Source: an optimization exercise on an open RTL-to-GDS flow (aim: small area and a short achievable clock period). Production flows keep margins and buffers that such runs may drop. At most, simulation tests tie the RTL to the original design; equivalence was not proved. Some runs may be left out. An edit can pass the tests and still lose a function that they never use. For runs 7 and 8, only the layout was checked, not whether the RTL still works.

`design.v`:
```
module PPU (
    input clk,
    input rst,
    input i_en,
    input [31:0] data_in,
    input [11:0] scaling_factor,
    output logic [6:0] data_out,
    output logic valid,
    output logic [31:0] data_in_out
);
wire [11:0] s  = scaling_factor;
wire [11:0] sn = ~scaling_factor;
wire [12:0] oc;
assign oc[0] = 1'b1;
genvar i, k;
generate
    for (i = 0; i < 12; i = i + 1) begin : g_ov
        assign oc[i+1] = (data_in[6+i] & sn[i]) | ((data_in[6+i] | sn[i]) & oc[i]);
    end
endgenerate
wire ovf = (|data_in[30:18]) | oc[12];
wire [11:0] rem [0:6];
wire [5:0]  qq;
assign rem[6] = data_in[17:6];
generate
    for (k = 5; k >= 0; k = k - 1) begin : g_st
        wire [12:0] a = {rem[k+1], data_in[k]};
        wire [12:0] c;
        wire [11:0] g = a[11:0] & sn;
        wire [11:0] p = a[11:0] | sn;
        wire [11:0] x = a[11:0] ^ sn;
        assign c[0] = 1'b1;
        for (i = 0; i < 12; i = i + 1) begin : g_b
            assign c[i+1] = g[i] | (p[i] & c[i]);
        end
        assign qq[k] = a[12] | c[12];
        assign rem[k] = a[11:0] ^ ({12{qq[k]}} & ~(s ^ c[11:0]));
    end
endgenerate
wire [12:0] rc;
wire [12:0] a2 = {rem[0], 1'b0};
assign rc[0] = 1'b1;
generate
    for (i = 0; i < 12; i = i + 1) begin : g_rn
        assign rc[i+1] = (a2[i] & sn[i]) | ((a2[i] | sn[i]) & rc[i]);
    end
endgenerate
wire rnd = a2[12] | rc[12];
wire [6:0] fval = ovf ? 7'd127 : ({1'b0, qq} + {6'd0, rnd});
always @(posedge clk) begin
    if (rst) begin
        valid <= 1'b0;
        data_out <= 7'd0;
        data_in_out <= 32'd0;
    end else begin
        valid <= i_en;
        data_out <= (i_en & ~data_in[31]) ? fval : 7'd0;
        data_in_out <= data_in;
    end
end
endmodule
```
`flow/run.sh`:
```
#!/bin/bash
# Standard ORFS layout, with the port buffers made from the smallest buffer cell.
set -o pipefail
bash standard.sh BUFFER_PORTS_ARGS="-buffer_cell sky130_fd_sc_hd__buf_1" finish > standard_flow.log 2>&1
```
`standard.sh`:
```
#!/bin/bash
# synth_recipe.tcl (not shown) runs the flow's synth.tcl, then flattens the netlist and writes it again
# the make line also repeats each setting of config.mk as NAME=value (left out here)
make -C /OpenROAD-flow-scripts/flow DESIGN_CONFIG=/design/flow/config.mk WORK_HOME=/design/flow/orfs CLKGATE_MAP_FILE= SYNTH_SCRIPT=/design/flow/synth_recipe.tcl "${@:-finish}"
```
`config.mk`:
```
export PLATFORM = sky130hd
export DESIGN_NAME = PPU
export DESIGN_NICKNAME = PPU
export VERILOG_FILES = /design/flow/design.v
export SDC_FILE = /design/flow/constraint.sdc
export NUM_CORES = 4
export LEC_CHECK = 0
export ABC_AREA = 1
export CAP_MARGIN = 20
export CORE_MARGIN = 2
export CORE_UTILIZATION = 40
export SLEW_MARGIN = 20
```
`constraint.sdc`:
```
create_clock -name core_clock -period 120.0 [get_ports {clk}]
set_input_delay 24.0000 -clock core_clock [delete_from_list [all_inputs] [get_ports {clk}]]
set_output_delay 24.0000 -clock core_clock [all_outputs]
set_load 0.01 [all_outputs]
```
**Run 1: metal 1**

Supply wires on this layer in gray. Cells faint in the background.
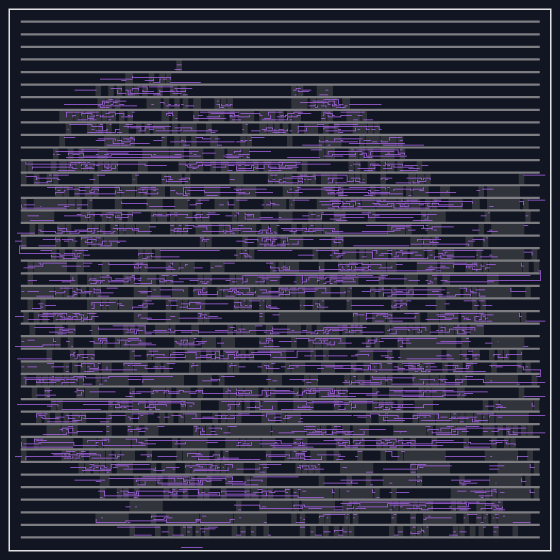
longest straight run: 41.9 um
wire length on this layer: 5,330 um
main direction: horizontal
nets with wire on the layer: 887
met1 usage: 21.8%
Post-Route WL: 11,200 um

**Run 1: signal wires on met2**

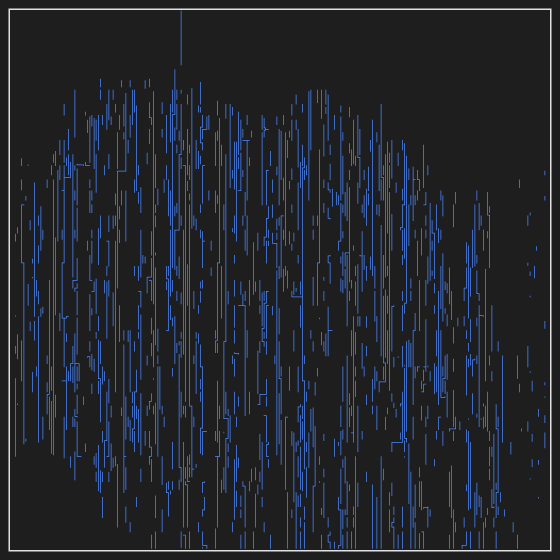
longest straight run: 59.5 um
main direction: vertical
share of all routed wire: 49%
GRT met2 Usage: 34.2%
routed vias: 4,999

==> key figures, run 1 <==
Floorplan
  • Num ports: 87
  • Area of the core: 0.0125 mm^2
  • Die width: 117 um
  • Initial Utilization: 40.6%

STA
  • Min cycle time layout: 34.88 ns
  • RSZ-0062 raised after global routing: no
  • Final Hold Slack: 23.90 ns
  • Maximum clock frequency: 28.7 MHz
  • Setup TNS: 0 ns
  • Tcrit/Tclk final: 29.1%
  • Final Hold Vio Count: 0
  • Final WS setup: 85.12 ns
  • Worst slew pin tran: 0.953 ns
  • Slew Limit Fails: 0

Synth
  • Synth top area cells: nand2_1 (19%), dfxtp_1 (16%), xor2_1 (11%)
  • Yosys synthesis warning count: 1
  • Post-Synth Adder-Cell Area: 0.492%
  • Cells after Synth: 863
  • Simple-Gate Fraction of Synth Area: 49.9%
  • Asr flop ratio synth: 0%
  • Dominant cell type by area after synthesis: nand2_1
  • Synth Area in Compound Gates: 4.43%
  • Total nets after synthesis: 912
  • Mapped Area: 0.00509 mm^2

Outcome
  • Status: timing/DRC/antenna clean

Critical path
  • CP peak stage delay: 0.55 ns
  • Crit-path most repeated cell: nand3_2
  • Crit Path Category: input pin to flip-flop

Job
  • Max Cap Viol: 0

Global route
  • GR Overflow Total: 0
  • Antenna violations before repair: 0
  • Largest net degree at the start of global routing: 34
  • Gr usage total: 18.1%

Placement
  • Number of I/O port buffers: 86
  • Worst slack at placement: 84.74 ns

Final layout
  • Final #Nets: 973
  • Post-Layout Cell Count: 1,097
  • Area delta synth->final: 10.6%

Clock network
  • Hold buffers post-CTS: 0
  • Root Buffer: clkbuf_16
  • # clock sinks: 40
  • Cts bufs inserted: 5
  • CTS max path bufs: 2
  • Post-CTS setup buffer count: 0
  • CTS tree: built

Drt
  • Drt pass-1 iters: 4
  • Final ANT Viol Nets: 0
**Run 1: the metal 3 layer**

Cells faint in the background.
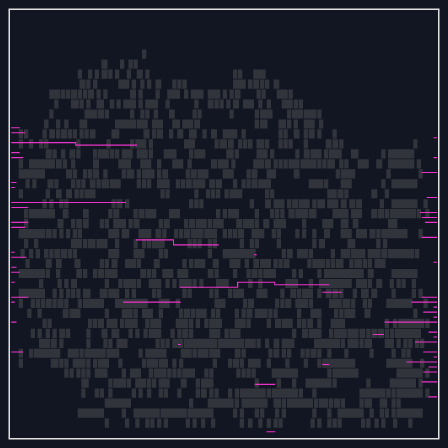
wire length on this layer: 292 um
share of all routed wire: 2.6%
longest straight run: 31.1 um
nets with wire on the layer: 49
main direction: horizontal
met3 usage: 2.78%

[run 1: through the flow]
step	util [%]	area, um^2
after floorplan	-	5090
final	45.0	5630
after detailed placement	43.6	5460
after global placement	43.6	5460
after global routing	45.0	5630
after CTS	45.0	5630
[run 1: layout by cell type (no fill, tap or decap), types with 2 or more instances in the layout]
master / synthesis / layout
a21oi_1: 9 / 9
and2_1: 2 / 2
buf_1: 2 / 86
buf_4: 1 / 2
clkbuf_16: 0 / 5
clkinv_1: 4 / 4
dfxtp_1: 40 / 40
ha_1: 2 / 2
inv_1: 132 / 132
inv_2: 6 / 6
nand2_1: 255 / 255
nand2_2: 15 / 15
nand2_4: 5 / 5
nand3_1: 108 / 108
nand3_2: 52 / 52
nand4_1: 5 / 5
nor2_1: 70 / 70
o211ai_1: 2 / 2
o21ai_0: 14 / 14
o221ai_1: 7 / 7
o22ai_1: 2 / 2
or2_0: 2 / 2
or2_1: 4 / 4
or2_2: 2 / 2
xnor2_1: 19 / 19
xor2_1: 62 / 62
xor2_2: 3 / 3
[run 1: cell families (layout without fill, tap and decap cells)]
group,Yosys count,count (layout)
AND/OR/NAND/NOR,522,522
buffers and inverters,176,238
AO/OA/AOI/OAI,37,37
multiplexers,1,1
adder cells (fa/ha/maj),2,2
XOR/XNOR,85,85
flip-flops,40,40
[run 1: state kept, by name, indices dropped and copies added (netlist names)]
name and flops:
valid 1, data_out 7, data_in_out 32
[run 1: path summary, 6_finish.rpt]
check / startpoint / to / slack [ns] / cells after the start
hold / removal: i_en / valid$_SDFF_PP0_ / 23.90 / 3
setup / recovery: scaling_factor[0] / data_out[4]$_SDFF_PP0_ / 85.12 / 100
[run 1: worst max-delay path, delay by kind of cell]
kind	cells	cell delay, ns
adders and majority gates	2	0.43
and+or+nand+nor	90	8.87
buffers and inverters	2	0.60
AOI/OAI and AO/OA	1	0.14
xor gates and xnor gates	5	0.96
[run 1: final cells by class]
class / instances / area [um^2]
inverter: 142 / 533
clock buffer: 5 / 125
sequential: 40 / 801
timing repair buffer: 88 / 338
multi-input combinational: 647 / 3570
clock inverter: 3 / 46.3
fill: 1416 / 6890
tap: 172 / 215
[run 1: metal layers]
layer  routed length (um)  track usage (%)  share of wire, %  vias to the layer above
li1                     -                -                 -                     2779
met1                 5330             21.8                47                     2152
met2                 5520             34.2                49                       57
met3                  292             2.78               2.6                       11
met4                   83             2.98              0.74                        0
met5                    0                0                 0                        -
**Run 1: track usage over the die**

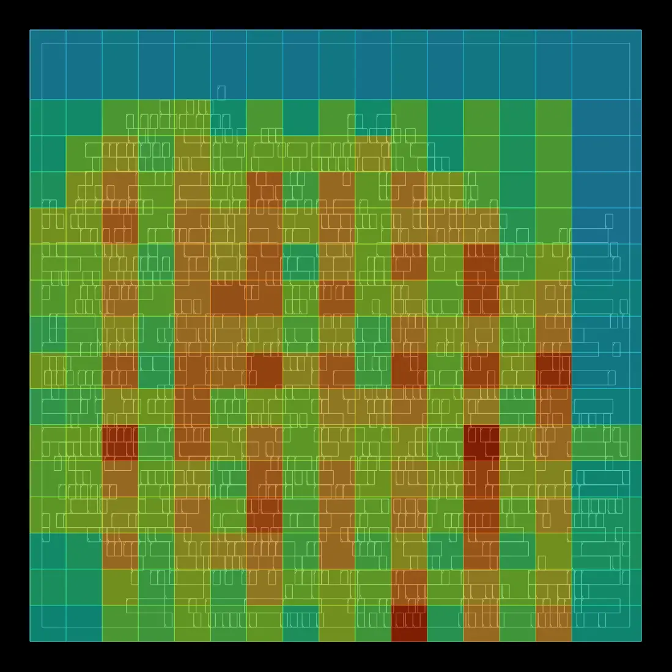

==> run 2, diff against run 1 <==
--- a/config.mk
+++ b/config.mk
@@ -10,3 +10,4 @@
 export CORE_MARGIN = 2
 export CORE_UTILIZATION = 40
+export CTS_BUF_LIST = sky130_fd_sc_hd__clkbuf_8
 export SLEW_MARGIN = 20
**Run 2: track usage over the die**

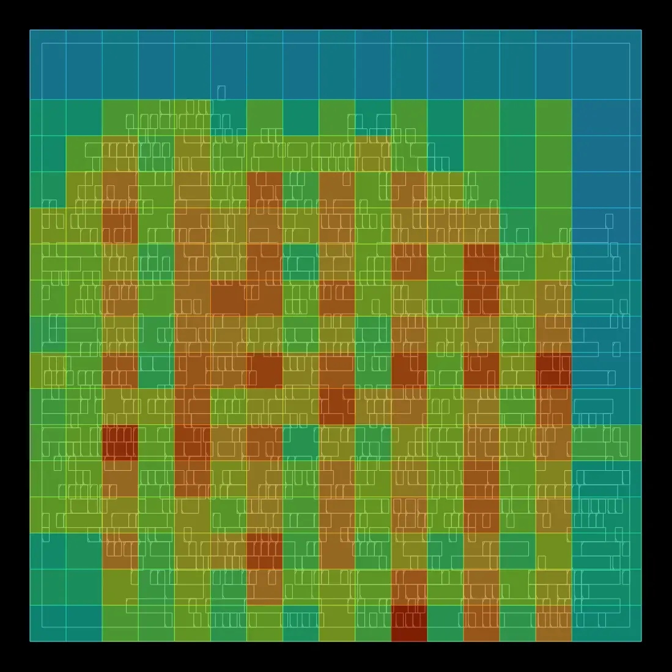
post-route core utilization: 44.5%
GRT met2 Usage: 34.5%
GRT busiest layer: met2
met1 usage: 21.8%

**Run 2: the metal 3 layer**

Cells faint in the background.
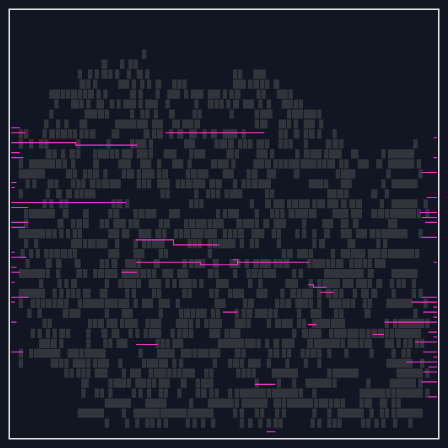
share of all routed wire: 2.9%
wire length on this layer: 328 um
longest straight run: 31.1 um
main direction: horizontal
nets with wire on the layer: 51

==> run 2 against run 1 <==
Die area stayed put. Core utilization is 0.45 points lower. Sequential cell count stayed put. Final cell count stayed put. Largest cell class unchanged.
==> key figures, run 2 <==
Final layout
  • Final Cell Area: 0.00557 mm^2 (was 0.00563 mm^2)
  • Max reg flops: 32 (unchanged)
  • Largest registers: data_in_out x32, data_out x7, valid x1 (unchanged)
  • Final #Nets: 973 (unchanged)
  • Commonest non-fill, non-tap cells in the layout: nand2_1 (255), inv_1 (132), nand3_1 (108), buf_1 (86), nor2_1 (70) (unchanged)
  • Area delta synth->final: 9.54% (was 10.6%)
  • Commonest non-fill, non-tap cell in the layout: nand2_1 (unchanged)
  • Post-Layout Cell Count: 1,097 (unchanged)

Critical path
  • Crit-path most repeated cell: nand3_2 (unchanged)
  • Buf/Inv on CP: 2 (unchanged)
  • CP peak stage delay: 0.55 ns (about the same)
  • Crit path max-delay family: simple AND/OR/NAND/NOR gates (unchanged)
  • Crit Path Category: input pin to flip-flop (unchanged)

STA
  • Worst slew pin tran: 0.955 ns (was 0.953 ns)
  • Min cycle time layout: 34.86 ns (was 34.88 ns)
  • Setup TNS: 0 ns (unchanged)
  • Maximum clock frequency: 28.7 MHz (about the same)
  • Final WS setup: 85.14 ns (was 85.12 ns)

Drt
  • Final ANT Viol Nets: 0 (unchanged)
  • Post-Route WL: 11,300 um (was 11,200 um)
  • Routed length on met3: 328 um (was 292 um)
  • Uppermost routed layer: met4 (unchanged)
  • Drt pass-1 iters: 4 (unchanged)

Clock network
  • Cts bufs inserted: 5 (unchanged)
  • Hold buffers post-CTS: 0 (unchanged)
  • CTS tree: built (unchanged)
  • # clock sinks: 40 (unchanged)
  • Root Buffer: clkbuf_8 (was clkbuf_16)
  • Post-CTS setup buffer count: 0 (unchanged)
  • CTS max path bufs: 2 (unchanged)

Floorplan
  • Initial Utilization: 40.6% (unchanged)
  • Die width: 117 um (unchanged)
  • Area of the core: 0.0125 mm^2 (unchanged)
  • Num ports: 87 (unchanged)

Synth
  • Cells after Synth: 863 (unchanged)
  • Mapped Area: 0.00509 mm^2 (unchanged)
  • Asr flop ratio synth: 0% (unchanged)
  • Synth top area cells: nand2_1 (19%), dfxtp_1 (16%), xor2_1 (11%) (unchanged)
  • Total nets after synthesis: 912 (unchanged)
  • Dominant cell type by area after synthesis: nand2_1 (unchanged)

Global route
  • Largest net degree at the start of global routing: 34 (unchanged)
  • Antenna violations before repair: 0 (unchanged)
  • GR Overflow Total: 0 (unchanged)

Placement
  • Worst slack at placement: 84.74 ns (unchanged)
  • Placement-stage cell area: 0.00546 mm^2 (unchanged)

Outcome
  • Status: timing/DRC/antenna clean (unchanged)

Job
  • Max Cap Viol: 0 (unchanged)
**Run 2: sequential cells colored by netlist name**

Other sequential cells in the stronger gray, the rest of the logic in the fainter gray.
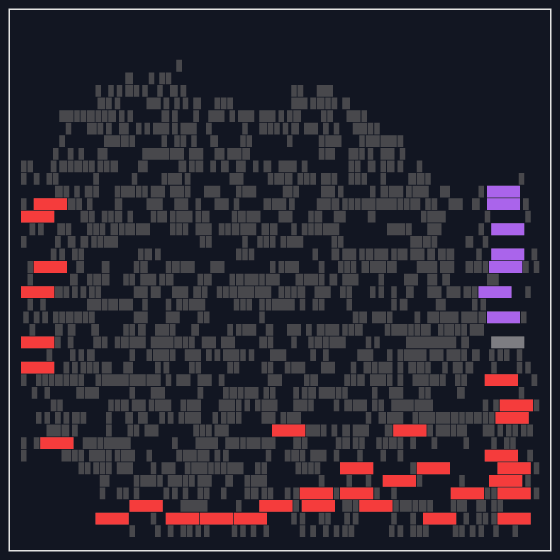
| signal | color | flops |
|---|---|---|
| `data_out` | purple | 7 |
| `data_in_out` | red | 32 |
not colored: 1

**Run 2: routing view**

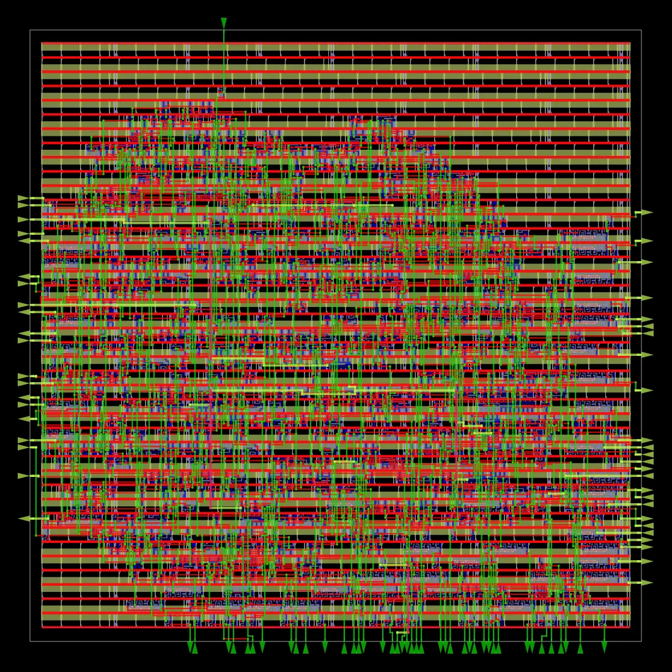
gr usage total: 18.1%
routed vias: 5,005
WL/cell: 10.3 um
met2 routed WL: 5550 um
met1 wire length: 5300 um

[run 2: cell counts after synthesis]
Identical to the previous run, type by type.
[run 2: path summary, 6_finish.rpt]
| check | start | end | slack (ns) | depth (start not counted) |
|---|---|---|---|---|
| worst max-delay path | scaling_factor[0] | data_out[4]$_SDFF_PP0_ | 85.14 | 100 |
| worst min-delay path | i_en | valid$_SDFF_PP0_ | 23.89 | 3 |
[run 2: area by class of cell]
| class | count | area (um^2) | area share [%] |
|---|---|---|---|
| clock inverters | 3 | 46.3 | 0.831 |
| clock buffers | 5 | 68.8 | 1.23 |
| inverters | 142 | 533 | 9.56 |
| multi-input cells | 647 | 3570 | 64.1 |
| repair buffers | 88 | 338 | 6.06 |
| well taps | 172 | 215 | 3.86 |
| flip-flops and latches | 40 | 801 | 14.4 |
[run 2: per-stage QoR]
step | utilization [%]
final | 44.5
after global routing | 44.5
after CTS | 44.5
after detailed placement | 43.6
after global placement | 43.6
after floorplan | -
[run 2: layer usage]
layer  GRT usage (%)  up-vias
met5               0        -
met4            2.51        0
met1            21.8     2156
met3            2.78       10
met2            34.5       61
li1                -     2778
[run 2: kinds of logic after synthesis]
kind of cell | share of synthesized area (%)
muxes | 0.197
DFF | 15.7
xor gates and xnor gates | 15.2
and+or+nand+nor | 49.9
adders and majority gates | 0.492
AOI/OAI and AO/OA | 4.43
buffers and inverters | 14.1
**Run 2: metal 1**

Supply wires on this layer in gray. Cells faint in the background.
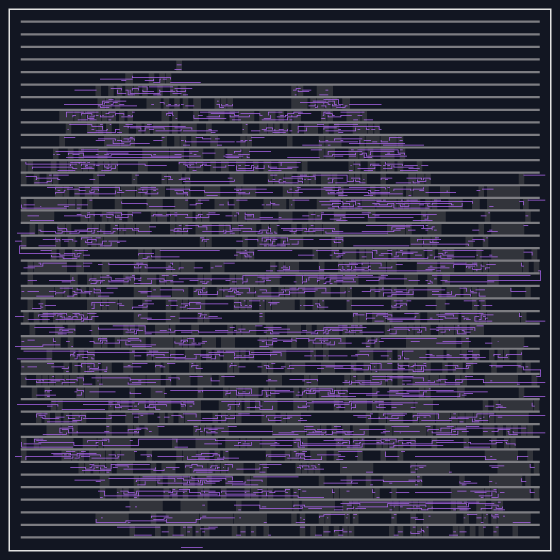

==> run 3, diff against run 2 <==
--- a/config.mk
+++ b/config.mk
@@ -9,5 +9,4 @@
 export CAP_MARGIN = 20
 export CORE_MARGIN = 2
-export CORE_UTILIZATION = 40
-export CTS_BUF_LIST = sky130_fd_sc_hd__clkbuf_8
+export CORE_UTILIZATION = 70
 export SLEW_MARGIN = 20
**Run 3: metal 1**

Supply wires on this layer in gray. Cells faint in the background.
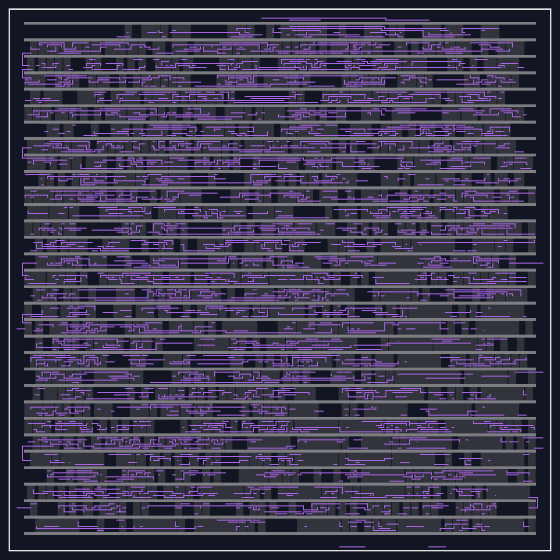
wire length on this layer: 5,220 um
nets with wire on the layer: 885
share of all routed wire: 43%
main direction: horizontal
longest straight run: 34.0 um
Post-Route WL: 12,100 um
routed vias: 5,416

**Run 3: routing view**

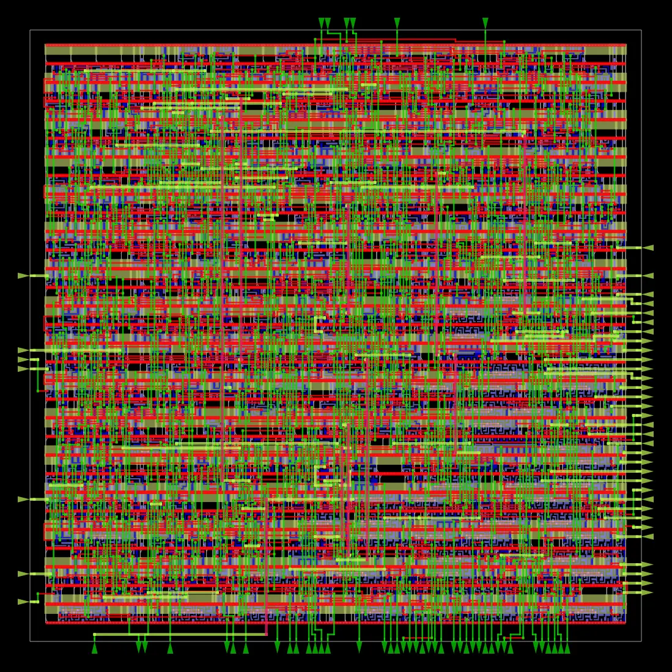
routed length on met3: 694 um
met1 wire length: 5220 um

**Run 3: track usage over the die**

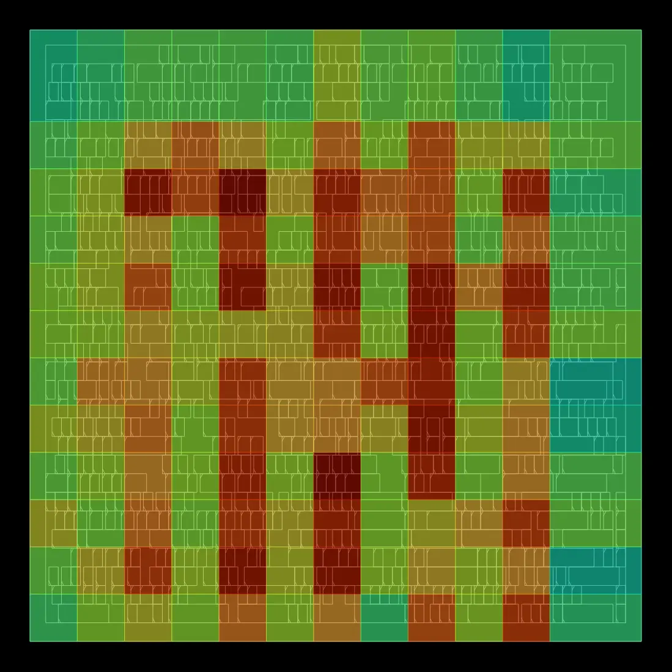
post-route core utilization: 77.0%
gr usage total: 30.3%

**Run 3: M4 wires**

Supply wires on this layer in gray. Cells faint in the background.
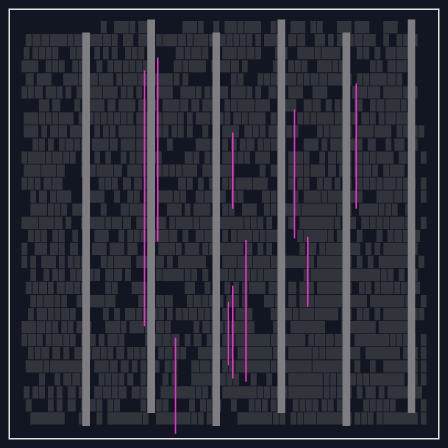
share of all routed wire: 2.1%
nets with wire on the layer: 10

==> run 3 against run 2 <==
Area after synthesis unchanged. Worst hold slack gained 0.030 ns. Synthesized cell count unchanged. Count of clock-buffer cells in the layout rose by 1. Critical path type unchanged. Still clean on timing, DRC and antenna. Critical path depth down 1. Critical endpoint unchanged. Design area decreased by 1.4%. Non-clock buffer count rose by 3.
==> key figures, run 3 <==
Global route
  • Largest net degree at the start of global routing: 34 (unchanged)
  • GR Overflow Total: 0 (unchanged)
  • GRT busiest layer: met2 (unchanged)
  • Met1 usage: 35.8% (was 21.8%)
  • GRT met2 Usage: 55.6% (was 34.5%)

Clock network
  • Root Buffer: clkbuf_8 (unchanged)
  • # clock sinks: 40 (unchanged)
  • CTS max path bufs: 2 (unchanged)
  • Hold buffers post-CTS: 0 (unchanged)
  • Post-CTS setup buffer count: 0 (unchanged)

Final layout
  • Commonest non-fill, non-tap cell in the layout: nand2_1 (unchanged)
  • Fillers: 614 (was 1,423)
  • Final #Nets: 976 (was 973)
  • Max reg flops: 32 (unchanged)
  • Commonest non-fill, non-tap cells in the layout: nand2_1 (255), inv_1 (132), nand3_1 (108), buf_1 (86), nor2_1 (70) (unchanged)
  • Area delta synth->final: 8.04% (was 9.54%)
  • Most flop-heavy register: data_in_out (unchanged)
  • Final Cell Area: 0.00550 mm^2 (was 0.00557 mm^2)

STA
  • Setup TNS: 0 ns (unchanged)
  • Slew Limit Fails: 0 (unchanged)
  • Tcrit/Tclk final: 29.6% (was 29.1%)
  • RSZ-0062 raised after global routing: no (unchanged)
  • Min cycle time layout: 35.55 ns (was 34.86 ns)

Synth
  • Yosys synthesis warning count: 1 (unchanged)
  • Synth top area cells: nand2_1 (19%), dfxtp_1 (16%), xor2_1 (11%) (unchanged)
  • Asr flop ratio synth: 0% (unchanged)
  • Dominant cell type by area after synthesis: nand2_1 (unchanged)
  • Cells after Synth: 863 (unchanged)
  • Mapped Area: 0.00509 mm^2 (unchanged)

Floorplan
  • Area of the core: 0.00714 mm^2 (was 0.0125 mm^2)
  • Num ports: 87 (unchanged)
  • Initial Utilization: 71.3% (was 40.6%)
  • Die width: 89.3 um (was 117 um)

Drt
  • WL/cell: 11.8 um (was 10.3 um)
  • Final ANT Viol Nets: 0 (unchanged)

Critical path
  • Buf/Inv on CP: 3 (was 2)
  • Crit-path most repeated cell: nand3_2 (unchanged)
  • CP peak stage delay: 0.59 ns (was 0.55 ns)
  • Crit path max-delay family: simple AND/OR/NAND/NOR gates (unchanged)
  • Crit Path Category: input pin to flip-flop (unchanged)

Placement
  • Placement-stage cell area: 0.00539 mm^2 (was 0.00546 mm^2)

Outcome
  • Status: timing/DRC/antenna clean (unchanged)
-- run 3: cell counts after synthesis --
No cell type changed its count.
-- run 3: logic make-up after synthesis --
logic type	Yosys count	synth area share, %
xor+xnor	85	15.2
buf+inv	176	14.1
fa+ha+maj	2	0.492
flops	40	15.7
simple gates	522	49.9
compound gates	37	4.43
mux	1	0.197
-- run 3: metal layers --
metal	share of wire [%]	wire length, um
met1	43	5220
met2	49	5950
met3	5.7	694
met4	2.1	254
met5	0	0
-- run 3: area by class of cell --
cell class	count	area (um^2)	share of cell area, %
well taps	99	124	2.25
repair buffers	91	360	6.56
inverters	142	533	9.70
flip-flops and latches	40	801	14.6
clock buffers	6	72.6	1.32
clock inverters	2	35.0	0.637
multi-input cells	647	3570	65.0
-- run 3: stage by stage --
step | setup slack, ns | std cells | utilization (%) | hold slack, ns
after floorplan | 87.16 | 863 | - | 24.12
after global placement | 84.81 | 1019 | 75.5 | 24.21
after detailed placement | 84.31 | 1019 | 75.5 | 24.22
after CTS | 84.56 | 1027 | 77.0 | 23.91
after global routing | 83.17 | 1027 | 77.0 | 23.92
final | 84.45 | 1027 | 77.0 | 23.91
-- run 3: final timing paths --
check	from	endpoint	slack, ns	cells past startpoint
max	scaling_factor[0]	data_out[4]$_SDFF_PP0_	84.45	99
min	data_in[28]	data_in_out[28]$_SDFF_PP0_	23.91	3
-- run 3: worst min-delay path, delay by kind of cell --
family,cells,cell delay [ns]
buf+inv,2,0.13
simple gates,1,0.04
==> run 4, diff against run 3 <==
--- a/config.mk
+++ b/config.mk
@@ -9,4 +9,7 @@
 export CAP_MARGIN = 20
 export CORE_MARGIN = 2
-export CORE_UTILIZATION = 70
+export CORE_UTILIZATION = 40
+export CTS_BUF_LIST = sky130_fd_sc_hd__clkbuf_16
+export CTS_CLUSTER_DIAMETER = 500
+export CTS_CLUSTER_SIZE = 40
 export SLEW_MARGIN = 20
**Run 4: sequential cells colored by netlist name**

Other sequential cells in the stronger gray, the rest of the logic in the fainter gray.
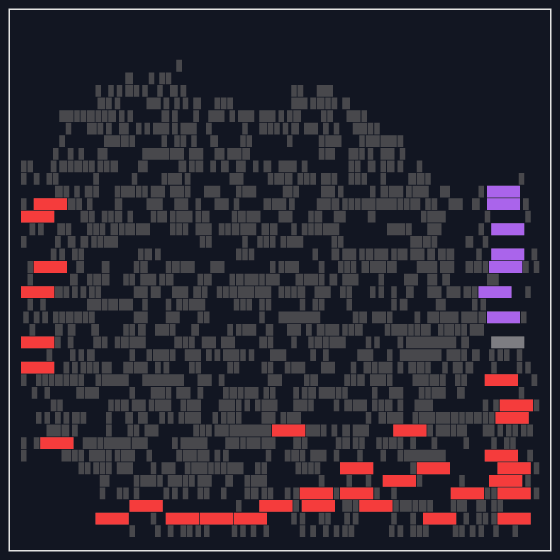
| signal | color | flops |
|---|---|---|
| `data_out` | purple | 7 |
| `data_in_out` | red | 32 |
not colored: 1
register area: 801 um^2
fraction of area in registers: 14.2%

**Run 4: routing view**

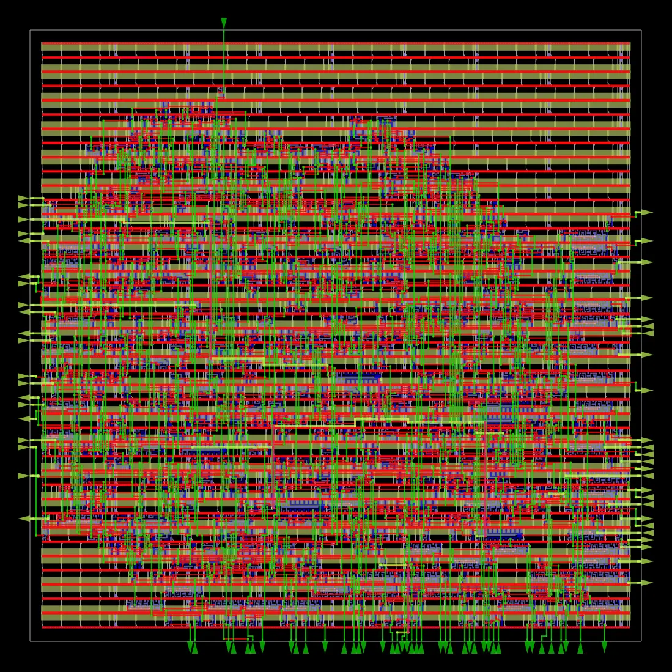
routed length on met3: 292 um
Post-Route WL: 11,200 um

==> run 4 against run 3 <==
Worst hold slack worse by 0.010 ns. Routed wire length down 7.4%. Highest routed layer unchanged. Sequential cell count unchanged. Still clean on timing, DRC and antenna.
==> key figures, run 4 <==
Outcome
  • Status: timing/DRC/antenna clean (unchanged)

Job
  • Max Cap Viol: 0 (unchanged)

Synth
  • Synth Area in Compound Gates: 4.43% (unchanged)
  • Yosys top cell area share: 18.8% (unchanged)
  • Post-synthesis mux area share: 0.197% (unchanged)
  • Total nets after synthesis: 912 (unchanged)
  • Post-Synth Adder-Cell Area: 0.492% (unchanged)
  • Simple-Gate Fraction of Synth Area: 49.9% (unchanged)
  • Main combinational cell family by area after synthesis: simple AND/OR/NAND/NOR gates (unchanged)
  • Yosys synthesis warning count: 1 (unchanged)
  • Asr flop ratio synth: 0% (unchanged)
  • XOR/XNOR Fraction of Synth Area: 15.2% (unchanged)
  • Mapped Area: 0.00509 mm^2 (unchanged)

Final layout
  • Final #Nets: 973 (was 976)
  • Area delta synth->final: 10.6% (was 8.04%)
  • Post-Layout Cell Count: 1,097 (was 1,027)
  • Final Cell Area: 0.00563 mm^2 (was 0.00550 mm^2)
  • Post-route core utilization: 45.0% (was 77.0%)
  • Commonest non-fill, non-tap cell in the layout: nand2_1 (unchanged)
  • Max reg flops: 32 (unchanged)
  • Commonest non-fill, non-tap cells in the layout: nand2_1 (255), inv_1 (132), nand3_1 (108), buf_1 (86), nor2_1 (70) (unchanged)
  • Most flop-heavy register: data_in_out (unchanged)
  • Largest registers: data_in_out x32, data_out x7, valid x1 (unchanged)

Drt
  • Final ANT Viol Nets: 0 (unchanged)
  • Routed vias: 4,999 (was 5,416)
  • Met1 wire length: 5330 um (was 5220 um)
  • Met2 routed WL: 5520 um (was 5950 um)
  • Drt pass-1 iters: 4 (was 5)
  • WL/cell: 10.2 um (was 11.8 um)
  • Uppermost routed layer: met4 (unchanged)

Hold path
  • Worst Hold Depth: 3 (unchanged)
  • Hold Path Sink: valid$_SDFF_PP0_ (was data_in_out[28]$_SDFF_PP0_)
  • Hold Path Origin: i_en (was data_in[28])

STA
  • RSZ-0062 raised after global routing: no (unchanged)
  • Worst slew pin tran: 0.953 ns (was 0.811 ns)
  • Tcrit/Tclk final: 29.1% (was 29.6%)
  • Final Hold Vio Count: 0 (unchanged)
  • Slew Limit Fails: 0 (unchanged)
  • Min cycle time layout: 34.88 ns (was 35.55 ns)
  • Maximum clock frequency: 28.7 MHz (was 28.1 MHz)

Floorplan
  • Area of the core: 0.0125 mm^2 (was 0.00714 mm^2)
  • Initial Utilization: 40.6% (was 71.3%)
  • Die width: 117 um (was 89.3 um)
  • Num ports: 87 (unchanged)

Placement
  • Number of I/O port buffers: 86 (unchanged)
  • Placement-stage cell area: 0.00546 mm^2 (was 0.00539 mm^2)

Clock network
  • CTS max path bufs: 2 (unchanged)
  • Cts bufs inserted: 5 (unchanged)
  • CTS tree: built (unchanged)
  • Post-CTS setup buffer count: 0 (unchanged)
  • Root Buffer: clkbuf_16 (was clkbuf_8)

Critical path
  • Crit-path most repeated cell: nand3_2 (unchanged)
  • Crit Path Category: input pin to flip-flop (unchanged)
  • CP peak stage delay: 0.55 ns (was 0.59 ns)

Global route
  • Largest net degree at the start of global routing: 34 (unchanged)
  • Gr usage total: 18.1% (was 30.3%)
  • GR Overflow Total: 0 (unchanged)
run 4: cell counts after synthesis:
Identical to the previous run, type by type.
run 4: routing by layer:
| metal | vias up | GRT usage [%] |
|---|---|---|
| li1 | 2779 | - |
| met3 | 11 | 2.78 |
| met1 | 2152 | 21.8 |
| met4 | 0 | 2.98 |
| met2 | 57 | 34.2 |
| met5 | - | 0 |
run 4: worst max-delay path by stage:
stage	to	slack [ns]	cells after the start
6_report	data_out[4]$_SDFF_PP0_	85.12	100
5_1_grt	data_out[4]$_SDFF_PP0_	83.35	104
4_1_cts	data_out[4]$_SDFF_PP0_	85.06	100
3_5_place_dp	data_out[4]$_SDFF_PP0_	84.74	100
3_3_place_gp	data_out[4]$_SDFF_PP0_	84.99	103
2_1_floorplan	data_out[4]$_SDFF_PP0_	87.16	102
run 4: layout make-up:
cell class	instances	area [um^2]
clock buffer	5	125
clock inverter	3	46.3
fill	1416	6890
inverter	142	533
multi-input combinational	647	3570
sequential	40	801
tap	172	215
timing repair buffer	88	338
run 4: per-stage QoR:
stage | hold WS (ns) | worst slack, ns
floorplan | 24.12 | 87.16
global route | 23.92 | 83.35
finish | 23.90 | 85.12
detailed placement | 24.20 | 84.74
CTS | 23.90 | 85.06
global placement | 24.21 | 84.99
run 4: critical path: cells and delay by family:
| kind | cells | cell delay (ns) |
|---|---|---|
| buffers and inverters | 2 | 0.60 |
| xor gates and xnor gates | 5 | 0.96 |
| adders and majority gates | 2 | 0.43 |
| and+or+nand+nor | 90 | 8.87 |
| AOI/OAI and AO/OA | 1 | 0.14 |
run 4: kinds of logic after synthesis:
| group | after synthesis |
|---|---|
| simple gates | 522 |
| flops | 40 |
| buf+inv | 176 |
| xor+xnor | 85 |
| mux | 1 |
| compound gates | 37 |
| fa+ha+maj | 2 |
==> run 5, diff against run 4 <==
==> flow/run.sh (replaced) <==
#!/bin/bash
# Standard ORFS layout, with the port buffers made from the smallest buffer cell.
set -o pipefail
bash standard.sh BUFFER_PORTS_ARGS="-buffer_cell sky130_fd_sc_hd__buf_1" SETUP_SLACK_MARGIN=86.5 finish > standard_flow.log 2>&1
--- a/config.mk
+++ b/config.mk
@@ -10,6 +10,4 @@
 export CORE_MARGIN = 2
 export CORE_UTILIZATION = 40
-export CTS_BUF_LIST = sky130_fd_sc_hd__clkbuf_16
-export CTS_CLUSTER_DIAMETER = 500
-export CTS_CLUSTER_SIZE = 40
+export CTS_BUF_LIST = sky130_fd_sc_hd__clkbuf_8
 export SLEW_MARGIN = 20
**Run 5: M4 wires**

Supply wires on this layer in gray. Cells faint in the background.
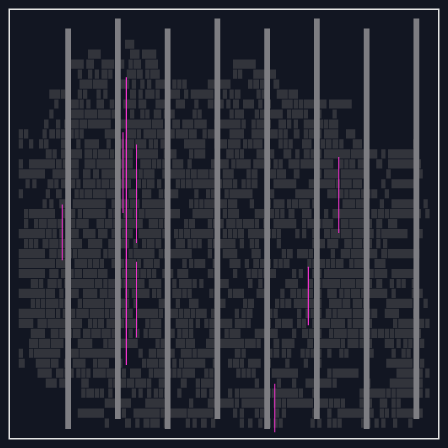
main direction: vertical
longest straight run: 78.2 um
share of all routed wire: 1.5%
nets with wire on the layer: 7
routed vias: 5,519
Post-Route WL: 14,100 um

**Run 5: metal 1**

Supply wires on this layer in gray. Cells faint in the background.
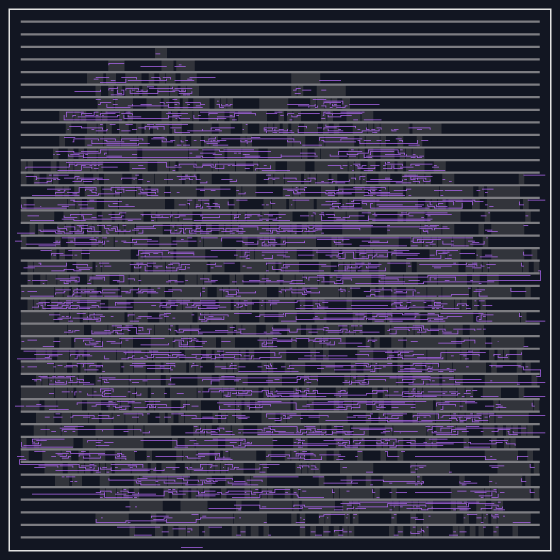
wire length on this layer: 6,130 um
longest straight run: 47.4 um
met1 usage: 23.4%

==> run 5 against run 4 <==
Area after synthesis unchanged. Synthesized cell count unchanged. Design area rose by 26%. Die area unchanged.
==> key figures, run 5 <==
Critical path
  • CP peak stage delay: 0.29 ns (was 0.55 ns)
  • Setup crit end: data_out[4]$_SDFF_PP0_ (unchanged)
  • Crit. path cell count: 103 (was 100)
  • Crit path max-delay family: simple AND/OR/NAND/NOR gates (unchanged)
  • Crit. Startpoint: data_in[5] (was scaling_factor[0])
  • Buf/Inv on CP: 3 (was 2)
  • Crit-path most repeated cell: nand3_2 (unchanged)

Floorplan
  • Initial Utilization: 40.6% (unchanged)
  • Area of the core: 0.0125 mm^2 (unchanged)
  • Num ports: 87 (unchanged)
  • Die width: 117 um (unchanged)

Synth
  • Yosys top cell area share: 18.8% (unchanged)
  • Dominant cell type by area after synthesis: nand2_1 (unchanged)
  • Synth top area cells: nand2_1 (19%), dfxtp_1 (16%), xor2_1 (11%) (unchanged)
  • Mapped Area: 0.00509 mm^2 (unchanged)
  • Synth cell types: 36 (unchanged)
  • Yosys synthesis warning count: 1 (unchanged)
  • Cells after Synth: 863 (unchanged)
  • Total nets after synthesis: 912 (unchanged)

Clock network
  • # clock sinks: 40 (unchanged)
  • CTS max path bufs: 2 (unchanged)
  • CTS tree: built (unchanged)
  • Cts bufs inserted: 5 (unchanged)
  • Root Buffer: clkbuf_8 (was clkbuf_16)

STA
  • Setup TNS: 0 ns (unchanged)
  • Slew Limit Fails: 0 (unchanged)
  • Tcrit/Tclk final: 28.0% (was 29.1%)
  • Min cycle time layout: 33.58 ns (was 34.88 ns)
  • Final WS setup: 86.42 ns (was 85.12 ns)
  • Final Hold Vio Count: 0 (unchanged)
  • Final Hold Slack: 23.88 ns (was 23.90 ns)
  • Maximum clock frequency: 29.8 MHz (was 28.7 MHz)
  • RSZ-0062 raised after global routing: yes (was no)

Global route
  • Global-route wire length before repair: 21,600 um (was 20,600 um)
  • GR Overflow Total: 0 (unchanged)
  • Largest net degree at the start of global routing: 34 (unchanged)
  • Gr usage total: 19.2% (was 18.1%)
  • Antenna violations before repair: 0 (unchanged)

Hold path
  • Hold Path Origin: i_en (unchanged)

Drt
  • Final ANT Viol Nets: 0 (unchanged)
  • Drt pass-1 iters: 5 (was 4)

Placement
  • Worst slack at placement: 84.74 ns (unchanged)

Final layout
  • Largest registers: data_in_out x32, data_out x7, valid x1 (unchanged)
  • Post-route core utilization: 56.6% (was 45.0%)
  • Max reg flops: 32 (unchanged)
  • Area delta synth->final: 39.3% (was 10.6%)
  • Final #Nets: 1,036 (was 973)
  • Fillers: 1,234 (was 1,416)
  • Commonest non-fill, non-tap cells in the layout: nand2_1 (211), inv_1 (125), buf_1 (71), nand3_1 (70), nor2_1 (69) (was nand2_1 (255), inv_1 (132), nand3_1 (108), buf_1 (86), nor2_1 (70))
  • Most flop-heavy register: data_in_out (unchanged)

Outcome
  • Status: timing/DRC/antenna clean (unchanged)

Job
  • Max Cap Viol: 0 (unchanged)
**Run 5: routing view**

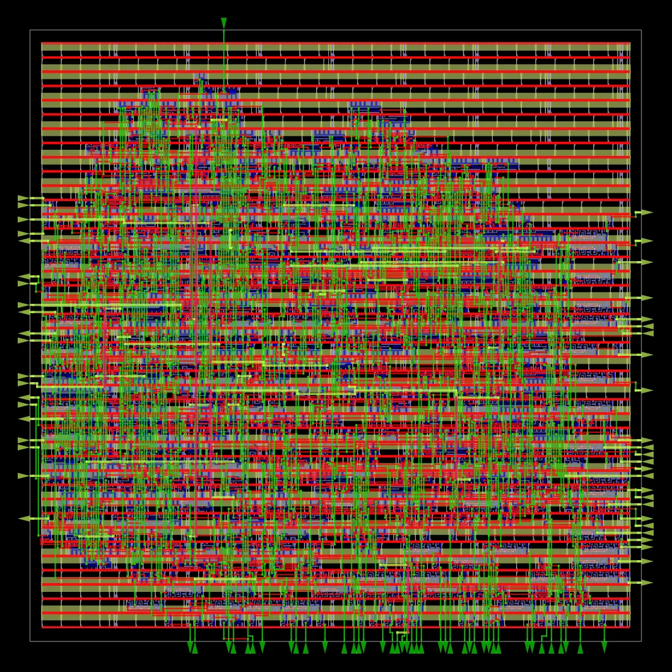
met2 routed WL: 7200 um
WL/cell: 12.1 um
routed length on met3: 558 um

**Run 5: signal wires on met2**

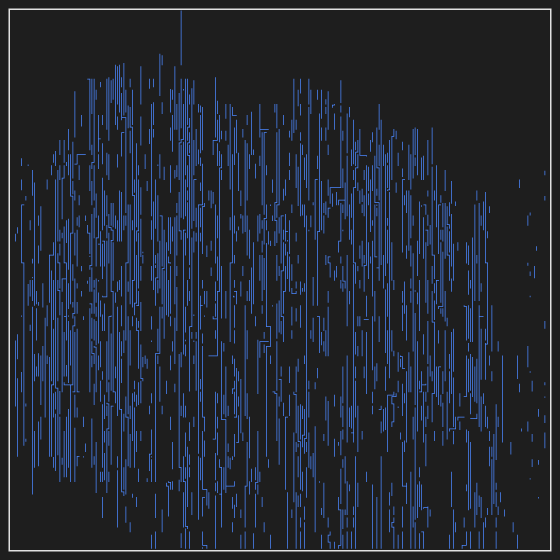
wire length on this layer: 7,200 um
longest straight run: 53.7 um
nets with wire on the layer: 846
GRT met2 Usage: 36.0%

-- run 5: cell counts after synthesis --
No cell type changed its count.
-- run 5: what timing repair did --
item                                    in CTS  in global routing
pin swaps                                   12                 75
resized for setup                           52                177
endpoints found under the setup margin       7                  7
hold buffers                                 0                  0
buffers inserted                            23                 35
gates cloned                                 1                  4
-- run 5: worst min path at each step --
stage,endpoint,slack (ns),cells past startpoint
after global placement,valid$_SDFF_PP0_,24.21,3
after CTS,valid$_SDFF_PP0_,23.88,3
after detailed placement,valid$_SDFF_PP0_,24.20,3
final,valid$_SDFF_PP0_,23.88,3
after global routing,data_in_out[18]$_SDFF_PP0_,23.89,3
after floorplan,valid$_SDFF_PP0_,24.12,2
-- run 5: cell type report --
class | count | area [um^2] | share of cell area [%]
multi-input cells | 651 | 4470 | 63.1
repair buffers | 147 | 921 | 13.0
flip-flops and latches | 40 | 801 | 11.3
inverters | 142 | 563 | 7.95
well taps | 172 | 215 | 3.04
clock buffers | 5 | 68.8 | 0.971
clock inverters | 3 | 46.3 | 0.653
-- run 5: logic make-up (layout without fill, tap and decap cells) --
family / count (synthesis) / count (layout) / share of synthesized area [%]
mux: 1 / 1 / 0.197
flops: 40 / 40 / 15.7
buf+inv: 176 / 297 / 14.1
compound gates: 37 / 37 / 4.43
xor+xnor: 85 / 85 / 15.2
simple gates: 522 / 526 / 49.9
fa+ha+maj: 2 / 2 / 0.492
-- run 5: tightest hold or removal path, stage by stage --
cell and delay, ns:
buf_1 0.07, inv_1 0.04, nor2_1 0.04
-- run 5: per-stage QoR --
stage	cells	cell area, um^2
after floorplan	863	5090
after global placement	1089	5460
after detailed placement	1089	5460
after CTS	1121	5950
after global routing	1160	7080
final	1160	7080
-- run 5: routing by layer --
layer  global-route usage [%]  wire, um
met1                     23.4      6130
met2                     36.0      7200
met3                     2.78       558
met4                     3.53       210
met5                        0         0
**Run 5: the metal 3 layer**

Cells faint in the background.
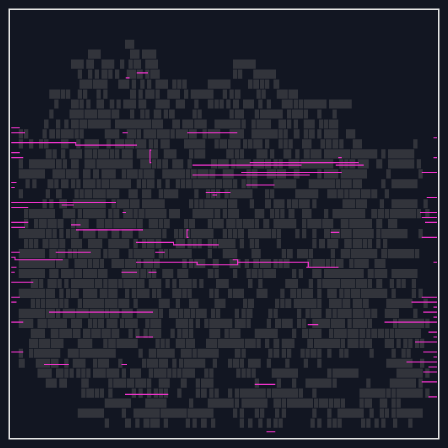

==> run 6, diff against run 5 <==
==> flow/run.sh (replaced) <==
#!/bin/bash
# Standard ORFS layout, with the port buffers made from the smallest buffer cell, and timing
# repair aiming at a setup slack of 90 ns so that it speeds up the critical paths.
set -o pipefail
bash standard.sh BUFFER_PORTS_ARGS="-buffer_cell sky130_fd_sc_hd__buf_1" SETUP_SLACK_MARGIN=90 finish > standard_flow.log 2>&1
--- a/config.mk
+++ b/config.mk
@@ -10,4 +10,3 @@
 export CORE_MARGIN = 2
 export CORE_UTILIZATION = 40
-export CTS_BUF_LIST = sky130_fd_sc_hd__clkbuf_8
 export SLEW_MARGIN = 20
**Run 6: the metal 3 layer**

Cells faint in the background.
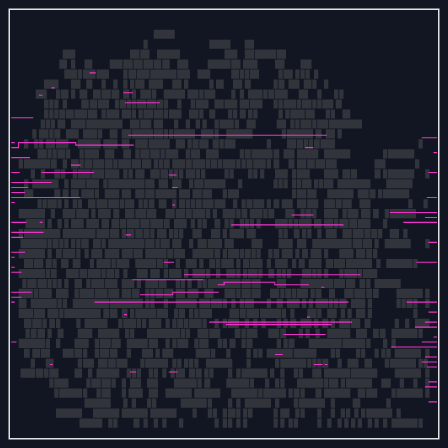
longest straight run: 69.0 um
wire length on this layer: 612 um
nets with wire on the layer: 66

**Run 6: M4 wires**

Supply wires on this layer in gray. Cells faint in the background.
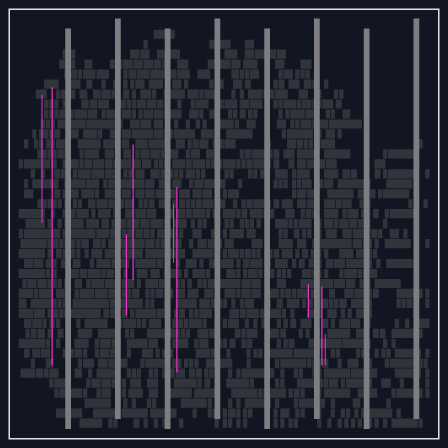
share of all routed wire: 1.8%
main direction: vertical

**Run 6: metal 1**

Supply wires on this layer in gray. Cells faint in the background.
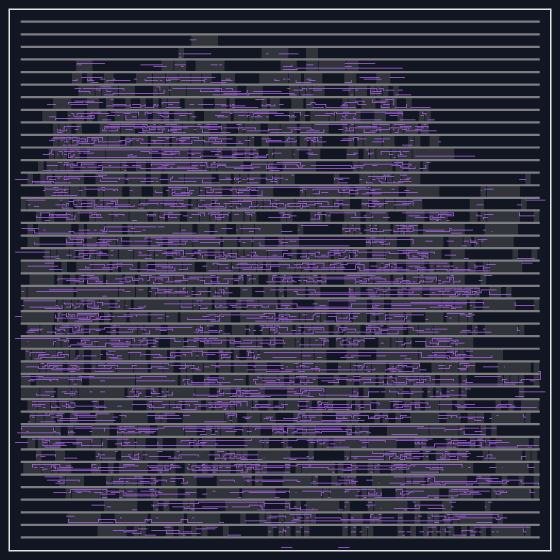
longest straight run: 56.1 um
nets with wire on the layer: 1,019

**Run 6: signal wires on met2**

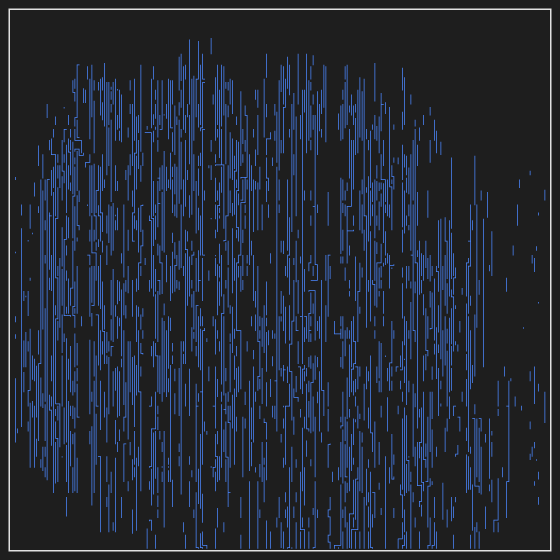
main direction: vertical
nets with wire on the layer: 915
longest straight run: 64.9 um
GRT met2 Usage: 41.4%
Post-Route WL: 15,500 um
routed vias: 5,822

==> run 6 against run 5 <==
Routed wire length grew 10%. Worst hold slack gained 0.026 ns. First-iteration DRC count fell by 9.0%. Maximum frequency up 0.64%. Worst setup slack better by 0.21 ns. Design area rose by 8.7%. Sequential share of layout area down 0.90 points. Non-clock buffer count is 77 higher. Count of clock-buffer cells in the layout did not move. Sequential cell count stayed put. Critical path type unchanged.
==> key figures, run 6 <==
Outcome
  • Status: timing/DRC/antenna clean (unchanged)

Floorplan
  • Area of the core: 0.0125 mm^2 (unchanged)
  • Num ports: 87 (unchanged)
  • Die width: 117 um (unchanged)

Global route
  • Antenna violations before repair: 0 (unchanged)
  • Gr usage total: 21.4% (was 19.2%)
  • GR Overflow Total: 0 (unchanged)
  • Global-route wire length before repair: 23,500 um (was 21,600 um)
  • Vias in the first global route: 5,328 (was 4,893)
  • Largest net degree at the start of global routing: 34 (unchanged)

Drt
  • Routed length on met3: 611 um (was 558 um)
  • Met2 routed WL: 8090 um (was 7200 um)
  • Uppermost routed layer: met4 (unchanged)
  • WL/cell: 12.6 um (was 12.1 um)
  • Drt pass-1 iters: 4 (was 5)

STA
  • Maximum clock frequency: 30.0 MHz (was 29.8 MHz)
  • Setup TNS: 0 ns (unchanged)
  • RSZ-0062 raised after global routing: yes (unchanged)
  • Final Hold Vio Count: 0 (unchanged)
  • Slew Limit Fails: 0 (unchanged)
  • Final Hold Slack: 23.91 ns (was 23.88 ns)
  • Min cycle time layout: 33.37 ns (was 33.58 ns)
  • Final WS setup: 86.63 ns (was 86.42 ns)
  • Worst slew pin tran: 0.549 ns (was 0.510 ns)

Clock network
  • # clock sinks: 40 (unchanged)
  • Cts bufs inserted: 5 (unchanged)
  • CTS max path bufs: 2 (unchanged)
  • Root Buffer: clkbuf_16 (was clkbuf_8)
  • CTS tree: built (unchanged)

Final layout
  • Area delta synth->final: 51.3% (was 39.3%)
  • Final Cell Area: 0.00770 mm^2 (was 0.00708 mm^2)
  • Max reg flops: 32 (unchanged)
  • Final #Nets: 1,113 (was 1,036)
  • Post-route core utilization: 61.5% (was 56.6%)
  • Fillers: 1,187 (was 1,234)
  • Largest registers: data_in_out x32, data_out x7, valid x1 (unchanged)
  • Commonest non-fill, non-tap cell in the layout: nand2_1 (unchanged)
  • Most flop-heavy register: data_in_out (unchanged)

Synth
  • Yosys top cell area share: 18.8% (unchanged)
  • Synth cell types: 36 (unchanged)
  • Synth top area cells: nand2_1 (19%), dfxtp_1 (16%), xor2_1 (11%) (unchanged)
  • Cells after Synth: 863 (unchanged)
  • Yosys synthesis warning count: 1 (unchanged)
  • Total nets after synthesis: 912 (unchanged)
  • Dominant cell type by area after synthesis: nand2_1 (unchanged)
  • Mapped Area: 0.00509 mm^2 (unchanged)

Placement
  • Worst slack at placement: 84.98 ns (was 84.74 ns)
  • Number of I/O port buffers: 86 (unchanged)
  • Placement-stage cell area: 0.00555 mm^2 (was 0.00546 mm^2)

Job
  • Max Cap Viol: 0 (unchanged)

Critical path
  • Crit-path most repeated cell: nand3_2 (unchanged)
  • Crit Path Category: input pin to flip-flop (unchanged)
==> run 6: cell count changes in the layout (fill, tap and decap cells not counted), sizes merged <==
cell,change
buf,+81
clkbuf,-4
clkinvlp,-1
inv,+1
==> run 6: kinds of logic (layout without fill, tap and decap cells) <==
| logic type | after synthesis | count (layout) | share of synthesized area [%] |
|---|---|---|---|
| AOI/OAI and AO/OA | 37 | 37 | 4.43 |
| buffers and inverters | 176 | 374 | 14.1 |
| adders and majority gates | 2 | 2 | 0.492 |
| xor gates and xnor gates | 85 | 85 | 15.2 |
| DFF | 40 | 40 | 15.7 |
| and+or+nand+nor | 522 | 526 | 49.9 |
| muxes | 1 | 1 | 0.197 |
==> run 6: worst paths after layout <==
path               from                     end  slack (ns)  cells past startpoint
max   scaling_factor[1]  data_out[4]$_SDFF_PP0_       86.63                     97
min                i_en        valid$_SDFF_PP0_       23.91                      3
==> run 6: area by class of cell <==
type | count | area (um^2) | share of cell area [%]
Timing Repair Buffer | 224 | 1490 | 19.4
Multi-Input combinational cell | 651 | 4450 | 57.8
Clock buffer | 5 | 125 | 1.63
Inverter | 142 | 564 | 7.33
Sequential cell | 40 | 801 | 10.4
Clock inverter | 3 | 46.3 | 0.601
Tap cell | 172 | 215 | 2.80
==> run 6: timing repair <==
action,4_1_cts,5_1_grt
hold buffers,0,0
resized for setup,113,88
pin swaps,80,84
gates cloned,4,1
endpoints found under the setup margin,7,7
buffers inserted,110,24
==> run 6: worst max-delay path: cells and delay by family <==
kind	cells	cell delay, ns
xor+xnor	6	1.01
fa+ha+maj	2	0.30
buf+inv	18	1.92
compound gates	2	0.26
simple gates	69	6.04
==> run 6: per-layer routing <==
metal / up-vias / global-route usage, %
met5: - / 0
met1: 2652 / 25.3
met3: 19 / 2.57
met2: 97 / 41.4
met4: 0 / 3.92
li1: 3054 / -
==> run 6: through the flow <==
stage / instances
floorplan: 863
global placement: 1090
detailed placement: 1090
CTS: 1212
global route: 1237
finish: 1237
**Run 6: track usage over the die**

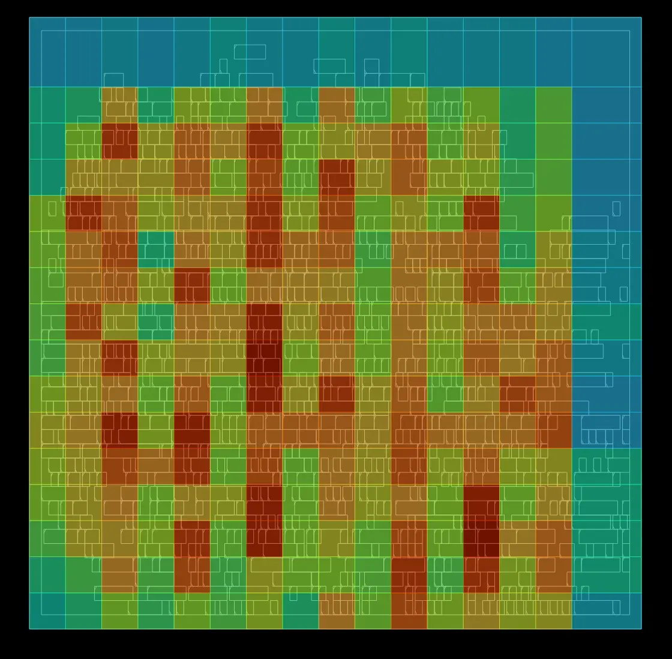

==> run 7, diff against run 6 <==
--- a/design.v
+++ b/design.v
@@ -16,5 +16,5 @@
 generate
     for (i = 0; i < 12; i = i + 1) begin : g_ov
-        assign oc[i+1] = (data_in[6+i] & sn[i]) | ((data_in[6+i] | sn[i]) & oc[i]);
+        assign oc[i+1] = (data_in[6+i] & sn[i]) | (data_in[6+i] & oc[i]) | (sn[i] & oc[i]);
     end
 endgenerate
@@ -27,13 +27,12 @@
         wire [12:0] a = {rem[k+1], data_in[k]};
         wire [12:0] c;
-        wire [11:0] g = a[11:0] & sn;
-        wire [11:0] p = a[11:0] | sn;
-        wire [11:0] x = a[11:0] ^ sn;
+        wire [11:0] d;
         assign c[0] = 1'b1;
         for (i = 0; i < 12; i = i + 1) begin : g_b
-            assign c[i+1] = g[i] | (p[i] & c[i]);
+            assign d[i]   = a[i] ^ sn[i] ^ c[i];
+            assign c[i+1] = (a[i] & sn[i]) | (a[i] & c[i]) | (sn[i] & c[i]);
         end
         assign qq[k] = a[12] | c[12];
-        assign rem[k] = a[11:0] ^ ({12{qq[k]}} & ~(s ^ c[11:0]));
+        assign rem[k] = qq[k] ? d : a[11:0];
     end
 endgenerate
@@ -43,5 +42,5 @@
 generate
     for (i = 0; i < 12; i = i + 1) begin : g_rn
-        assign rc[i+1] = (a2[i] & sn[i]) | ((a2[i] | sn[i]) & rc[i]);
+        assign rc[i+1] = (a2[i] & sn[i]) | (a2[i] & rc[i]) | (sn[i] & rc[i]);
     end
 endgenerate
==> run.sh (new file) <==
#!/bin/bash
# synth_recipe.tcl (not shown) runs the flow's synth.tcl, then flattens the netlist and writes it again
# the make line also repeats each setting of config.mk as NAME=value (left out here)
make -C /OpenROAD-flow-scripts/flow DESIGN_CONFIG=/design/flow/config.mk WORK_HOME=/design/flow/orfs CLKGATE_MAP_FILE= SYNTH_SCRIPT=/design/flow/synth_recipe.tcl finish
--- a/config.mk
+++ b/config.mk
@@ -6,5 +6,4 @@
 export NUM_CORES = 4
 export LEC_CHECK = 0
-export ABC_AREA = 1
 export CAP_MARGIN = 20
 export CORE_MARGIN = 2
removed: flow/run.sh
removed: standard.sh
**Run 7: track usage over the die**

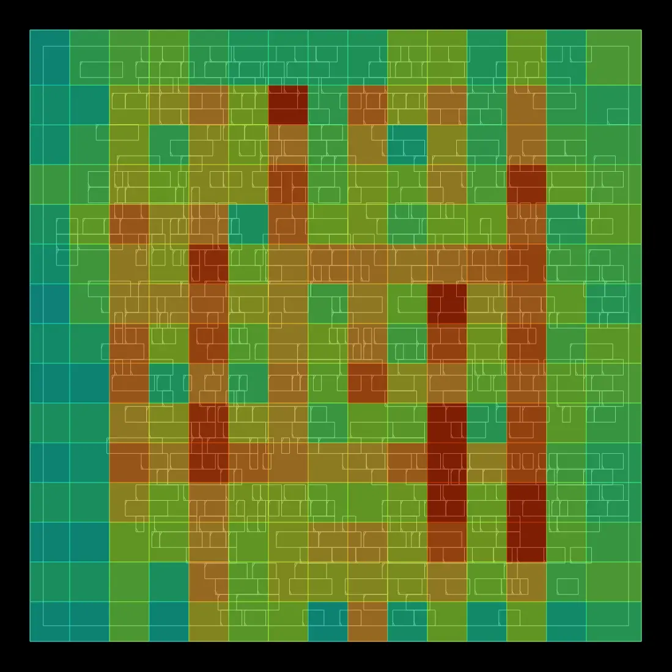
post-route core utilization: 51.6%
met3 usage: 2.51%
GRT met2 Usage: 31.3%
gr usage total: 18.9%
WL/cell: 16.0 um

**Run 7: the metal 3 layer**

Cells faint in the background.
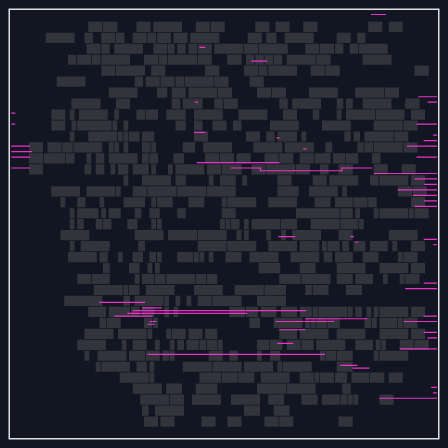
share of all routed wire: 4.2%
nets with wire on the layer: 49
wire length on this layer: 411 um
main direction: horizontal
longest straight run: 43.7 um

**Run 7: routing view**

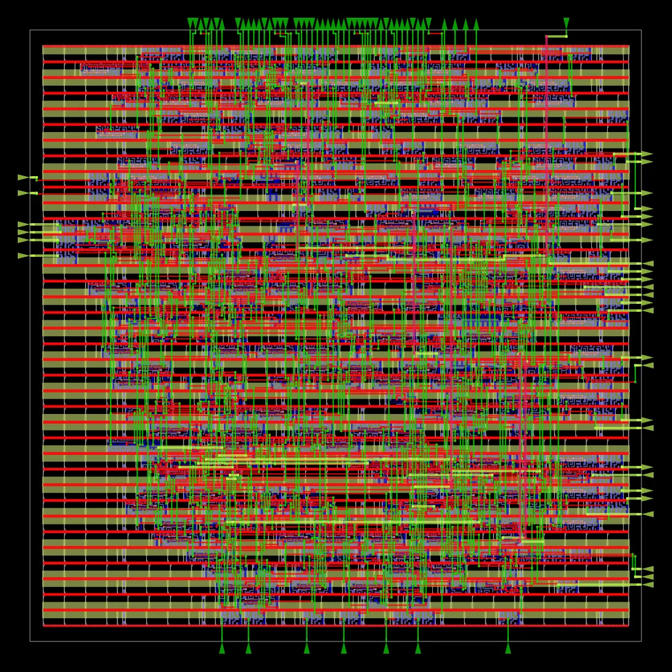
uppermost routed layer: met4
met2 routed WL: 4890 um

**Run 7: signal wires on met2**

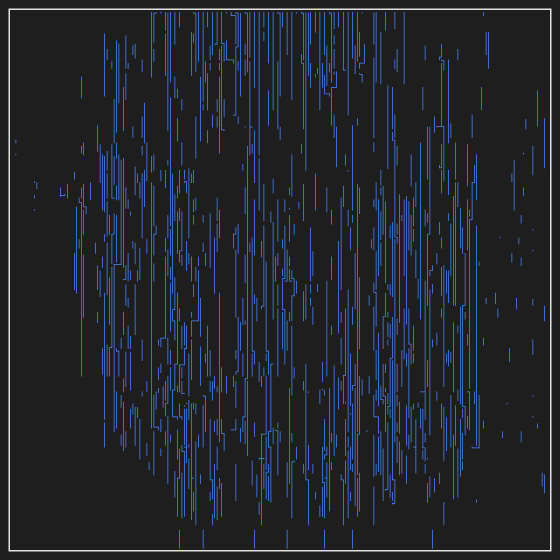
longest straight run: 48.6 um
wire length on this layer: 4,890 um
nets with wire on the layer: 510

==> run 7 against run 6 <==
Non-clock buffer count down 132. Maximum frequency down 42%. Worst setup slack worse by 25 ns. Global-route usage down 2.4 points. Core utilization down 9.9 points. Design area down 31%. Routed wire length down 36%. Worst hold slack better by 0.36 ns. Sequential share of layout area up 4.8 points.
==> key figures, run 7 <==
Final layout
  • Final #Nets: 604 (was 1,113)
  • Largest registers: data_in_out x32, data_out x7, valid x1 (unchanged)
  • Commonest non-fill, non-tap cell in the layout: clkdlybuf4s50_1 (was nand2_1)
  • Area delta synth->final: 26.3% (was 51.3%)
  • Commonest non-fill, non-tap cells in the layout: clkdlybuf4s50_1 (86), fa_1 (65), dfxtp_1 (40), inv_1 (37), nand2_1 (32) (was nand2_1 (206), buf_4 (133), inv_1 (124), nand3_2 (73), nand3_1 (73))
  • Max reg flops: 32 (unchanged)

Synth
  • Synth top area cells: fa_1 (31%), dfxtp_1 (19%), mux2_2 (6.5%) (was nand2_1 (19%), dfxtp_1 (16%), xor2_1 (11%))
  • XOR/XNOR Fraction of Synth Area: 1.05% (was 15.2%)
  • Synth Area in Compound Gates: 12.9% (was 4.43%)
  • Yosys synthesis warning count: 1 (unchanged)
  • Yosys top cell area share: 31.2% (was 18.8%)
  • Mapped Area: 0.00418 mm^2 (was 0.00509 mm^2)
  • Asr flop ratio synth: 0% (unchanged)
  • Cells after Synth: 395 (was 863)
  • Total nets after synthesis: 517 (was 912)

STA
  • Setup TNS: 0 ns (unchanged)
  • RSZ-0062 raised after global routing: no (was yes)
  • Slew Limit Fails: 0 (unchanged)
  • Tcrit/Tclk final: 48.3% (was 27.8%)
  • Final WS setup: 62.03 ns (was 86.63 ns)
  • Maximum clock frequency: 17.3 MHz (was 30.0 MHz)
  • Min cycle time layout: 57.97 ns (was 33.37 ns)

Critical path
  • Buf/Inv on CP: 12 (was 18)
  • Crit. Startpoint: scaling_factor[1] (unchanged)
  • Crit-path most repeated cell: fa_1 (was nand3_2)
  • Crit Path Category: input pin to flip-flop (unchanged)
  • CP peak stage delay: 0.71 ns (was 0.24 ns)

Clock network
  • Post-CTS setup buffer count: 0 (was 110)
  • # clock sinks: 40 (unchanged)
  • CTS tree: built (unchanged)
  • Hold buffers post-CTS: 0 (unchanged)
  • Root Buffer: clkbuf_8 (was clkbuf_16)
  • CTS max path bufs: 2 (unchanged)

Global route
  • Largest net degree at the start of global routing: 34 (unchanged)
  • Vias in the first global route: 3,301 (was 5,328)
  • Antenna violations before repair: 0 (unchanged)
  • Global-route wire length before repair: 16,900 um (was 23,500 um)

Floorplan
  • Initial Utilization: 40.8% (was 40.6%)
  • Die width: 106 um (was 117 um)

Job
  • Max Cap Viol: 0 (unchanged)

Outcome
  • Status: timing/DRC/antenna clean (unchanged)

Drt
  • Post-Route WL: 9910 um (was 15,500 um)
-- run 7: cell count changes in the layout (fill, tap and decap cells not counted), sizes merged, moves of 11 or more --
cell | before | now
mux2i | 1 | 12
clkdlybuf4s50 | 0 | 86
fa | 0 | 65
mux2 | 0 | 32
nand3 | 160 | 2
nand2 | 279 | 32
xnor2 | 20 | 4
nor2 | 70 | 23
nor2b | 0 | 27
inv | 138 | 38
xor2 | 65 | 1
buf | 222 | 6
-- run 7: worst min path at each step --
| stage | start | end | slack, ns | cells after the start |
|---|---|---|---|---|
| after global placement | i_en | valid$_SDFF_PP0_ | 24.58 | 2 |
| after floorplan | rst | data_in_out[17]$_SDFF_PP0_ | 24.07 | 1 |
| after global routing | i_en | valid$_SDFF_PP0_ | 24.27 | 2 |
| after detailed placement | i_en | valid$_SDFF_PP0_ | 24.58 | 2 |
| after CTS | i_en | valid$_SDFF_PP0_ | 24.26 | 2 |
| final | i_en | valid$_SDFF_PP0_ | 24.27 | 2 |
-- run 7: logic make-up (layout without fill, tap and decap cells) --
kind of cell	Yosys count	in the layout
adder cells (fa/ha/maj)	83	83
AO/OA/AOI/OAI	67	67
buffers and inverters	49	137
multiplexers	44	44
AND/OR/NAND/NOR	107	107
flip-flops	40	40
XOR/XNOR	5	5
-- run 7: cell type report --
type / count / area [um^2]
multi-input combinational: 306 / 3140
inverter: 37 / 139
clock buffer: 5 / 68.8
sequential: 40 / 801
clock inverter: 3 / 46.3
timing repair buffer: 92 / 906
tap: 136 / 170
fill: 968 / 4960
-- run 7: routing by layer --
layer  global-route usage, %  routed length [um]  up-vias
met5                       0                   0        -
met4                    5.08                 206        0
met3                    2.51                 410       15
met2                    31.3                4890       72
met1                    26.2                4410     1553
li1                        -                   -     1527
-- run 7: through the flow --
stage / instances / hold WS [ns] / utilization [%] / area (um^2)
5_1_grt: 619 / 24.27 / 51.6 / 5280
3_3_place_gp: 610 / 24.58 / 50.4 / 5150
6_report: 619 / 24.27 / 51.6 / 5280
3_5_place_dp: 610 / 24.58 / 50.4 / 5150
2_1_floorplan: 395 / 24.07 / - / 4180
4_1_cts: 618 / 24.26 / 51.5 / 5270
**Run 7: metal 1**

Supply wires on this layer in gray. Cells faint in the background.
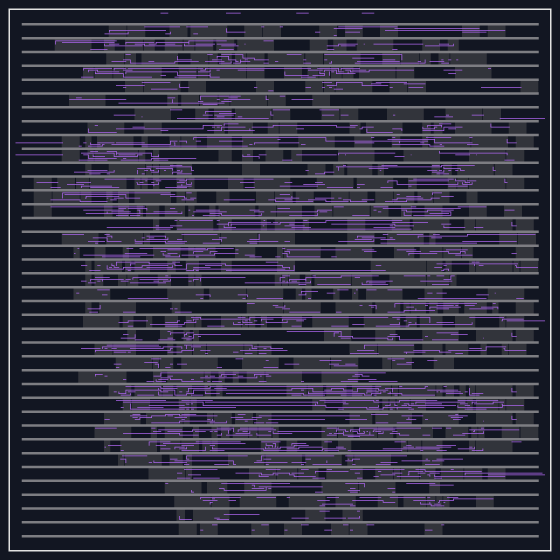

==> run 8, diff against run 7 <==
==> flow/run.sh (new file) <==
#!/bin/bash
# Standard ORFS layout, with the port buffers made from the smallest buffer cell.
set -o pipefail
bash standard.sh BUFFER_PORTS_ARGS="-buffer_cell sky130_fd_sc_hd__buf_1" finish > standard_flow.log 2>&1
==> standard.sh (new file) <==
#!/bin/bash
# synth_recipe.tcl (not shown) runs the flow's synth.tcl, then flattens the netlist and writes it again
# the make line also repeats each setting of config.mk as NAME=value (left out here)
make -C /OpenROAD-flow-scripts/flow DESIGN_CONFIG=/design/flow/config.mk WORK_HOME=/design/flow/orfs CLKGATE_MAP_FILE= SYNTH_SCRIPT=/design/flow/synth_recipe.tcl "${@:-finish}"
removed: run.sh
**Run 8: metal 1**

Supply wires on this layer in gray. Cells faint in the background.
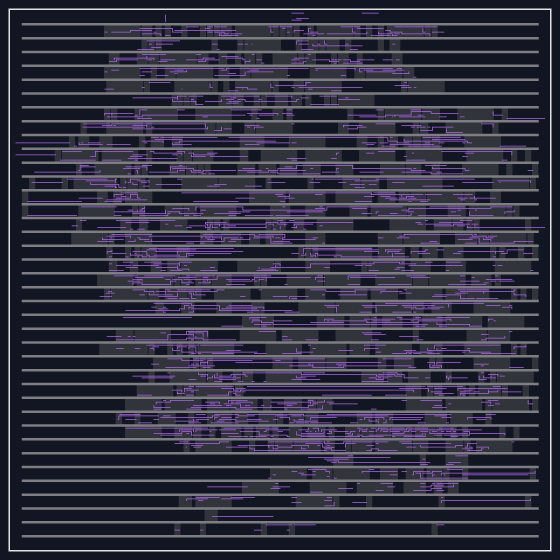
wire length on this layer: 4,230 um
longest straight run: 37.3 um
share of all routed wire: 44%
main direction: horizontal
Post-Route WL: 9690 um
met1 usage: 24.3%
routed vias: 3,231

**Run 8: the metal 3 layer**

Cells faint in the background.
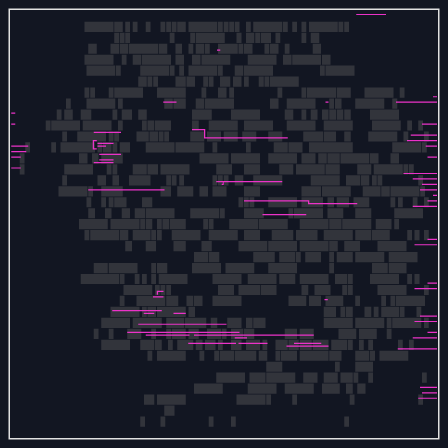
nets with wire on the layer: 54
wire length on this layer: 415 um

**Run 8: signal wires on met2**

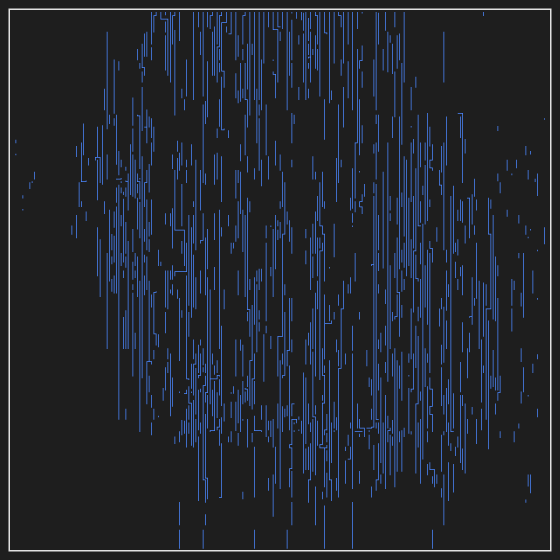
main direction: vertical
longest straight run: 46.9 um
share of all routed wire: 51%
wire length on this layer: 4,910 um
nets with wire on the layer: 524
GRT met2 Usage: 31.2%

**Run 8: routing view**

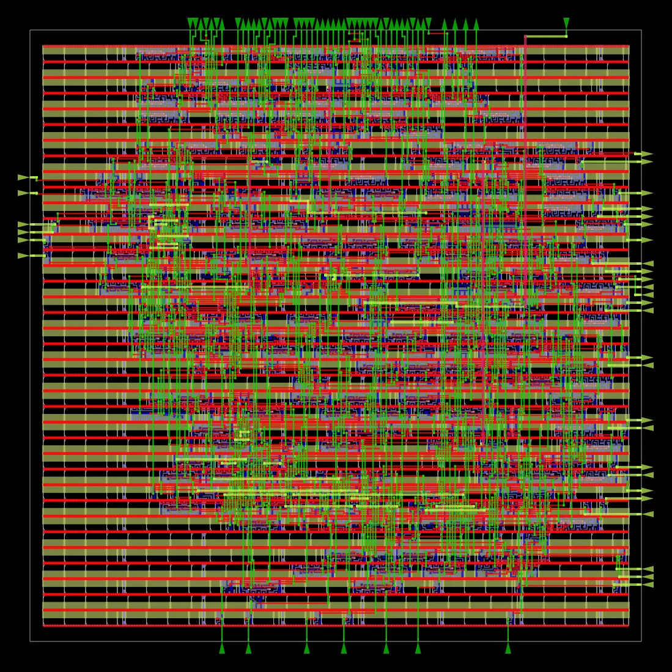
WL/cell: 15.7 um
met2 routed WL: 4910 um

==> run 8 against run 7 <==
Largest cell class unchanged. Critical path depth shrank 2. First-iteration DRC count shrank 21%. Routed wire length shrank 2.2%. Critical path type unchanged. Final cell count shrank 0.16%. Die area is the same. Critical endpoint unchanged. Worst hold slack lost 0.33 ns.
==> key figures, run 8 <==
STA
  • Tcrit/Tclk final: 48.1% (was 48.3%)
  • Slew Limit Fails: 0 (unchanged)
  • Worst slew pin tran: 0.989 ns (was 0.854 ns)
  • Final Hold Vio Count: 0 (unchanged)
  • Min cycle time layout: 57.68 ns (was 57.97 ns)

Placement
  • Placement-stage cell area: 0.00461 mm^2 (was 0.00515 mm^2)
  • Number of I/O port buffers: 86 (unchanged)

Critical path
  • Crit-path most repeated cell: fa_1 (unchanged)
  • Crit path max-delay family: adder cells (unchanged)
  • Crit Path Category: input pin to flip-flop (unchanged)
  • Buf/Inv on CP: 10 (was 12)
  • CP peak stage delay: 0.47 ns (was 0.71 ns)

Clock network
  • CTS tree: built (unchanged)
  • Post-CTS setup buffer count: 0 (unchanged)
  • # clock sinks: 40 (unchanged)
  • Cts bufs inserted: 5 (unchanged)
  • Root Buffer: clkbuf_8 (unchanged)
  • Hold buffers post-CTS: 0 (unchanged)

Outcome
  • Status: timing/DRC/antenna clean (unchanged)

Synth
  • Synth top area cells: fa_1 (31%), dfxtp_1 (19%), mux2_2 (6.5%) (unchanged)
  • Cells after Synth: 395 (unchanged)
  • Total nets after synthesis: 517 (unchanged)
  • Dominant cell type by area after synthesis: fa_1 (unchanged)
  • Synth cell types: 64 (unchanged)
  • Asr flop ratio synth: 0% (unchanged)

Global route
  • Met3 usage: 2.51% (unchanged)
  • Largest net degree at the start of global routing: 34 (unchanged)
  • Global-route wire length before repair: 16,400 um (was 16,900 um)
  • GRT busiest layer: met2 (unchanged)
  • Antenna violations before repair: 0 (unchanged)
  • GR Overflow Total: 0 (unchanged)
  • Gr usage total: 18.2% (was 18.9%)
  • Vias in the first global route: 3,300 (was 3,301)

Final layout
  • Commonest non-fill, non-tap cell in the layout: buf_1 (was clkdlybuf4s50_1)
  • Fillers: 1,007 (was 968)
  • Multi-input gate area: 0.00314 mm^2 (unchanged)
  • Register area: 801 um^2 (unchanged)
  • Post-route core utilization: 46.2% (was 51.6%)
  • Final Cell Area: 0.00473 mm^2 (was 0.00528 mm^2)
  • Largest registers: data_in_out x32, data_out x7, valid x1 (unchanged)
  • Final #Nets: 603 (was 604)
  • Most flop-heavy register: data_in_out (unchanged)

Job
  • Max Cap Viol: 0 (unchanged)

Drt
  • Final ANT Viol Nets: 0 (unchanged)
  • Drt pass-1 iters: 4 (unchanged)

Floorplan
  • Num ports: 87 (unchanged)
-- run 8: path summary, 6_finish.rpt --
path / start / to / cells past startpoint
setup / recovery: scaling_factor[1] / data_out[6]$_SDFF_PP0_ / 105
hold / removal: data_in[31] / data_in_out[31]$_SDFF_PP0_ / 2
-- run 8: layer usage --
| layer | vias to the layer above | part of all wire, % |
|---|---|---|
| li1 | 1527 | - |
| met1 | 1607 | 44 |
| met2 | 89 | 51 |
| met3 | 8 | 4.3 |
| met4 | 0 | 1.4 |
| met5 | - | 0 |
-- run 8: per-stage QoR --
stage	setup WS, ns	instances
3_3_place_gp	62.26	610
4_1_cts	62.20	618
2_1_floorplan	64.22	395
6_report	62.32	618
5_1_grt	60.71	618
3_5_place_dp	61.90	610
-- run 8: final cells by class --
type | instances | share of cell area (%)
multi-input combinational | 306 | 66.5
sequential | 40 | 16.9
timing repair buffer | 91 | 7.63
tap | 136 | 3.60
inverter | 37 | 2.94
clock buffer | 5 | 1.46
clock inverter | 3 | 0.900
-- run 8: kinds of logic (layout without fill, tap and decap cells) --
family | count (synthesis) | after routing | synth area share (%)
DFF | 40 | 40 | 19.2
muxes | 44 | 44 | 12.2
and+or+nand+nor | 107 | 107 | 13.1
adders and majority gates | 83 | 83 | 36.1
xor gates and xnor gates | 5 | 5 | 1.05
buffers and inverters | 49 | 136 | 5.54
AOI/OAI and AO/OA | 67 | 67 | 12.9
**Run 8: track usage over the die**

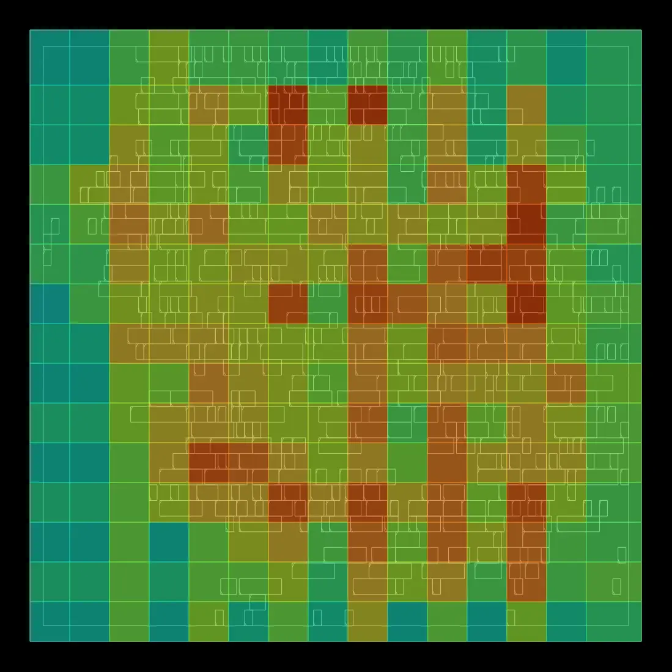

==> run 9, diff against run 8 <==
--- a/design.v
+++ b/design.v
@@ -11,10 +11,10 @@
 wire [11:0] s  = scaling_factor;
 wire [11:0] sn = ~scaling_factor;
+genvar i, k;
 wire [12:0] oc;
 assign oc[0] = 1'b1;
-genvar i, k;
 generate
     for (i = 0; i < 12; i = i + 1) begin : g_ov
-        assign oc[i+1] = (data_in[6+i] & sn[i]) | (data_in[6+i] & oc[i]) | (sn[i] & oc[i]);
+        assign oc[i+1] = (data_in[6+i] & sn[i]) | ((data_in[6+i] | sn[i]) & oc[i]);
     end
 endgenerate
@@ -27,12 +27,10 @@
         wire [12:0] a = {rem[k+1], data_in[k]};
         wire [12:0] c;
-        wire [11:0] d;
         assign c[0] = 1'b1;
         for (i = 0; i < 12; i = i + 1) begin : g_b
-            assign d[i]   = a[i] ^ sn[i] ^ c[i];
-            assign c[i+1] = (a[i] & sn[i]) | (a[i] & c[i]) | (sn[i] & c[i]);
+            assign c[i+1] = (a[i] & sn[i]) | ((a[i] | sn[i]) & c[i]);
         end
         assign qq[k] = a[12] | c[12];
-        assign rem[k] = qq[k] ? d : a[11:0];
+        assign rem[k] = a[11:0] ^ ({12{qq[k]}} & ~(s ^ c[11:0]));
     end
 endgenerate
@@ -42,5 +40,5 @@
 generate
     for (i = 0; i < 12; i = i + 1) begin : g_rn
-        assign rc[i+1] = (a2[i] & sn[i]) | (a2[i] & rc[i]) | (sn[i] & rc[i]);
+        assign rc[i+1] = (a2[i] & sn[i]) | ((a2[i] | sn[i]) & rc[i]);
     end
 endgenerate
==> flow/run.sh (replaced) <==
#!/bin/bash
# ORFS layout with two changes: synthesis maps the logic with our own ABC script
# (flow/abc_area.script, no gate sizing or buffering inside ABC), and the port buffers are
# made from the smallest buffer cell. Each step's full output goes to its own log file here.
set -o pipefail
mkdir -p synth_scripts
cp -r "$FLOW_HOME/scripts/." synth_scripts/
cp flow/abc_area.script synth_scripts/abc_area.script
bash standard.sh SCRIPTS_DIR="$PWD/synth_scripts" synth > synth_flow.log 2>&1 || exit 1
bash standard.sh BUFFER_PORTS_ARGS="-buffer_cell sky130_fd_sc_hd__buf_1" finish > layout_flow.log 2>&1
==> flow/abc_area.script (new file) <==
strash
dc2
dch
map -B 0.9
--- a/config.mk
+++ b/config.mk
@@ -6,6 +6,8 @@
 export NUM_CORES = 4
 export LEC_CHECK = 0
+export ABC_AREA = 1
 export CAP_MARGIN = 20
 export CORE_MARGIN = 2
 export CORE_UTILIZATION = 40
+export CTS_BUF_LIST = sky130_fd_sc_hd__clkbuf_8
 export SLEW_MARGIN = 20
**Run 9: track usage over the die**

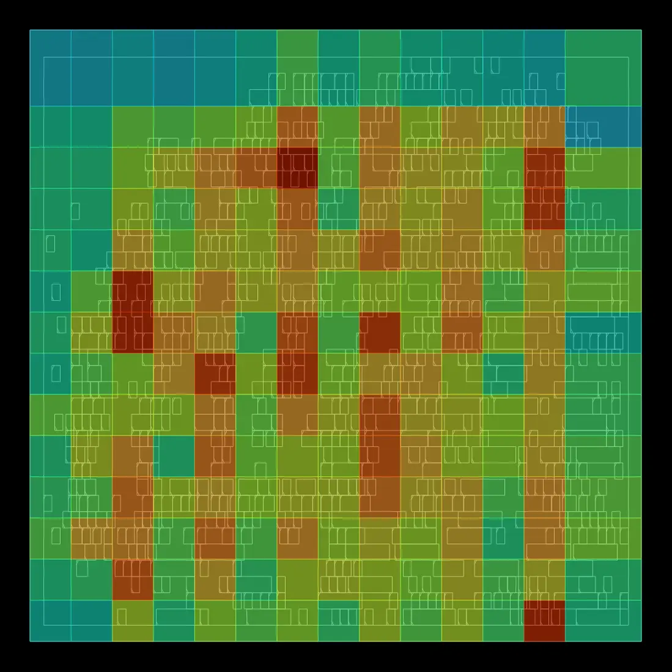
met3 usage: 2.67%
met1 usage: 25.5%

**Run 9: metal 1**

Supply wires on this layer in gray. Cells faint in the background.
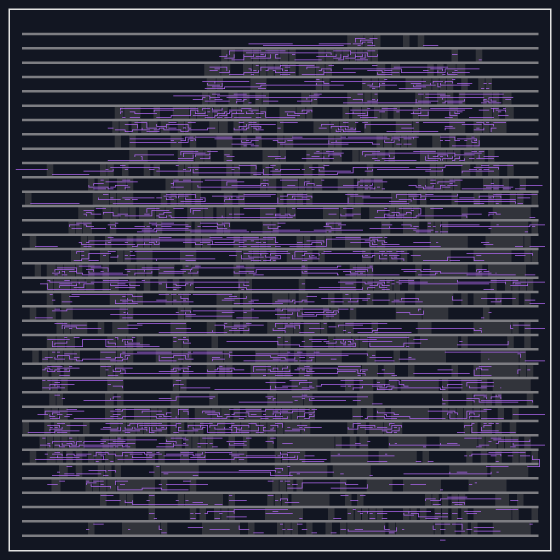
share of all routed wire: 49%
longest straight run: 56.1 um
main direction: horizontal
wire length on this layer: 5,000 um

==> run 9 against run 8 <==
Still clean on timing, DRC and antenna. Area after synthesis is 7.1% lower. Non-clock buffer count is 4 lower. Synthesized cell count is 74% higher.
==> key figures, run 9 <==
Outcome
  • Status: timing/DRC/antenna clean (unchanged)

Final layout
  • Commonest non-fill, non-tap cells in the layout: nand2_1 (235), nand3_1 (153), clkinv_1 (101), buf_1 (86), xor2_1 (54) (was buf_1 (86), fa_1 (65), dfxtp_1 (40), inv_1 (37), nand2_1 (32))
  • Commonest non-fill, non-tap cell in the layout: nand2_1 (was buf_1)
  • Most flop-heavy register: data_in_out (unchanged)
  • Largest registers: data_in_out x32, data_out x7, valid x1 (unchanged)

Synth
  • Mapped Area: 0.00388 mm^2 (was 0.00418 mm^2)
  • Cells after Synth: 689 (was 395)
  • Synth top area cells: nand2_1 (23%), dfxtp_1 (21%), nand3_1 (20%) (was fa_1 (31%), dfxtp_1 (19%), mux2_2 (6.5%))
  • Dominant cell type by area after synthesis: nand2_1 (was fa_1)

Drt
  • Final ANT Viol Nets: 0 (unchanged)
  • Met2 routed WL: 4710 um (was 4910 um)
  • Met1 wire length: 5000 um (was 4230 um)

STA
  • Tcrit/Tclk final: 35.3% (was 48.1%)
  • Final WS setup: 77.58 ns (was 62.32 ns)
  • Min cycle time layout: 42.42 ns (was 57.68 ns)
  • Final Hold Vio Count: 0 (unchanged)
  • Worst slew pin tran: 0.773 ns (was 0.989 ns)
  • Setup TNS: 0 ns (unchanged)
  • Slew Limit Fails: 0 (unchanged)

Global route
  • Largest net degree at the start of global routing: 34 (unchanged)
  • GR Overflow Total: 0 (unchanged)

Critical path
  • Crit Path Category: input pin to flip-flop (unchanged)

Floorplan
  • Die width: 102 um (was 106 um)
  • Area of the core: 0.00933 mm^2 (was 0.0102 mm^2)

Placement
  • Worst slack at placement: 77.34 ns (was 61.90 ns)
  • Number of I/O port buffers: 86 (unchanged)

Job
  • Max Cap Viol: 0 (unchanged)

Clock network
  • Root Buffer: clkbuf_8 (unchanged)
  • Post-CTS setup buffer count: 0 (unchanged)

Hold path
  • Hold Path Sink: valid$_SDFF_PP0_ (was data_in_out[31]$_SDFF_PP0_)
**Run 9: the metal 3 layer**

Cells faint in the background.
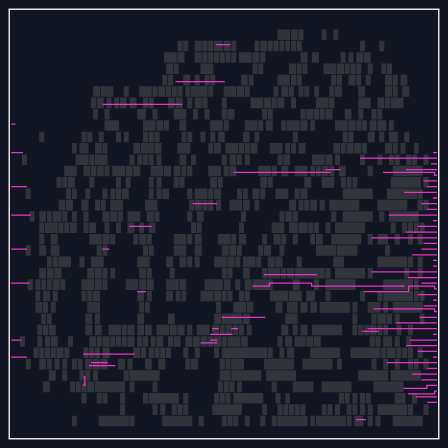
main direction: horizontal
nets with wire on the layer: 72
longest straight run: 23.0 um
wire length on this layer: 473 um
share of all routed wire: 4.6%
routed vias: 4,609
Post-Route WL: 10,200 um

**Run 9: signal wires on met2**

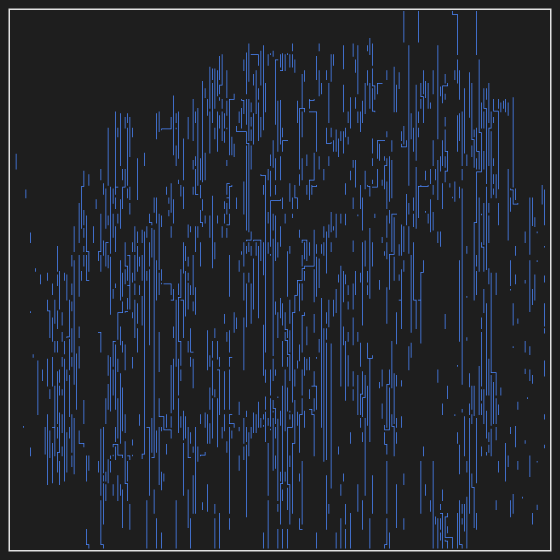
wire length on this layer: 4,710 um
nets with wire on the layer: 687
longest straight run: 43.2 um
share of all routed wire: 46%

[run 9: cell families (layout without fill, tap and decap cells)]
family	after synthesis	count (layout)	share of synthesized area [%]
AND/OR/NAND/NOR	444	444	48.9
buffers and inverters	101	196	9.77
XOR/XNOR	60	60	13.5
AO/OA/AOI/OAI	42	42	6.45
flip-flops	40	40	20.6
adder cells (fa/ha/maj)	2	2	0.645
[run 9: through the flow]
step	hold slack [ns]	instances	area, um^2
final	23.89	913	4480
after global routing	23.89	913	4480
after CTS	23.88	913	4480
after global placement	24.19	905	4370
after floorplan	24.07	689	3880
after detailed placement	24.20	905	4370
[run 9: tightest hold or removal path: stages]
cell and delay [ns]:
buf_1 0.07, clkinv_1 0.03, nor2_1 0.03
[run 9: routing by layer]
metal  global-route usage [%]  vias up
li1                         -     2413
met1                     25.5     2092
met2                     37.2      100
met3                     2.67        4
met4                     4.00        0
met5                        0        -
[run 9: cell type report]
type / instances / area [um^2]
repair buffers: 87 / 330
clock buffers: 5 / 68.8
multi-input cells: 548 / 2700
well taps: 129 / 161
clock inverters: 3 / 42.5
flip-flops and latches: 40 / 801
fillers: 1057 / 4850
inverters: 101 / 379
[run 9: worst max-delay path by stage]
stage | from | endpoint | depth (start not counted)
after floorplan | scaling_factor[1] | data_out[4]$_SDFF_PP0_ | 161
after global placement | scaling_factor[0] | data_out[4]$_SDFF_PP0_ | 158
after detailed placement | scaling_factor[0] | data_out[4]$_SDFF_PP0_ | 161
after CTS | scaling_factor[0] | data_out[4]$_SDFF_PP0_ | 161
after global routing | scaling_factor[0] | data_out[4]$_SDFF_PP0_ | 162
final | scaling_factor[0] | data_out[4]$_SDFF_PP0_ | 161
**Run 9: routing view**

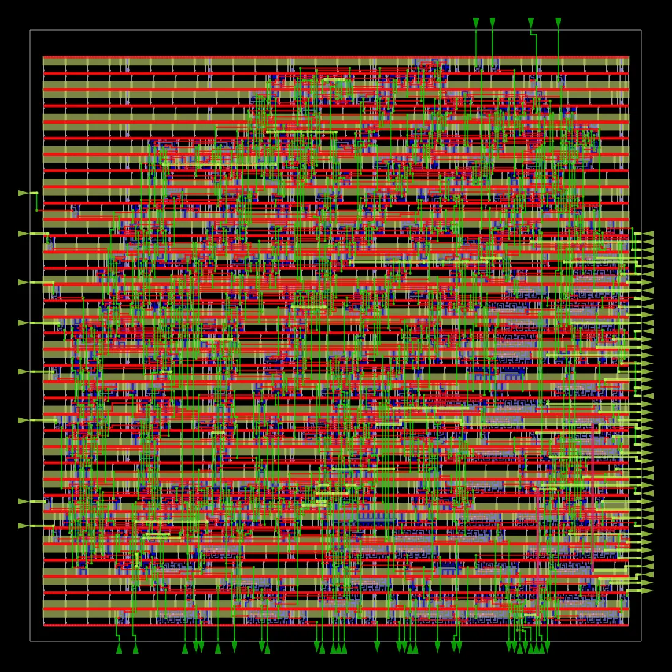

==> run 10, diff against run 9 <==
==> flow/abc_area.script (replaced) <==
strash
dc2
dch
map -B 0.3
**Run 10: routing view**

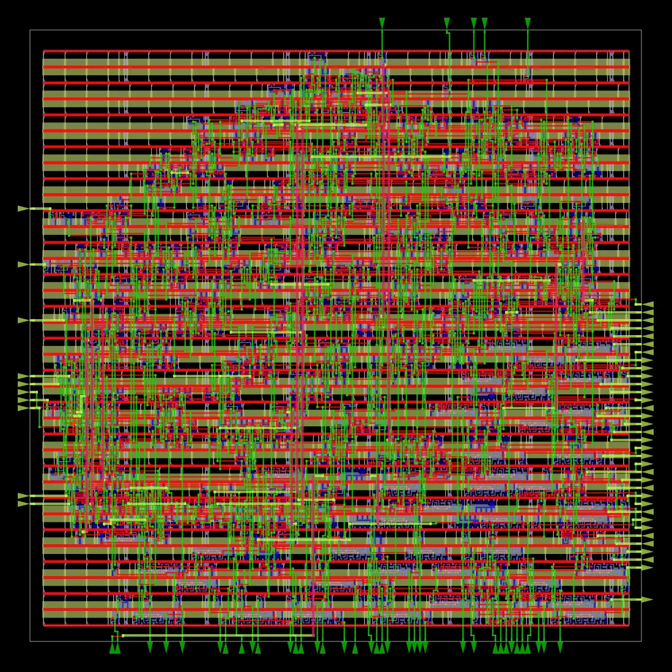
routed vias: 4,816
met2 routed WL: 5430 um
met1 wire length: 5210 um
WL/cell: 12.4 um

**Run 10: signal wires on met2**

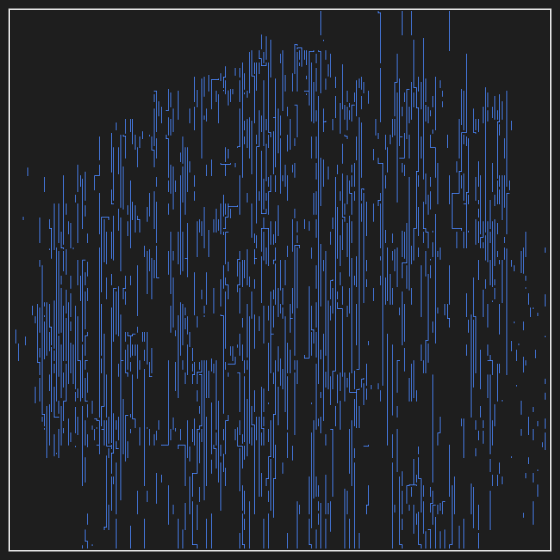
share of all routed wire: 47%
nets with wire on the layer: 663
longest straight run: 55.4 um
wire length on this layer: 5,430 um
Post-Route WL: 11,500 um
GRT met2 Usage: 38.4%

==> run 10 against run 9 <==
Final cell count grew 1.3%. Non-clock buffer count grew 2. Worst hold slack gained 0.0086 ns. Routed wire length up 12%. Worst setup slack worse by 1.4 ns.
==> key figures, run 10 <==
Outcome
  • Status: timing/DRC/antenna clean (unchanged)

Synth
  • Cells after Synth: 695 (was 689)
  • Synth cell types: 28 (was 23)
  • Yosys synthesis warning count: 1 (unchanged)

STA
  • Min cycle time layout: 43.84 ns (was 42.42 ns)
  • Final Hold Vio Count: 0 (unchanged)

Clock network
  • Root Buffer: clkbuf_8 (unchanged)
  • Cts bufs inserted: 5 (unchanged)

Global route
  • Global-route wire length before repair: 19,900 um (was 17,800 um)
  • GR Overflow Total: 0 (unchanged)
  • Largest net degree at the start of global routing: 34 (unchanged)
  • Gr usage total: 21.4% (was 20.3%)

Drt
  • Routed length on met3: 432 um (was 472 um)
  • Drt pass-1 iters: 4 (was 5)
  • Final ANT Viol Nets: 0 (unchanged)
  • Uppermost routed layer: met4 (unchanged)

Final layout
  • Largest registers: data_in_out x32, data_out x7, valid x1 (unchanged)
  • Multi-input gate area: 0.00285 mm^2 (was 0.00270 mm^2)
  • Post-route core utilization: 47.4% (was 48.0%)
  • Register area: 801 um^2 (unchanged)
  • Final #Nets: 840 (was 832)
  • Commonest non-fill, non-tap cell in the layout: nand3_1 (was nand2_1)

Floorplan
  • Num ports: 87 (unchanged)
  • Area of the core: 0.00977 mm^2 (was 0.00933 mm^2)
  • Initial Utilization: 41.1% (was 41.6%)

Placement
  • Placed cell count: 917 (was 905)
**Run 10: metal 1**

Supply wires on this layer in gray. Cells faint in the background.
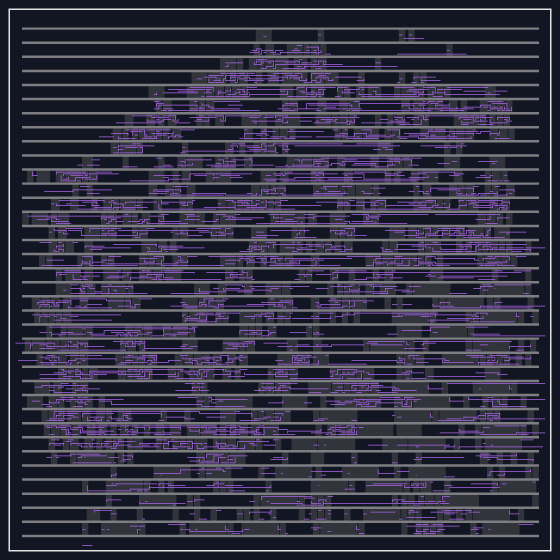
main direction: horizontal
longest straight run: 36.3 um
nets with wire on the layer: 752
met1 usage: 25.2%

**Run 10: M4 wires**

Supply wires on this layer in gray. Cells faint in the background.
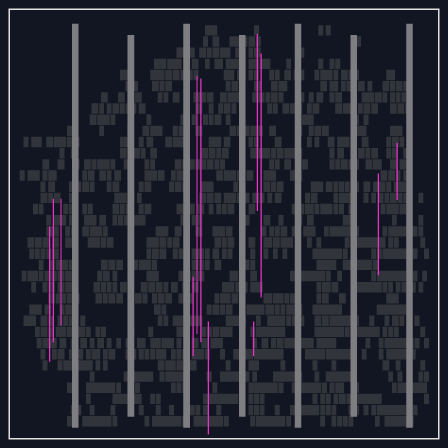
wire length on this layer: 419 um
longest straight run: 63.9 um

-- run 10: cell types whose count changed after synthesis, moves of 4 or more --
cell     delta
nor3_1      -4
a21oi_1     +5
nor2_1      +5
xor2_1      +5
nand3_1    +49
o21ai_0     -8
nand2_1    -55
a31oi_1     +8
-- run 10: through the flow --
step	instance area, um^2	hold WS [ns]
4_1_cts	4630	23.89
2_1_floorplan	4020	24.07
3_3_place_gp	4530	24.19
3_5_place_dp	4530	24.20
6_report	4630	23.90
5_1_grt	4630	23.88
-- run 10: area by class of cell --
type | instances | area share (%)
multi-input combinational | 557 | 61.6
sequential | 40 | 17.3
inverter | 98 | 7.95
timing repair buffer | 89 | 7.46
tap | 133 | 3.60
clock buffer | 6 | 1.78
clock inverter | 2 | 0.324
-- run 10: cell families (layout without fill, tap and decap cells) --
kind of cell / Yosys count / after routing / synth area share, %
and+or+nand+nor: 439 / 439 / 48.2
buffers and inverters: 98 / 195 / 9.15
xor gates and xnor gates: 64 / 64 / 13.9
AOI/OAI and AO/OA: 52 / 52 / 8.19
DFF: 40 / 40 / 19.9
adders and majority gates: 2 / 2 / 0.623
-- run 10: final timing paths --
kind	end	slack [ns]	start	cells past startpoint
max	data_out[5]$_SDFF_PP0_	76.16	scaling_factor[1]	154
min	data_in_out[31]$_SDFF_PP0_	23.90	data_in[31]	3
-- run 10: per-layer routing --
layer  vias to the layer above  GRT usage, %
li1                       2500             -
met1                      2181          25.2
met2                       111          38.4
met3                        24          3.01
met4                         0          9.17
met5                         -             0
**Run 10: track usage over the die**

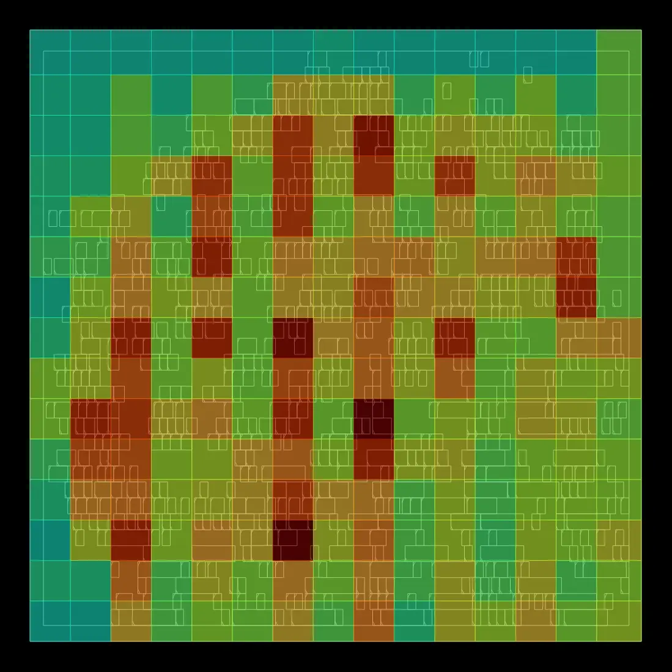

==> run 11, diff against run 10 <==
==> flow/abc_area.script (replaced) <==
strash
dch
map -B 0.3
**Run 11: track usage over the die**

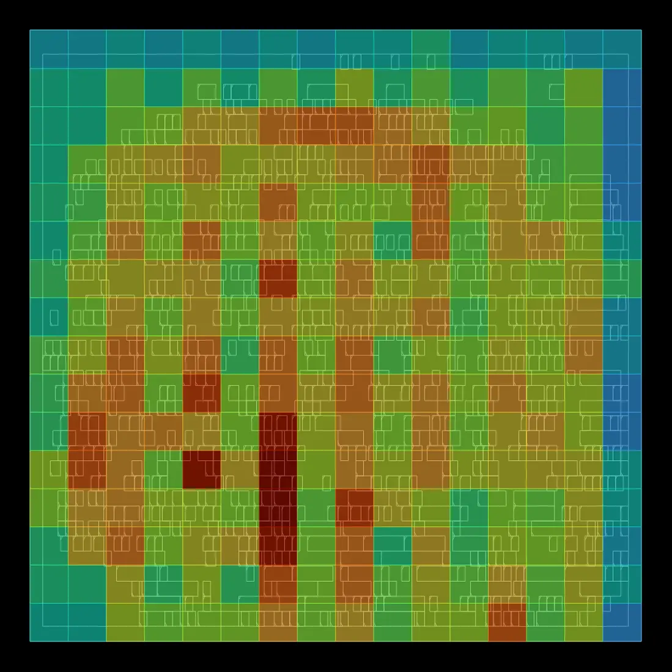
post-route core utilization: 47.2%
gr usage total: 20.4%
met1 usage: 27.0%

**Run 11: metal 1**

Supply wires on this layer in gray. Cells faint in the background.
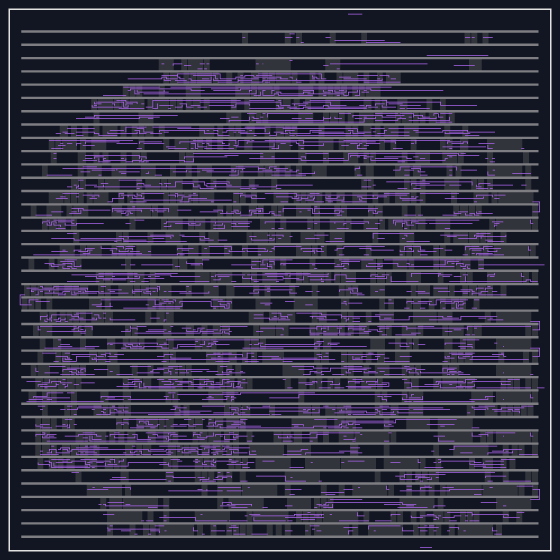
share of all routed wire: 46%
nets with wire on the layer: 849
longest straight run: 49.7 um
main direction: horizontal
wire length on this layer: 5,730 um
routed vias: 4,980
Post-Route WL: 12,500 um

**Run 11: sequential cells colored by netlist name**

Other sequential cells in the stronger gray, the rest of the logic in the fainter gray.
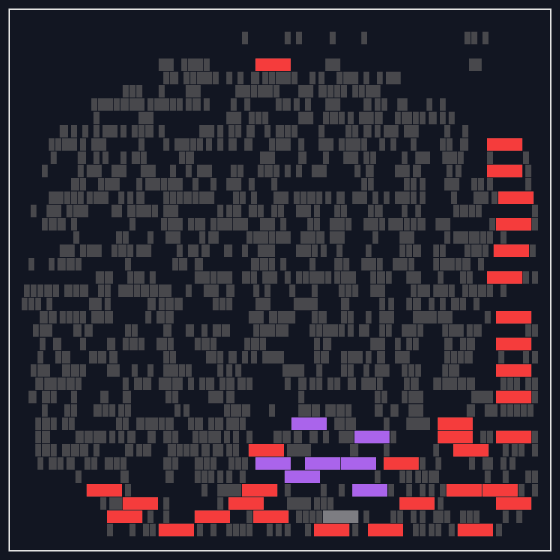
| signal | color | flops | where |
|---|---|---|---|
| `data_out` | purple | 7 | south |
| `data_in_out` | red | 32 | all over the die |
not colored: 1
fraction of area in registers: 15.5%

**Run 11: routing view**

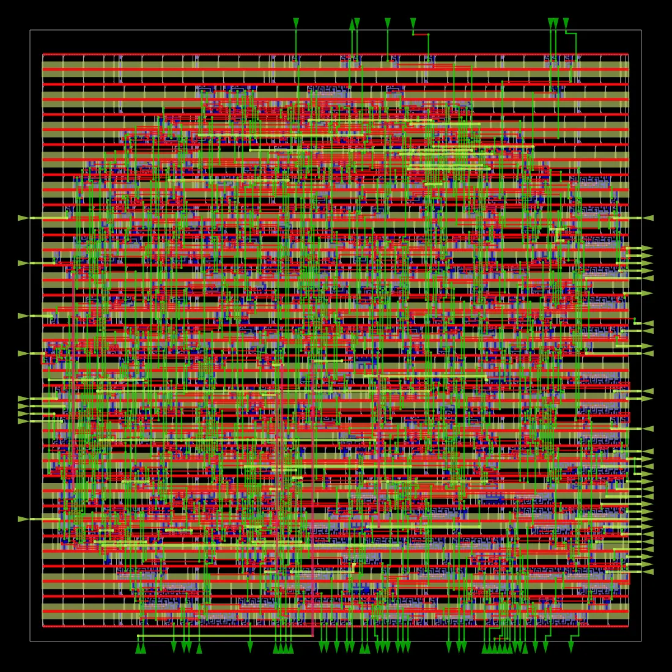
met1 wire length: 5730 um
WL/cell: 12.0 um
routed length on met3: 739 um

==> run 11 against run 10 <==
Still clean on timing, DRC and antenna. Area after synthesis is 13% higher. Worst setup slack improved by 5.7 ns. Design area increased by 12%. Critical path depth shrank 61. Sequential share of layout area shrank 1.8 points.
==> key figures, run 11 <==
Synth
  • Yosys top cell area share: 21.1% (was 25.2%)
  • Synth cell types: 25 (was 28)
  • Asr flop ratio synth: 0% (unchanged)

Floorplan
  • Die width: 110 um (was 104 um)
  • Area of the core: 0.0109 mm^2 (was 0.00977 mm^2)

Clock network
  • Root Buffer: clkbuf_8 (unchanged)
  • Post-CTS setup buffer count: 0 (unchanged)
  • CTS max path bufs: 2 (unchanged)
  • Hold buffers post-CTS: 0 (unchanged)
  • CTS tree: built (unchanged)

Job
  • Max Cap Viol: 0 (unchanged)

STA
  • Final Hold Slack: 23.89 ns (was 23.90 ns)
  • Worst slew pin tran: 0.999 ns (was 0.715 ns)
  • Setup TNS: 0 ns (unchanged)
  • Maximum clock frequency: 26.2 MHz (was 22.8 MHz)

Outcome
  • Status: timing/DRC/antenna clean (unchanged)

Final layout
  • Final #Nets: 948 (was 840)
  • Max reg flops: 32 (unchanged)
  • Commonest non-fill, non-tap cell in the layout: nand2_1 (was nand3_1)

Placement
  • Number of I/O port buffers: 86 (unchanged)

Critical path
  • CP peak stage delay: 0.62 ns (was 0.55 ns)
[run 11: changes by cell type in the layout (fill, tap and decap cells not counted), sizes merged, moves of 6 or more]
cell / before / now
clkinv: 98 / 126
xnor2: 5 / 13
o21ai: 4 / 30
nand3: 202 / 108
nand2: 180 / 255
xor2: 59 / 93
o21bai: 1 / 7
nor2: 43 / 74
[run 11: layout make-up]
type,count,area [um^2]
fill,1253,5770
multi-input combinational,636,3270
sequential,40,801
inverter,126,473
timing repair buffer,90,353
tap,140,175
clock buffer,6,82.6
clock inverter,2,15.0
[run 11: worst max path at each step]
stage	to	depth (start not counted)	from	slack, ns
after floorplan	data_out[4]$_SDFF_PP0_	90	scaling_factor[2]	85.75
after global placement	data_out[6]$_SDFF_PP0_	95	scaling_factor[2]	81.67
after detailed placement	data_out[4]$_SDFF_PP0_	95	scaling_factor[2]	81.56
after CTS	data_out[6]$_SDFF_PP0_	95	scaling_factor[2]	81.84
after global routing	data_out[6]$_SDFF_PP0_	97	scaling_factor[2]	79.71
final	data_out[6]$_SDFF_PP0_	93	scaling_factor[2]	81.82
[run 11: metrics by stage]
step	setup WS [ns]	cell area, um^2
final	81.82	5170
after global routing	79.71	5170
after CTS	81.84	5160
after detailed placement	81.56	5060
after global placement	81.67	5060
after floorplan	85.75	4530
[run 11: cell families (layout without fill, tap and decap cells)]
group           after synthesis  count (layout)  share of synthesized area (%)
simple gates                454             454                           41.6
buf+inv                     126             224                           10.4
xor+xnor                    106             106                           20.5
compound gates               74              74                           9.33
flops                        40              40                           17.7
fa+ha+maj                     2               2                          0.552
[run 11: layer usage]
layer	wire, um	up-vias	track usage [%]
li1	-	2721	-
met1	5730	2134	27.0
met2	5880	115	34.9
met3	739	10	2.74
met4	170	0	5.33
met5	0	-	0
[run 11: critical path, delay by kind of cell]
kind	cells	cell delay, ns
and+or+nand+nor	78	10.40
AOI/OAI and AO/OA	9	2.38
buffers and inverters	3	1.12
adders and majority gates	2	0.36
xor gates and xnor gates	1	0.17
**Run 11: the metal 3 layer**

Cells faint in the background.
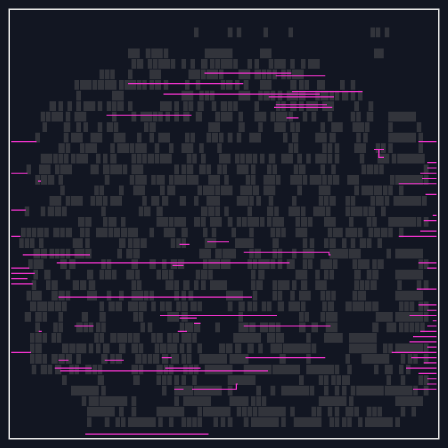

==> run 12, diff against run 11 <==
==> flow/abc_area.script (replaced) <==
strash
dch
map -B 0.5
topo
stime -c
buffer -c
upsize -c
dnsize -c
**Run 12: the metal 3 layer**

Cells faint in the background.
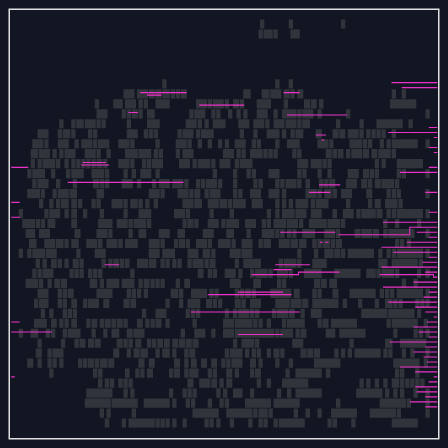
longest straight run: 31.3 um
share of all routed wire: 4.7%
wire length on this layer: 582 um

**Run 12: track usage over the die**

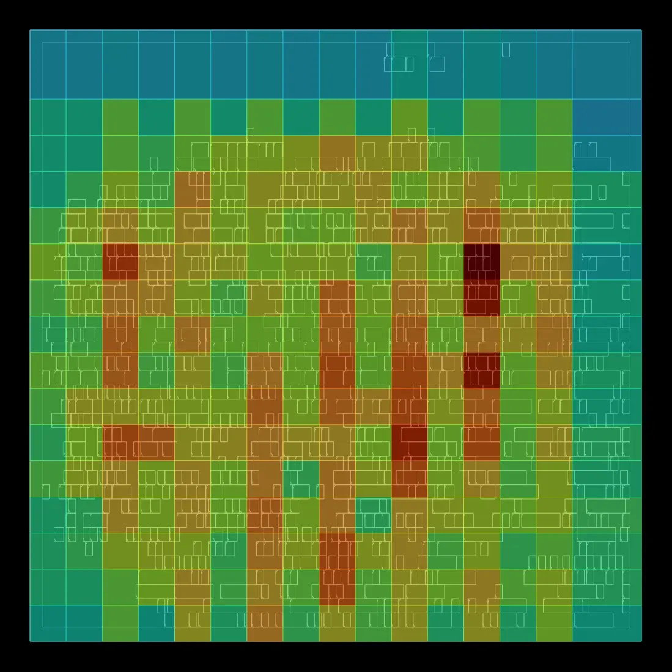
met1 usage: 25.3%
GRT met2 Usage: 32.3%
post-route core utilization: 44.2%

**Run 12: signal wires on met2**

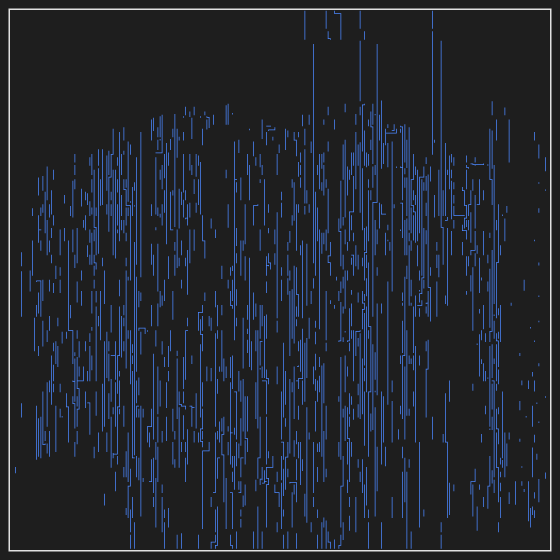
longest straight run: 47.3 um
nets with wire on the layer: 728

**Run 12: metal 1**

Supply wires on this layer in gray. Cells faint in the background.
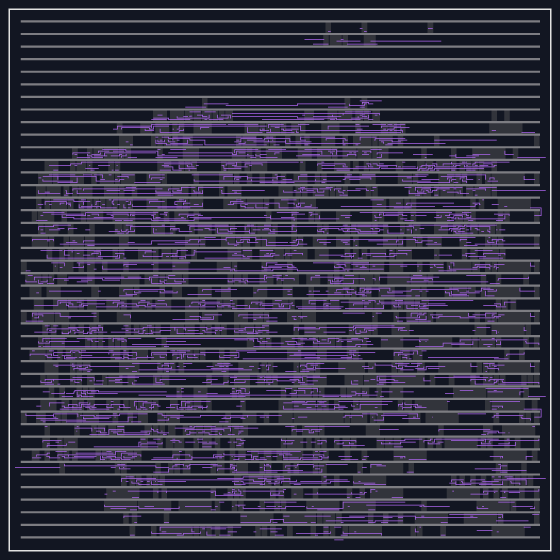
main direction: horizontal
share of all routed wire: 50%
nets with wire on the layer: 852
longest straight run: 48.3 um
Post-Route WL: 12,300 um

==> run 12 against run 11 <==
Die area grew 12%. Critical path type unchanged. Worst setup slack gained 3.7 ns. Final cell count up 2.9%. Area after synthesis up 12%. Core utilization fell by 3.1 points. Highest routed layer unchanged. Worst hold slack better by 0.016 ns. Largest cell class unchanged. Non-clock buffer count up 2.
==> key figures, run 12 <==
Final layout
  • Most flop-heavy register: data_in_out (unchanged)
  • Commonest non-fill, non-tap cell in the layout: nand2_1 (unchanged)
  • Commonest non-fill, non-tap cells in the layout: nand2_1 (253), inv_1 (113), xor2_1 (95), buf_1 (86), nand3_1 (68) (was nand2_1 (255), clkinv_1 (126), nand3_1 (108), xor2_1 (93), buf_1 (86))
  • Max reg flops: 32 (unchanged)
  • Area delta synth->final: 8.82% (was 13.9%)
  • Largest registers: data_in_out x32, data_out x7, valid x1 (unchanged)

Floorplan
  • Area of the core: 0.0125 mm^2 (was 0.0109 mm^2)
  • Initial Utilization: 40.6% (was 41.5%)
  • Num ports: 87 (unchanged)
  • Die width: 117 um (was 110 um)

Placement
  • Number of I/O port buffers: 86 (unchanged)

Outcome
  • Status: timing/DRC/antenna clean (unchanged)

Clock network
  • Post-CTS sizing: 0 (unchanged)
  • # clock sinks: 40 (unchanged)

STA
  • Setup TNS: 0 ns (unchanged)
  • Final WS setup: 85.56 ns (was 81.82 ns)
  • Maximum clock frequency: 29.0 MHz (was 26.2 MHz)
  • Worst slew pin tran: 0.927 ns (was 0.999 ns)

Drt
  • Routed vias: 4,980 (unchanged)
  • WL/cell: 11.5 um (was 12.0 um)

Global route
  • Gr usage total: 18.5% (was 20.4%)
  • Vias in the first global route: 4,549 (was 4,451)

Synth
  • Yosys top cell area share: 18.7% (was 21.1%)
  • Synth cell types: 40 (was 25)

Critical path
  • Crit-path most repeated cell: nand3_2 (was nand3_1)
run 12: kinds of logic after synthesis:
| kind of cell | after synthesis | synth area share, % |
|---|---|---|
| and+or+nand+nor | 479 | 45.7 |
| buffers and inverters | 152 | 14.0 |
| xor gates and xnor gates | 107 | 18.6 |
| AOI/OAI and AO/OA | 49 | 5.44 |
| DFF | 40 | 15.8 |
| adders and majority gates | 2 | 0.492 |
run 12: final cells by class:
cell class | count | area share [%]
Clock buffer | 5 | 1.24
Clock inverter | 3 | 0.860
Inverter | 121 | 8.31
Multi-Input combinational cell | 637 | 64.6
Sequential cell | 40 | 14.5
Tap cell | 172 | 3.89
Timing Repair Buffer | 92 | 6.65
run 12: critical path: cells and delay by family:
| family | cells | cell delay [ns] |
|---|---|---|
| buf+inv | 2 | 0.70 |
| xor+xnor | 1 | 0.15 |
| fa+ha+maj | 2 | 0.45 |
| simple gates | 96 | 9.17 |
| compound gates | 1 | 0.07 |
run 12: worst paths after layout:
kind	from	end	slack [ns]	depth (start not counted)
worst max-delay path	scaling_factor[0]	data_out[4]$_SDFF_PP0_	85.56	102
worst min-delay path	data_in[29]	data_in_out[29]$_SDFF_PP0_	23.90	3
run 12: stage by stage:
step,area [um^2],cells
after CTS,5530,1070
final,5530,1070
after detailed placement,5410,1062
after floorplan,5080,829
after global routing,5530,1070
after global placement,5410,1062
run 12: layer usage:
layer  GRT usage (%)  routed length (um)
met5               0                   0
met4            2.27                  67
met3            1.82                 581
met2            32.3                5570
met1            25.3                6120

## Gallery

Signal wires on met2.
picture 1
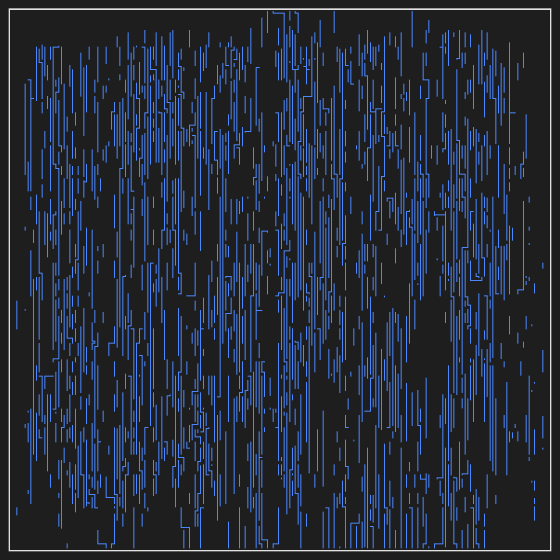
picture 2
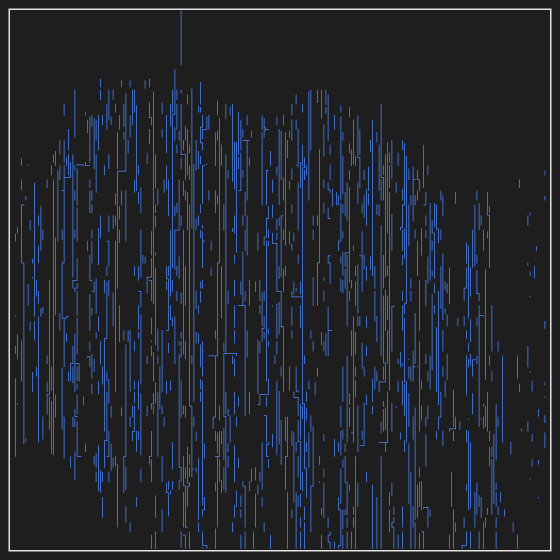
picture 3
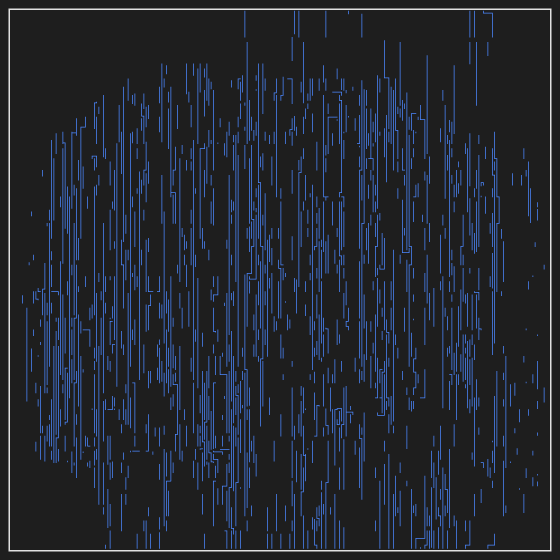
picture 3 -> run 11
picture 1 -> run 3
picture 2 -> run 2


==> gallery <==
Sequential cells colored by netlist name.
Other sequential cells in the stronger gray, the rest of the logic in the fainter gray.
image #1
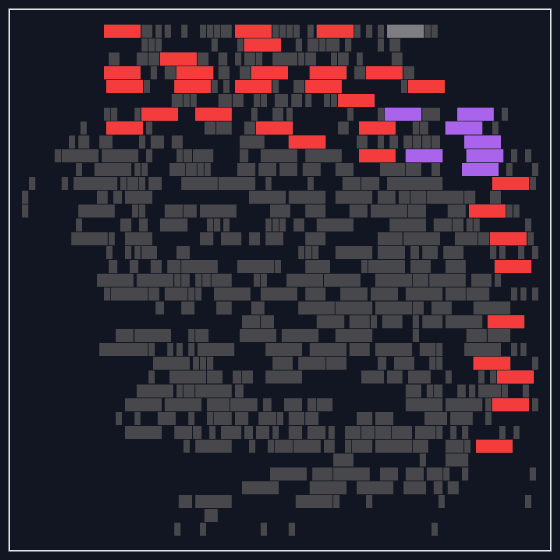
image #2
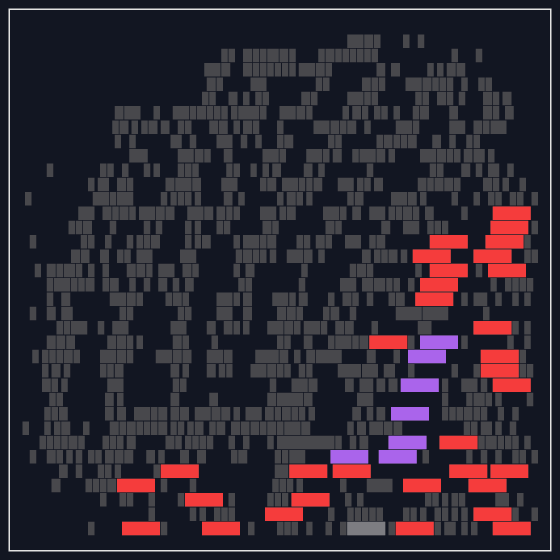
image #3
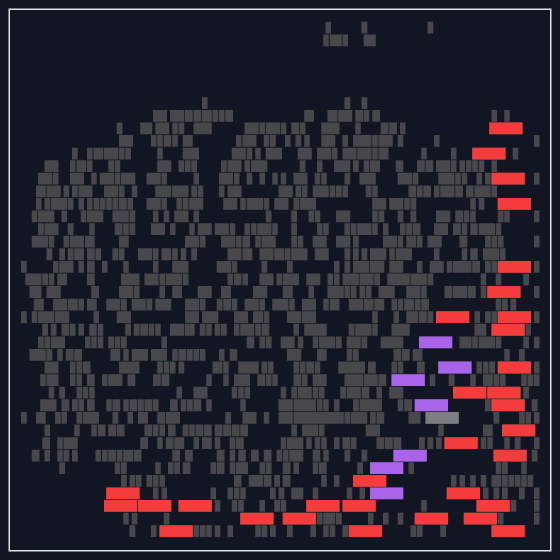
| from | picture |
|---|---|
| run 8 | image #1 |
| run 12 | image #3 |
| run 9 | image #2 |
Of these, most cells: image #3
Of these, fewest cells: image #1

Key to image #3:
| signal | color | flops |
|---|---|---|
| `data_out` | purple | 7 |
| `data_in_out` | red | 32 |

## what the ideal ports hide
In the flow no input, the clock included, has a driving cell. The finished layouts below were timed again as built, in two steps.
Step 1, drivers: a clkbuf_16 drives clk and a buf_2 each remaining input, both assumed.
Step 2, shift: input delay + t, output delay - t, t = (earliest + latest rising clock arrival at the registers) / 2. This alone moves slack from input paths to output paths.
Slacks: ideal ports / drivers / drivers and shift; pairs: ideal ports / drivers.
| run | t, ns | setup slack, ns | worst setup path at the end |
|---|---|---|---|
| run 1 | 0.322 | 85.115 / 85.091 / 84.769 | input to register |
| run 2 | 0.334 | 85.137 / 85.126 / 84.792 | input to register |
| run 3 | 0.312 | 84.454 / 84.455 / 84.142 | input to register |
| run 4 | 0.322 | 85.115 / 85.091 / 84.769 | input to register |
| run 5 | 0.339 | 86.416 / 86.374 / 86.035 | input to register |
| run 6 | 0.325 | 86.628 / 86.595 / 86.271 | input to register |
| run 7 | 0.328 | 62.034 / 62.030 / 61.703 | input to register |
| run 8 | 0.322 | 62.317 / 62.324 / 62.002 | input to register |
| run 9 | 0.312 | 77.581 / 77.580 / 77.268 | input to register |
| run 10 | 0.311 | 76.163 / 76.162 / 75.851 | input to register |
| run 11 | 0.331 | 81.817 / 81.824 / 81.493 | input to register |
| run 12 | 0.319 | 85.563 / 85.562 / 85.243 | input to register |
After both steps every run listed still meets setup and hold. For run 5, which loses most, drivers alone change the setup slack by -0.042 ns; drivers and shift together by -0.381 ns.
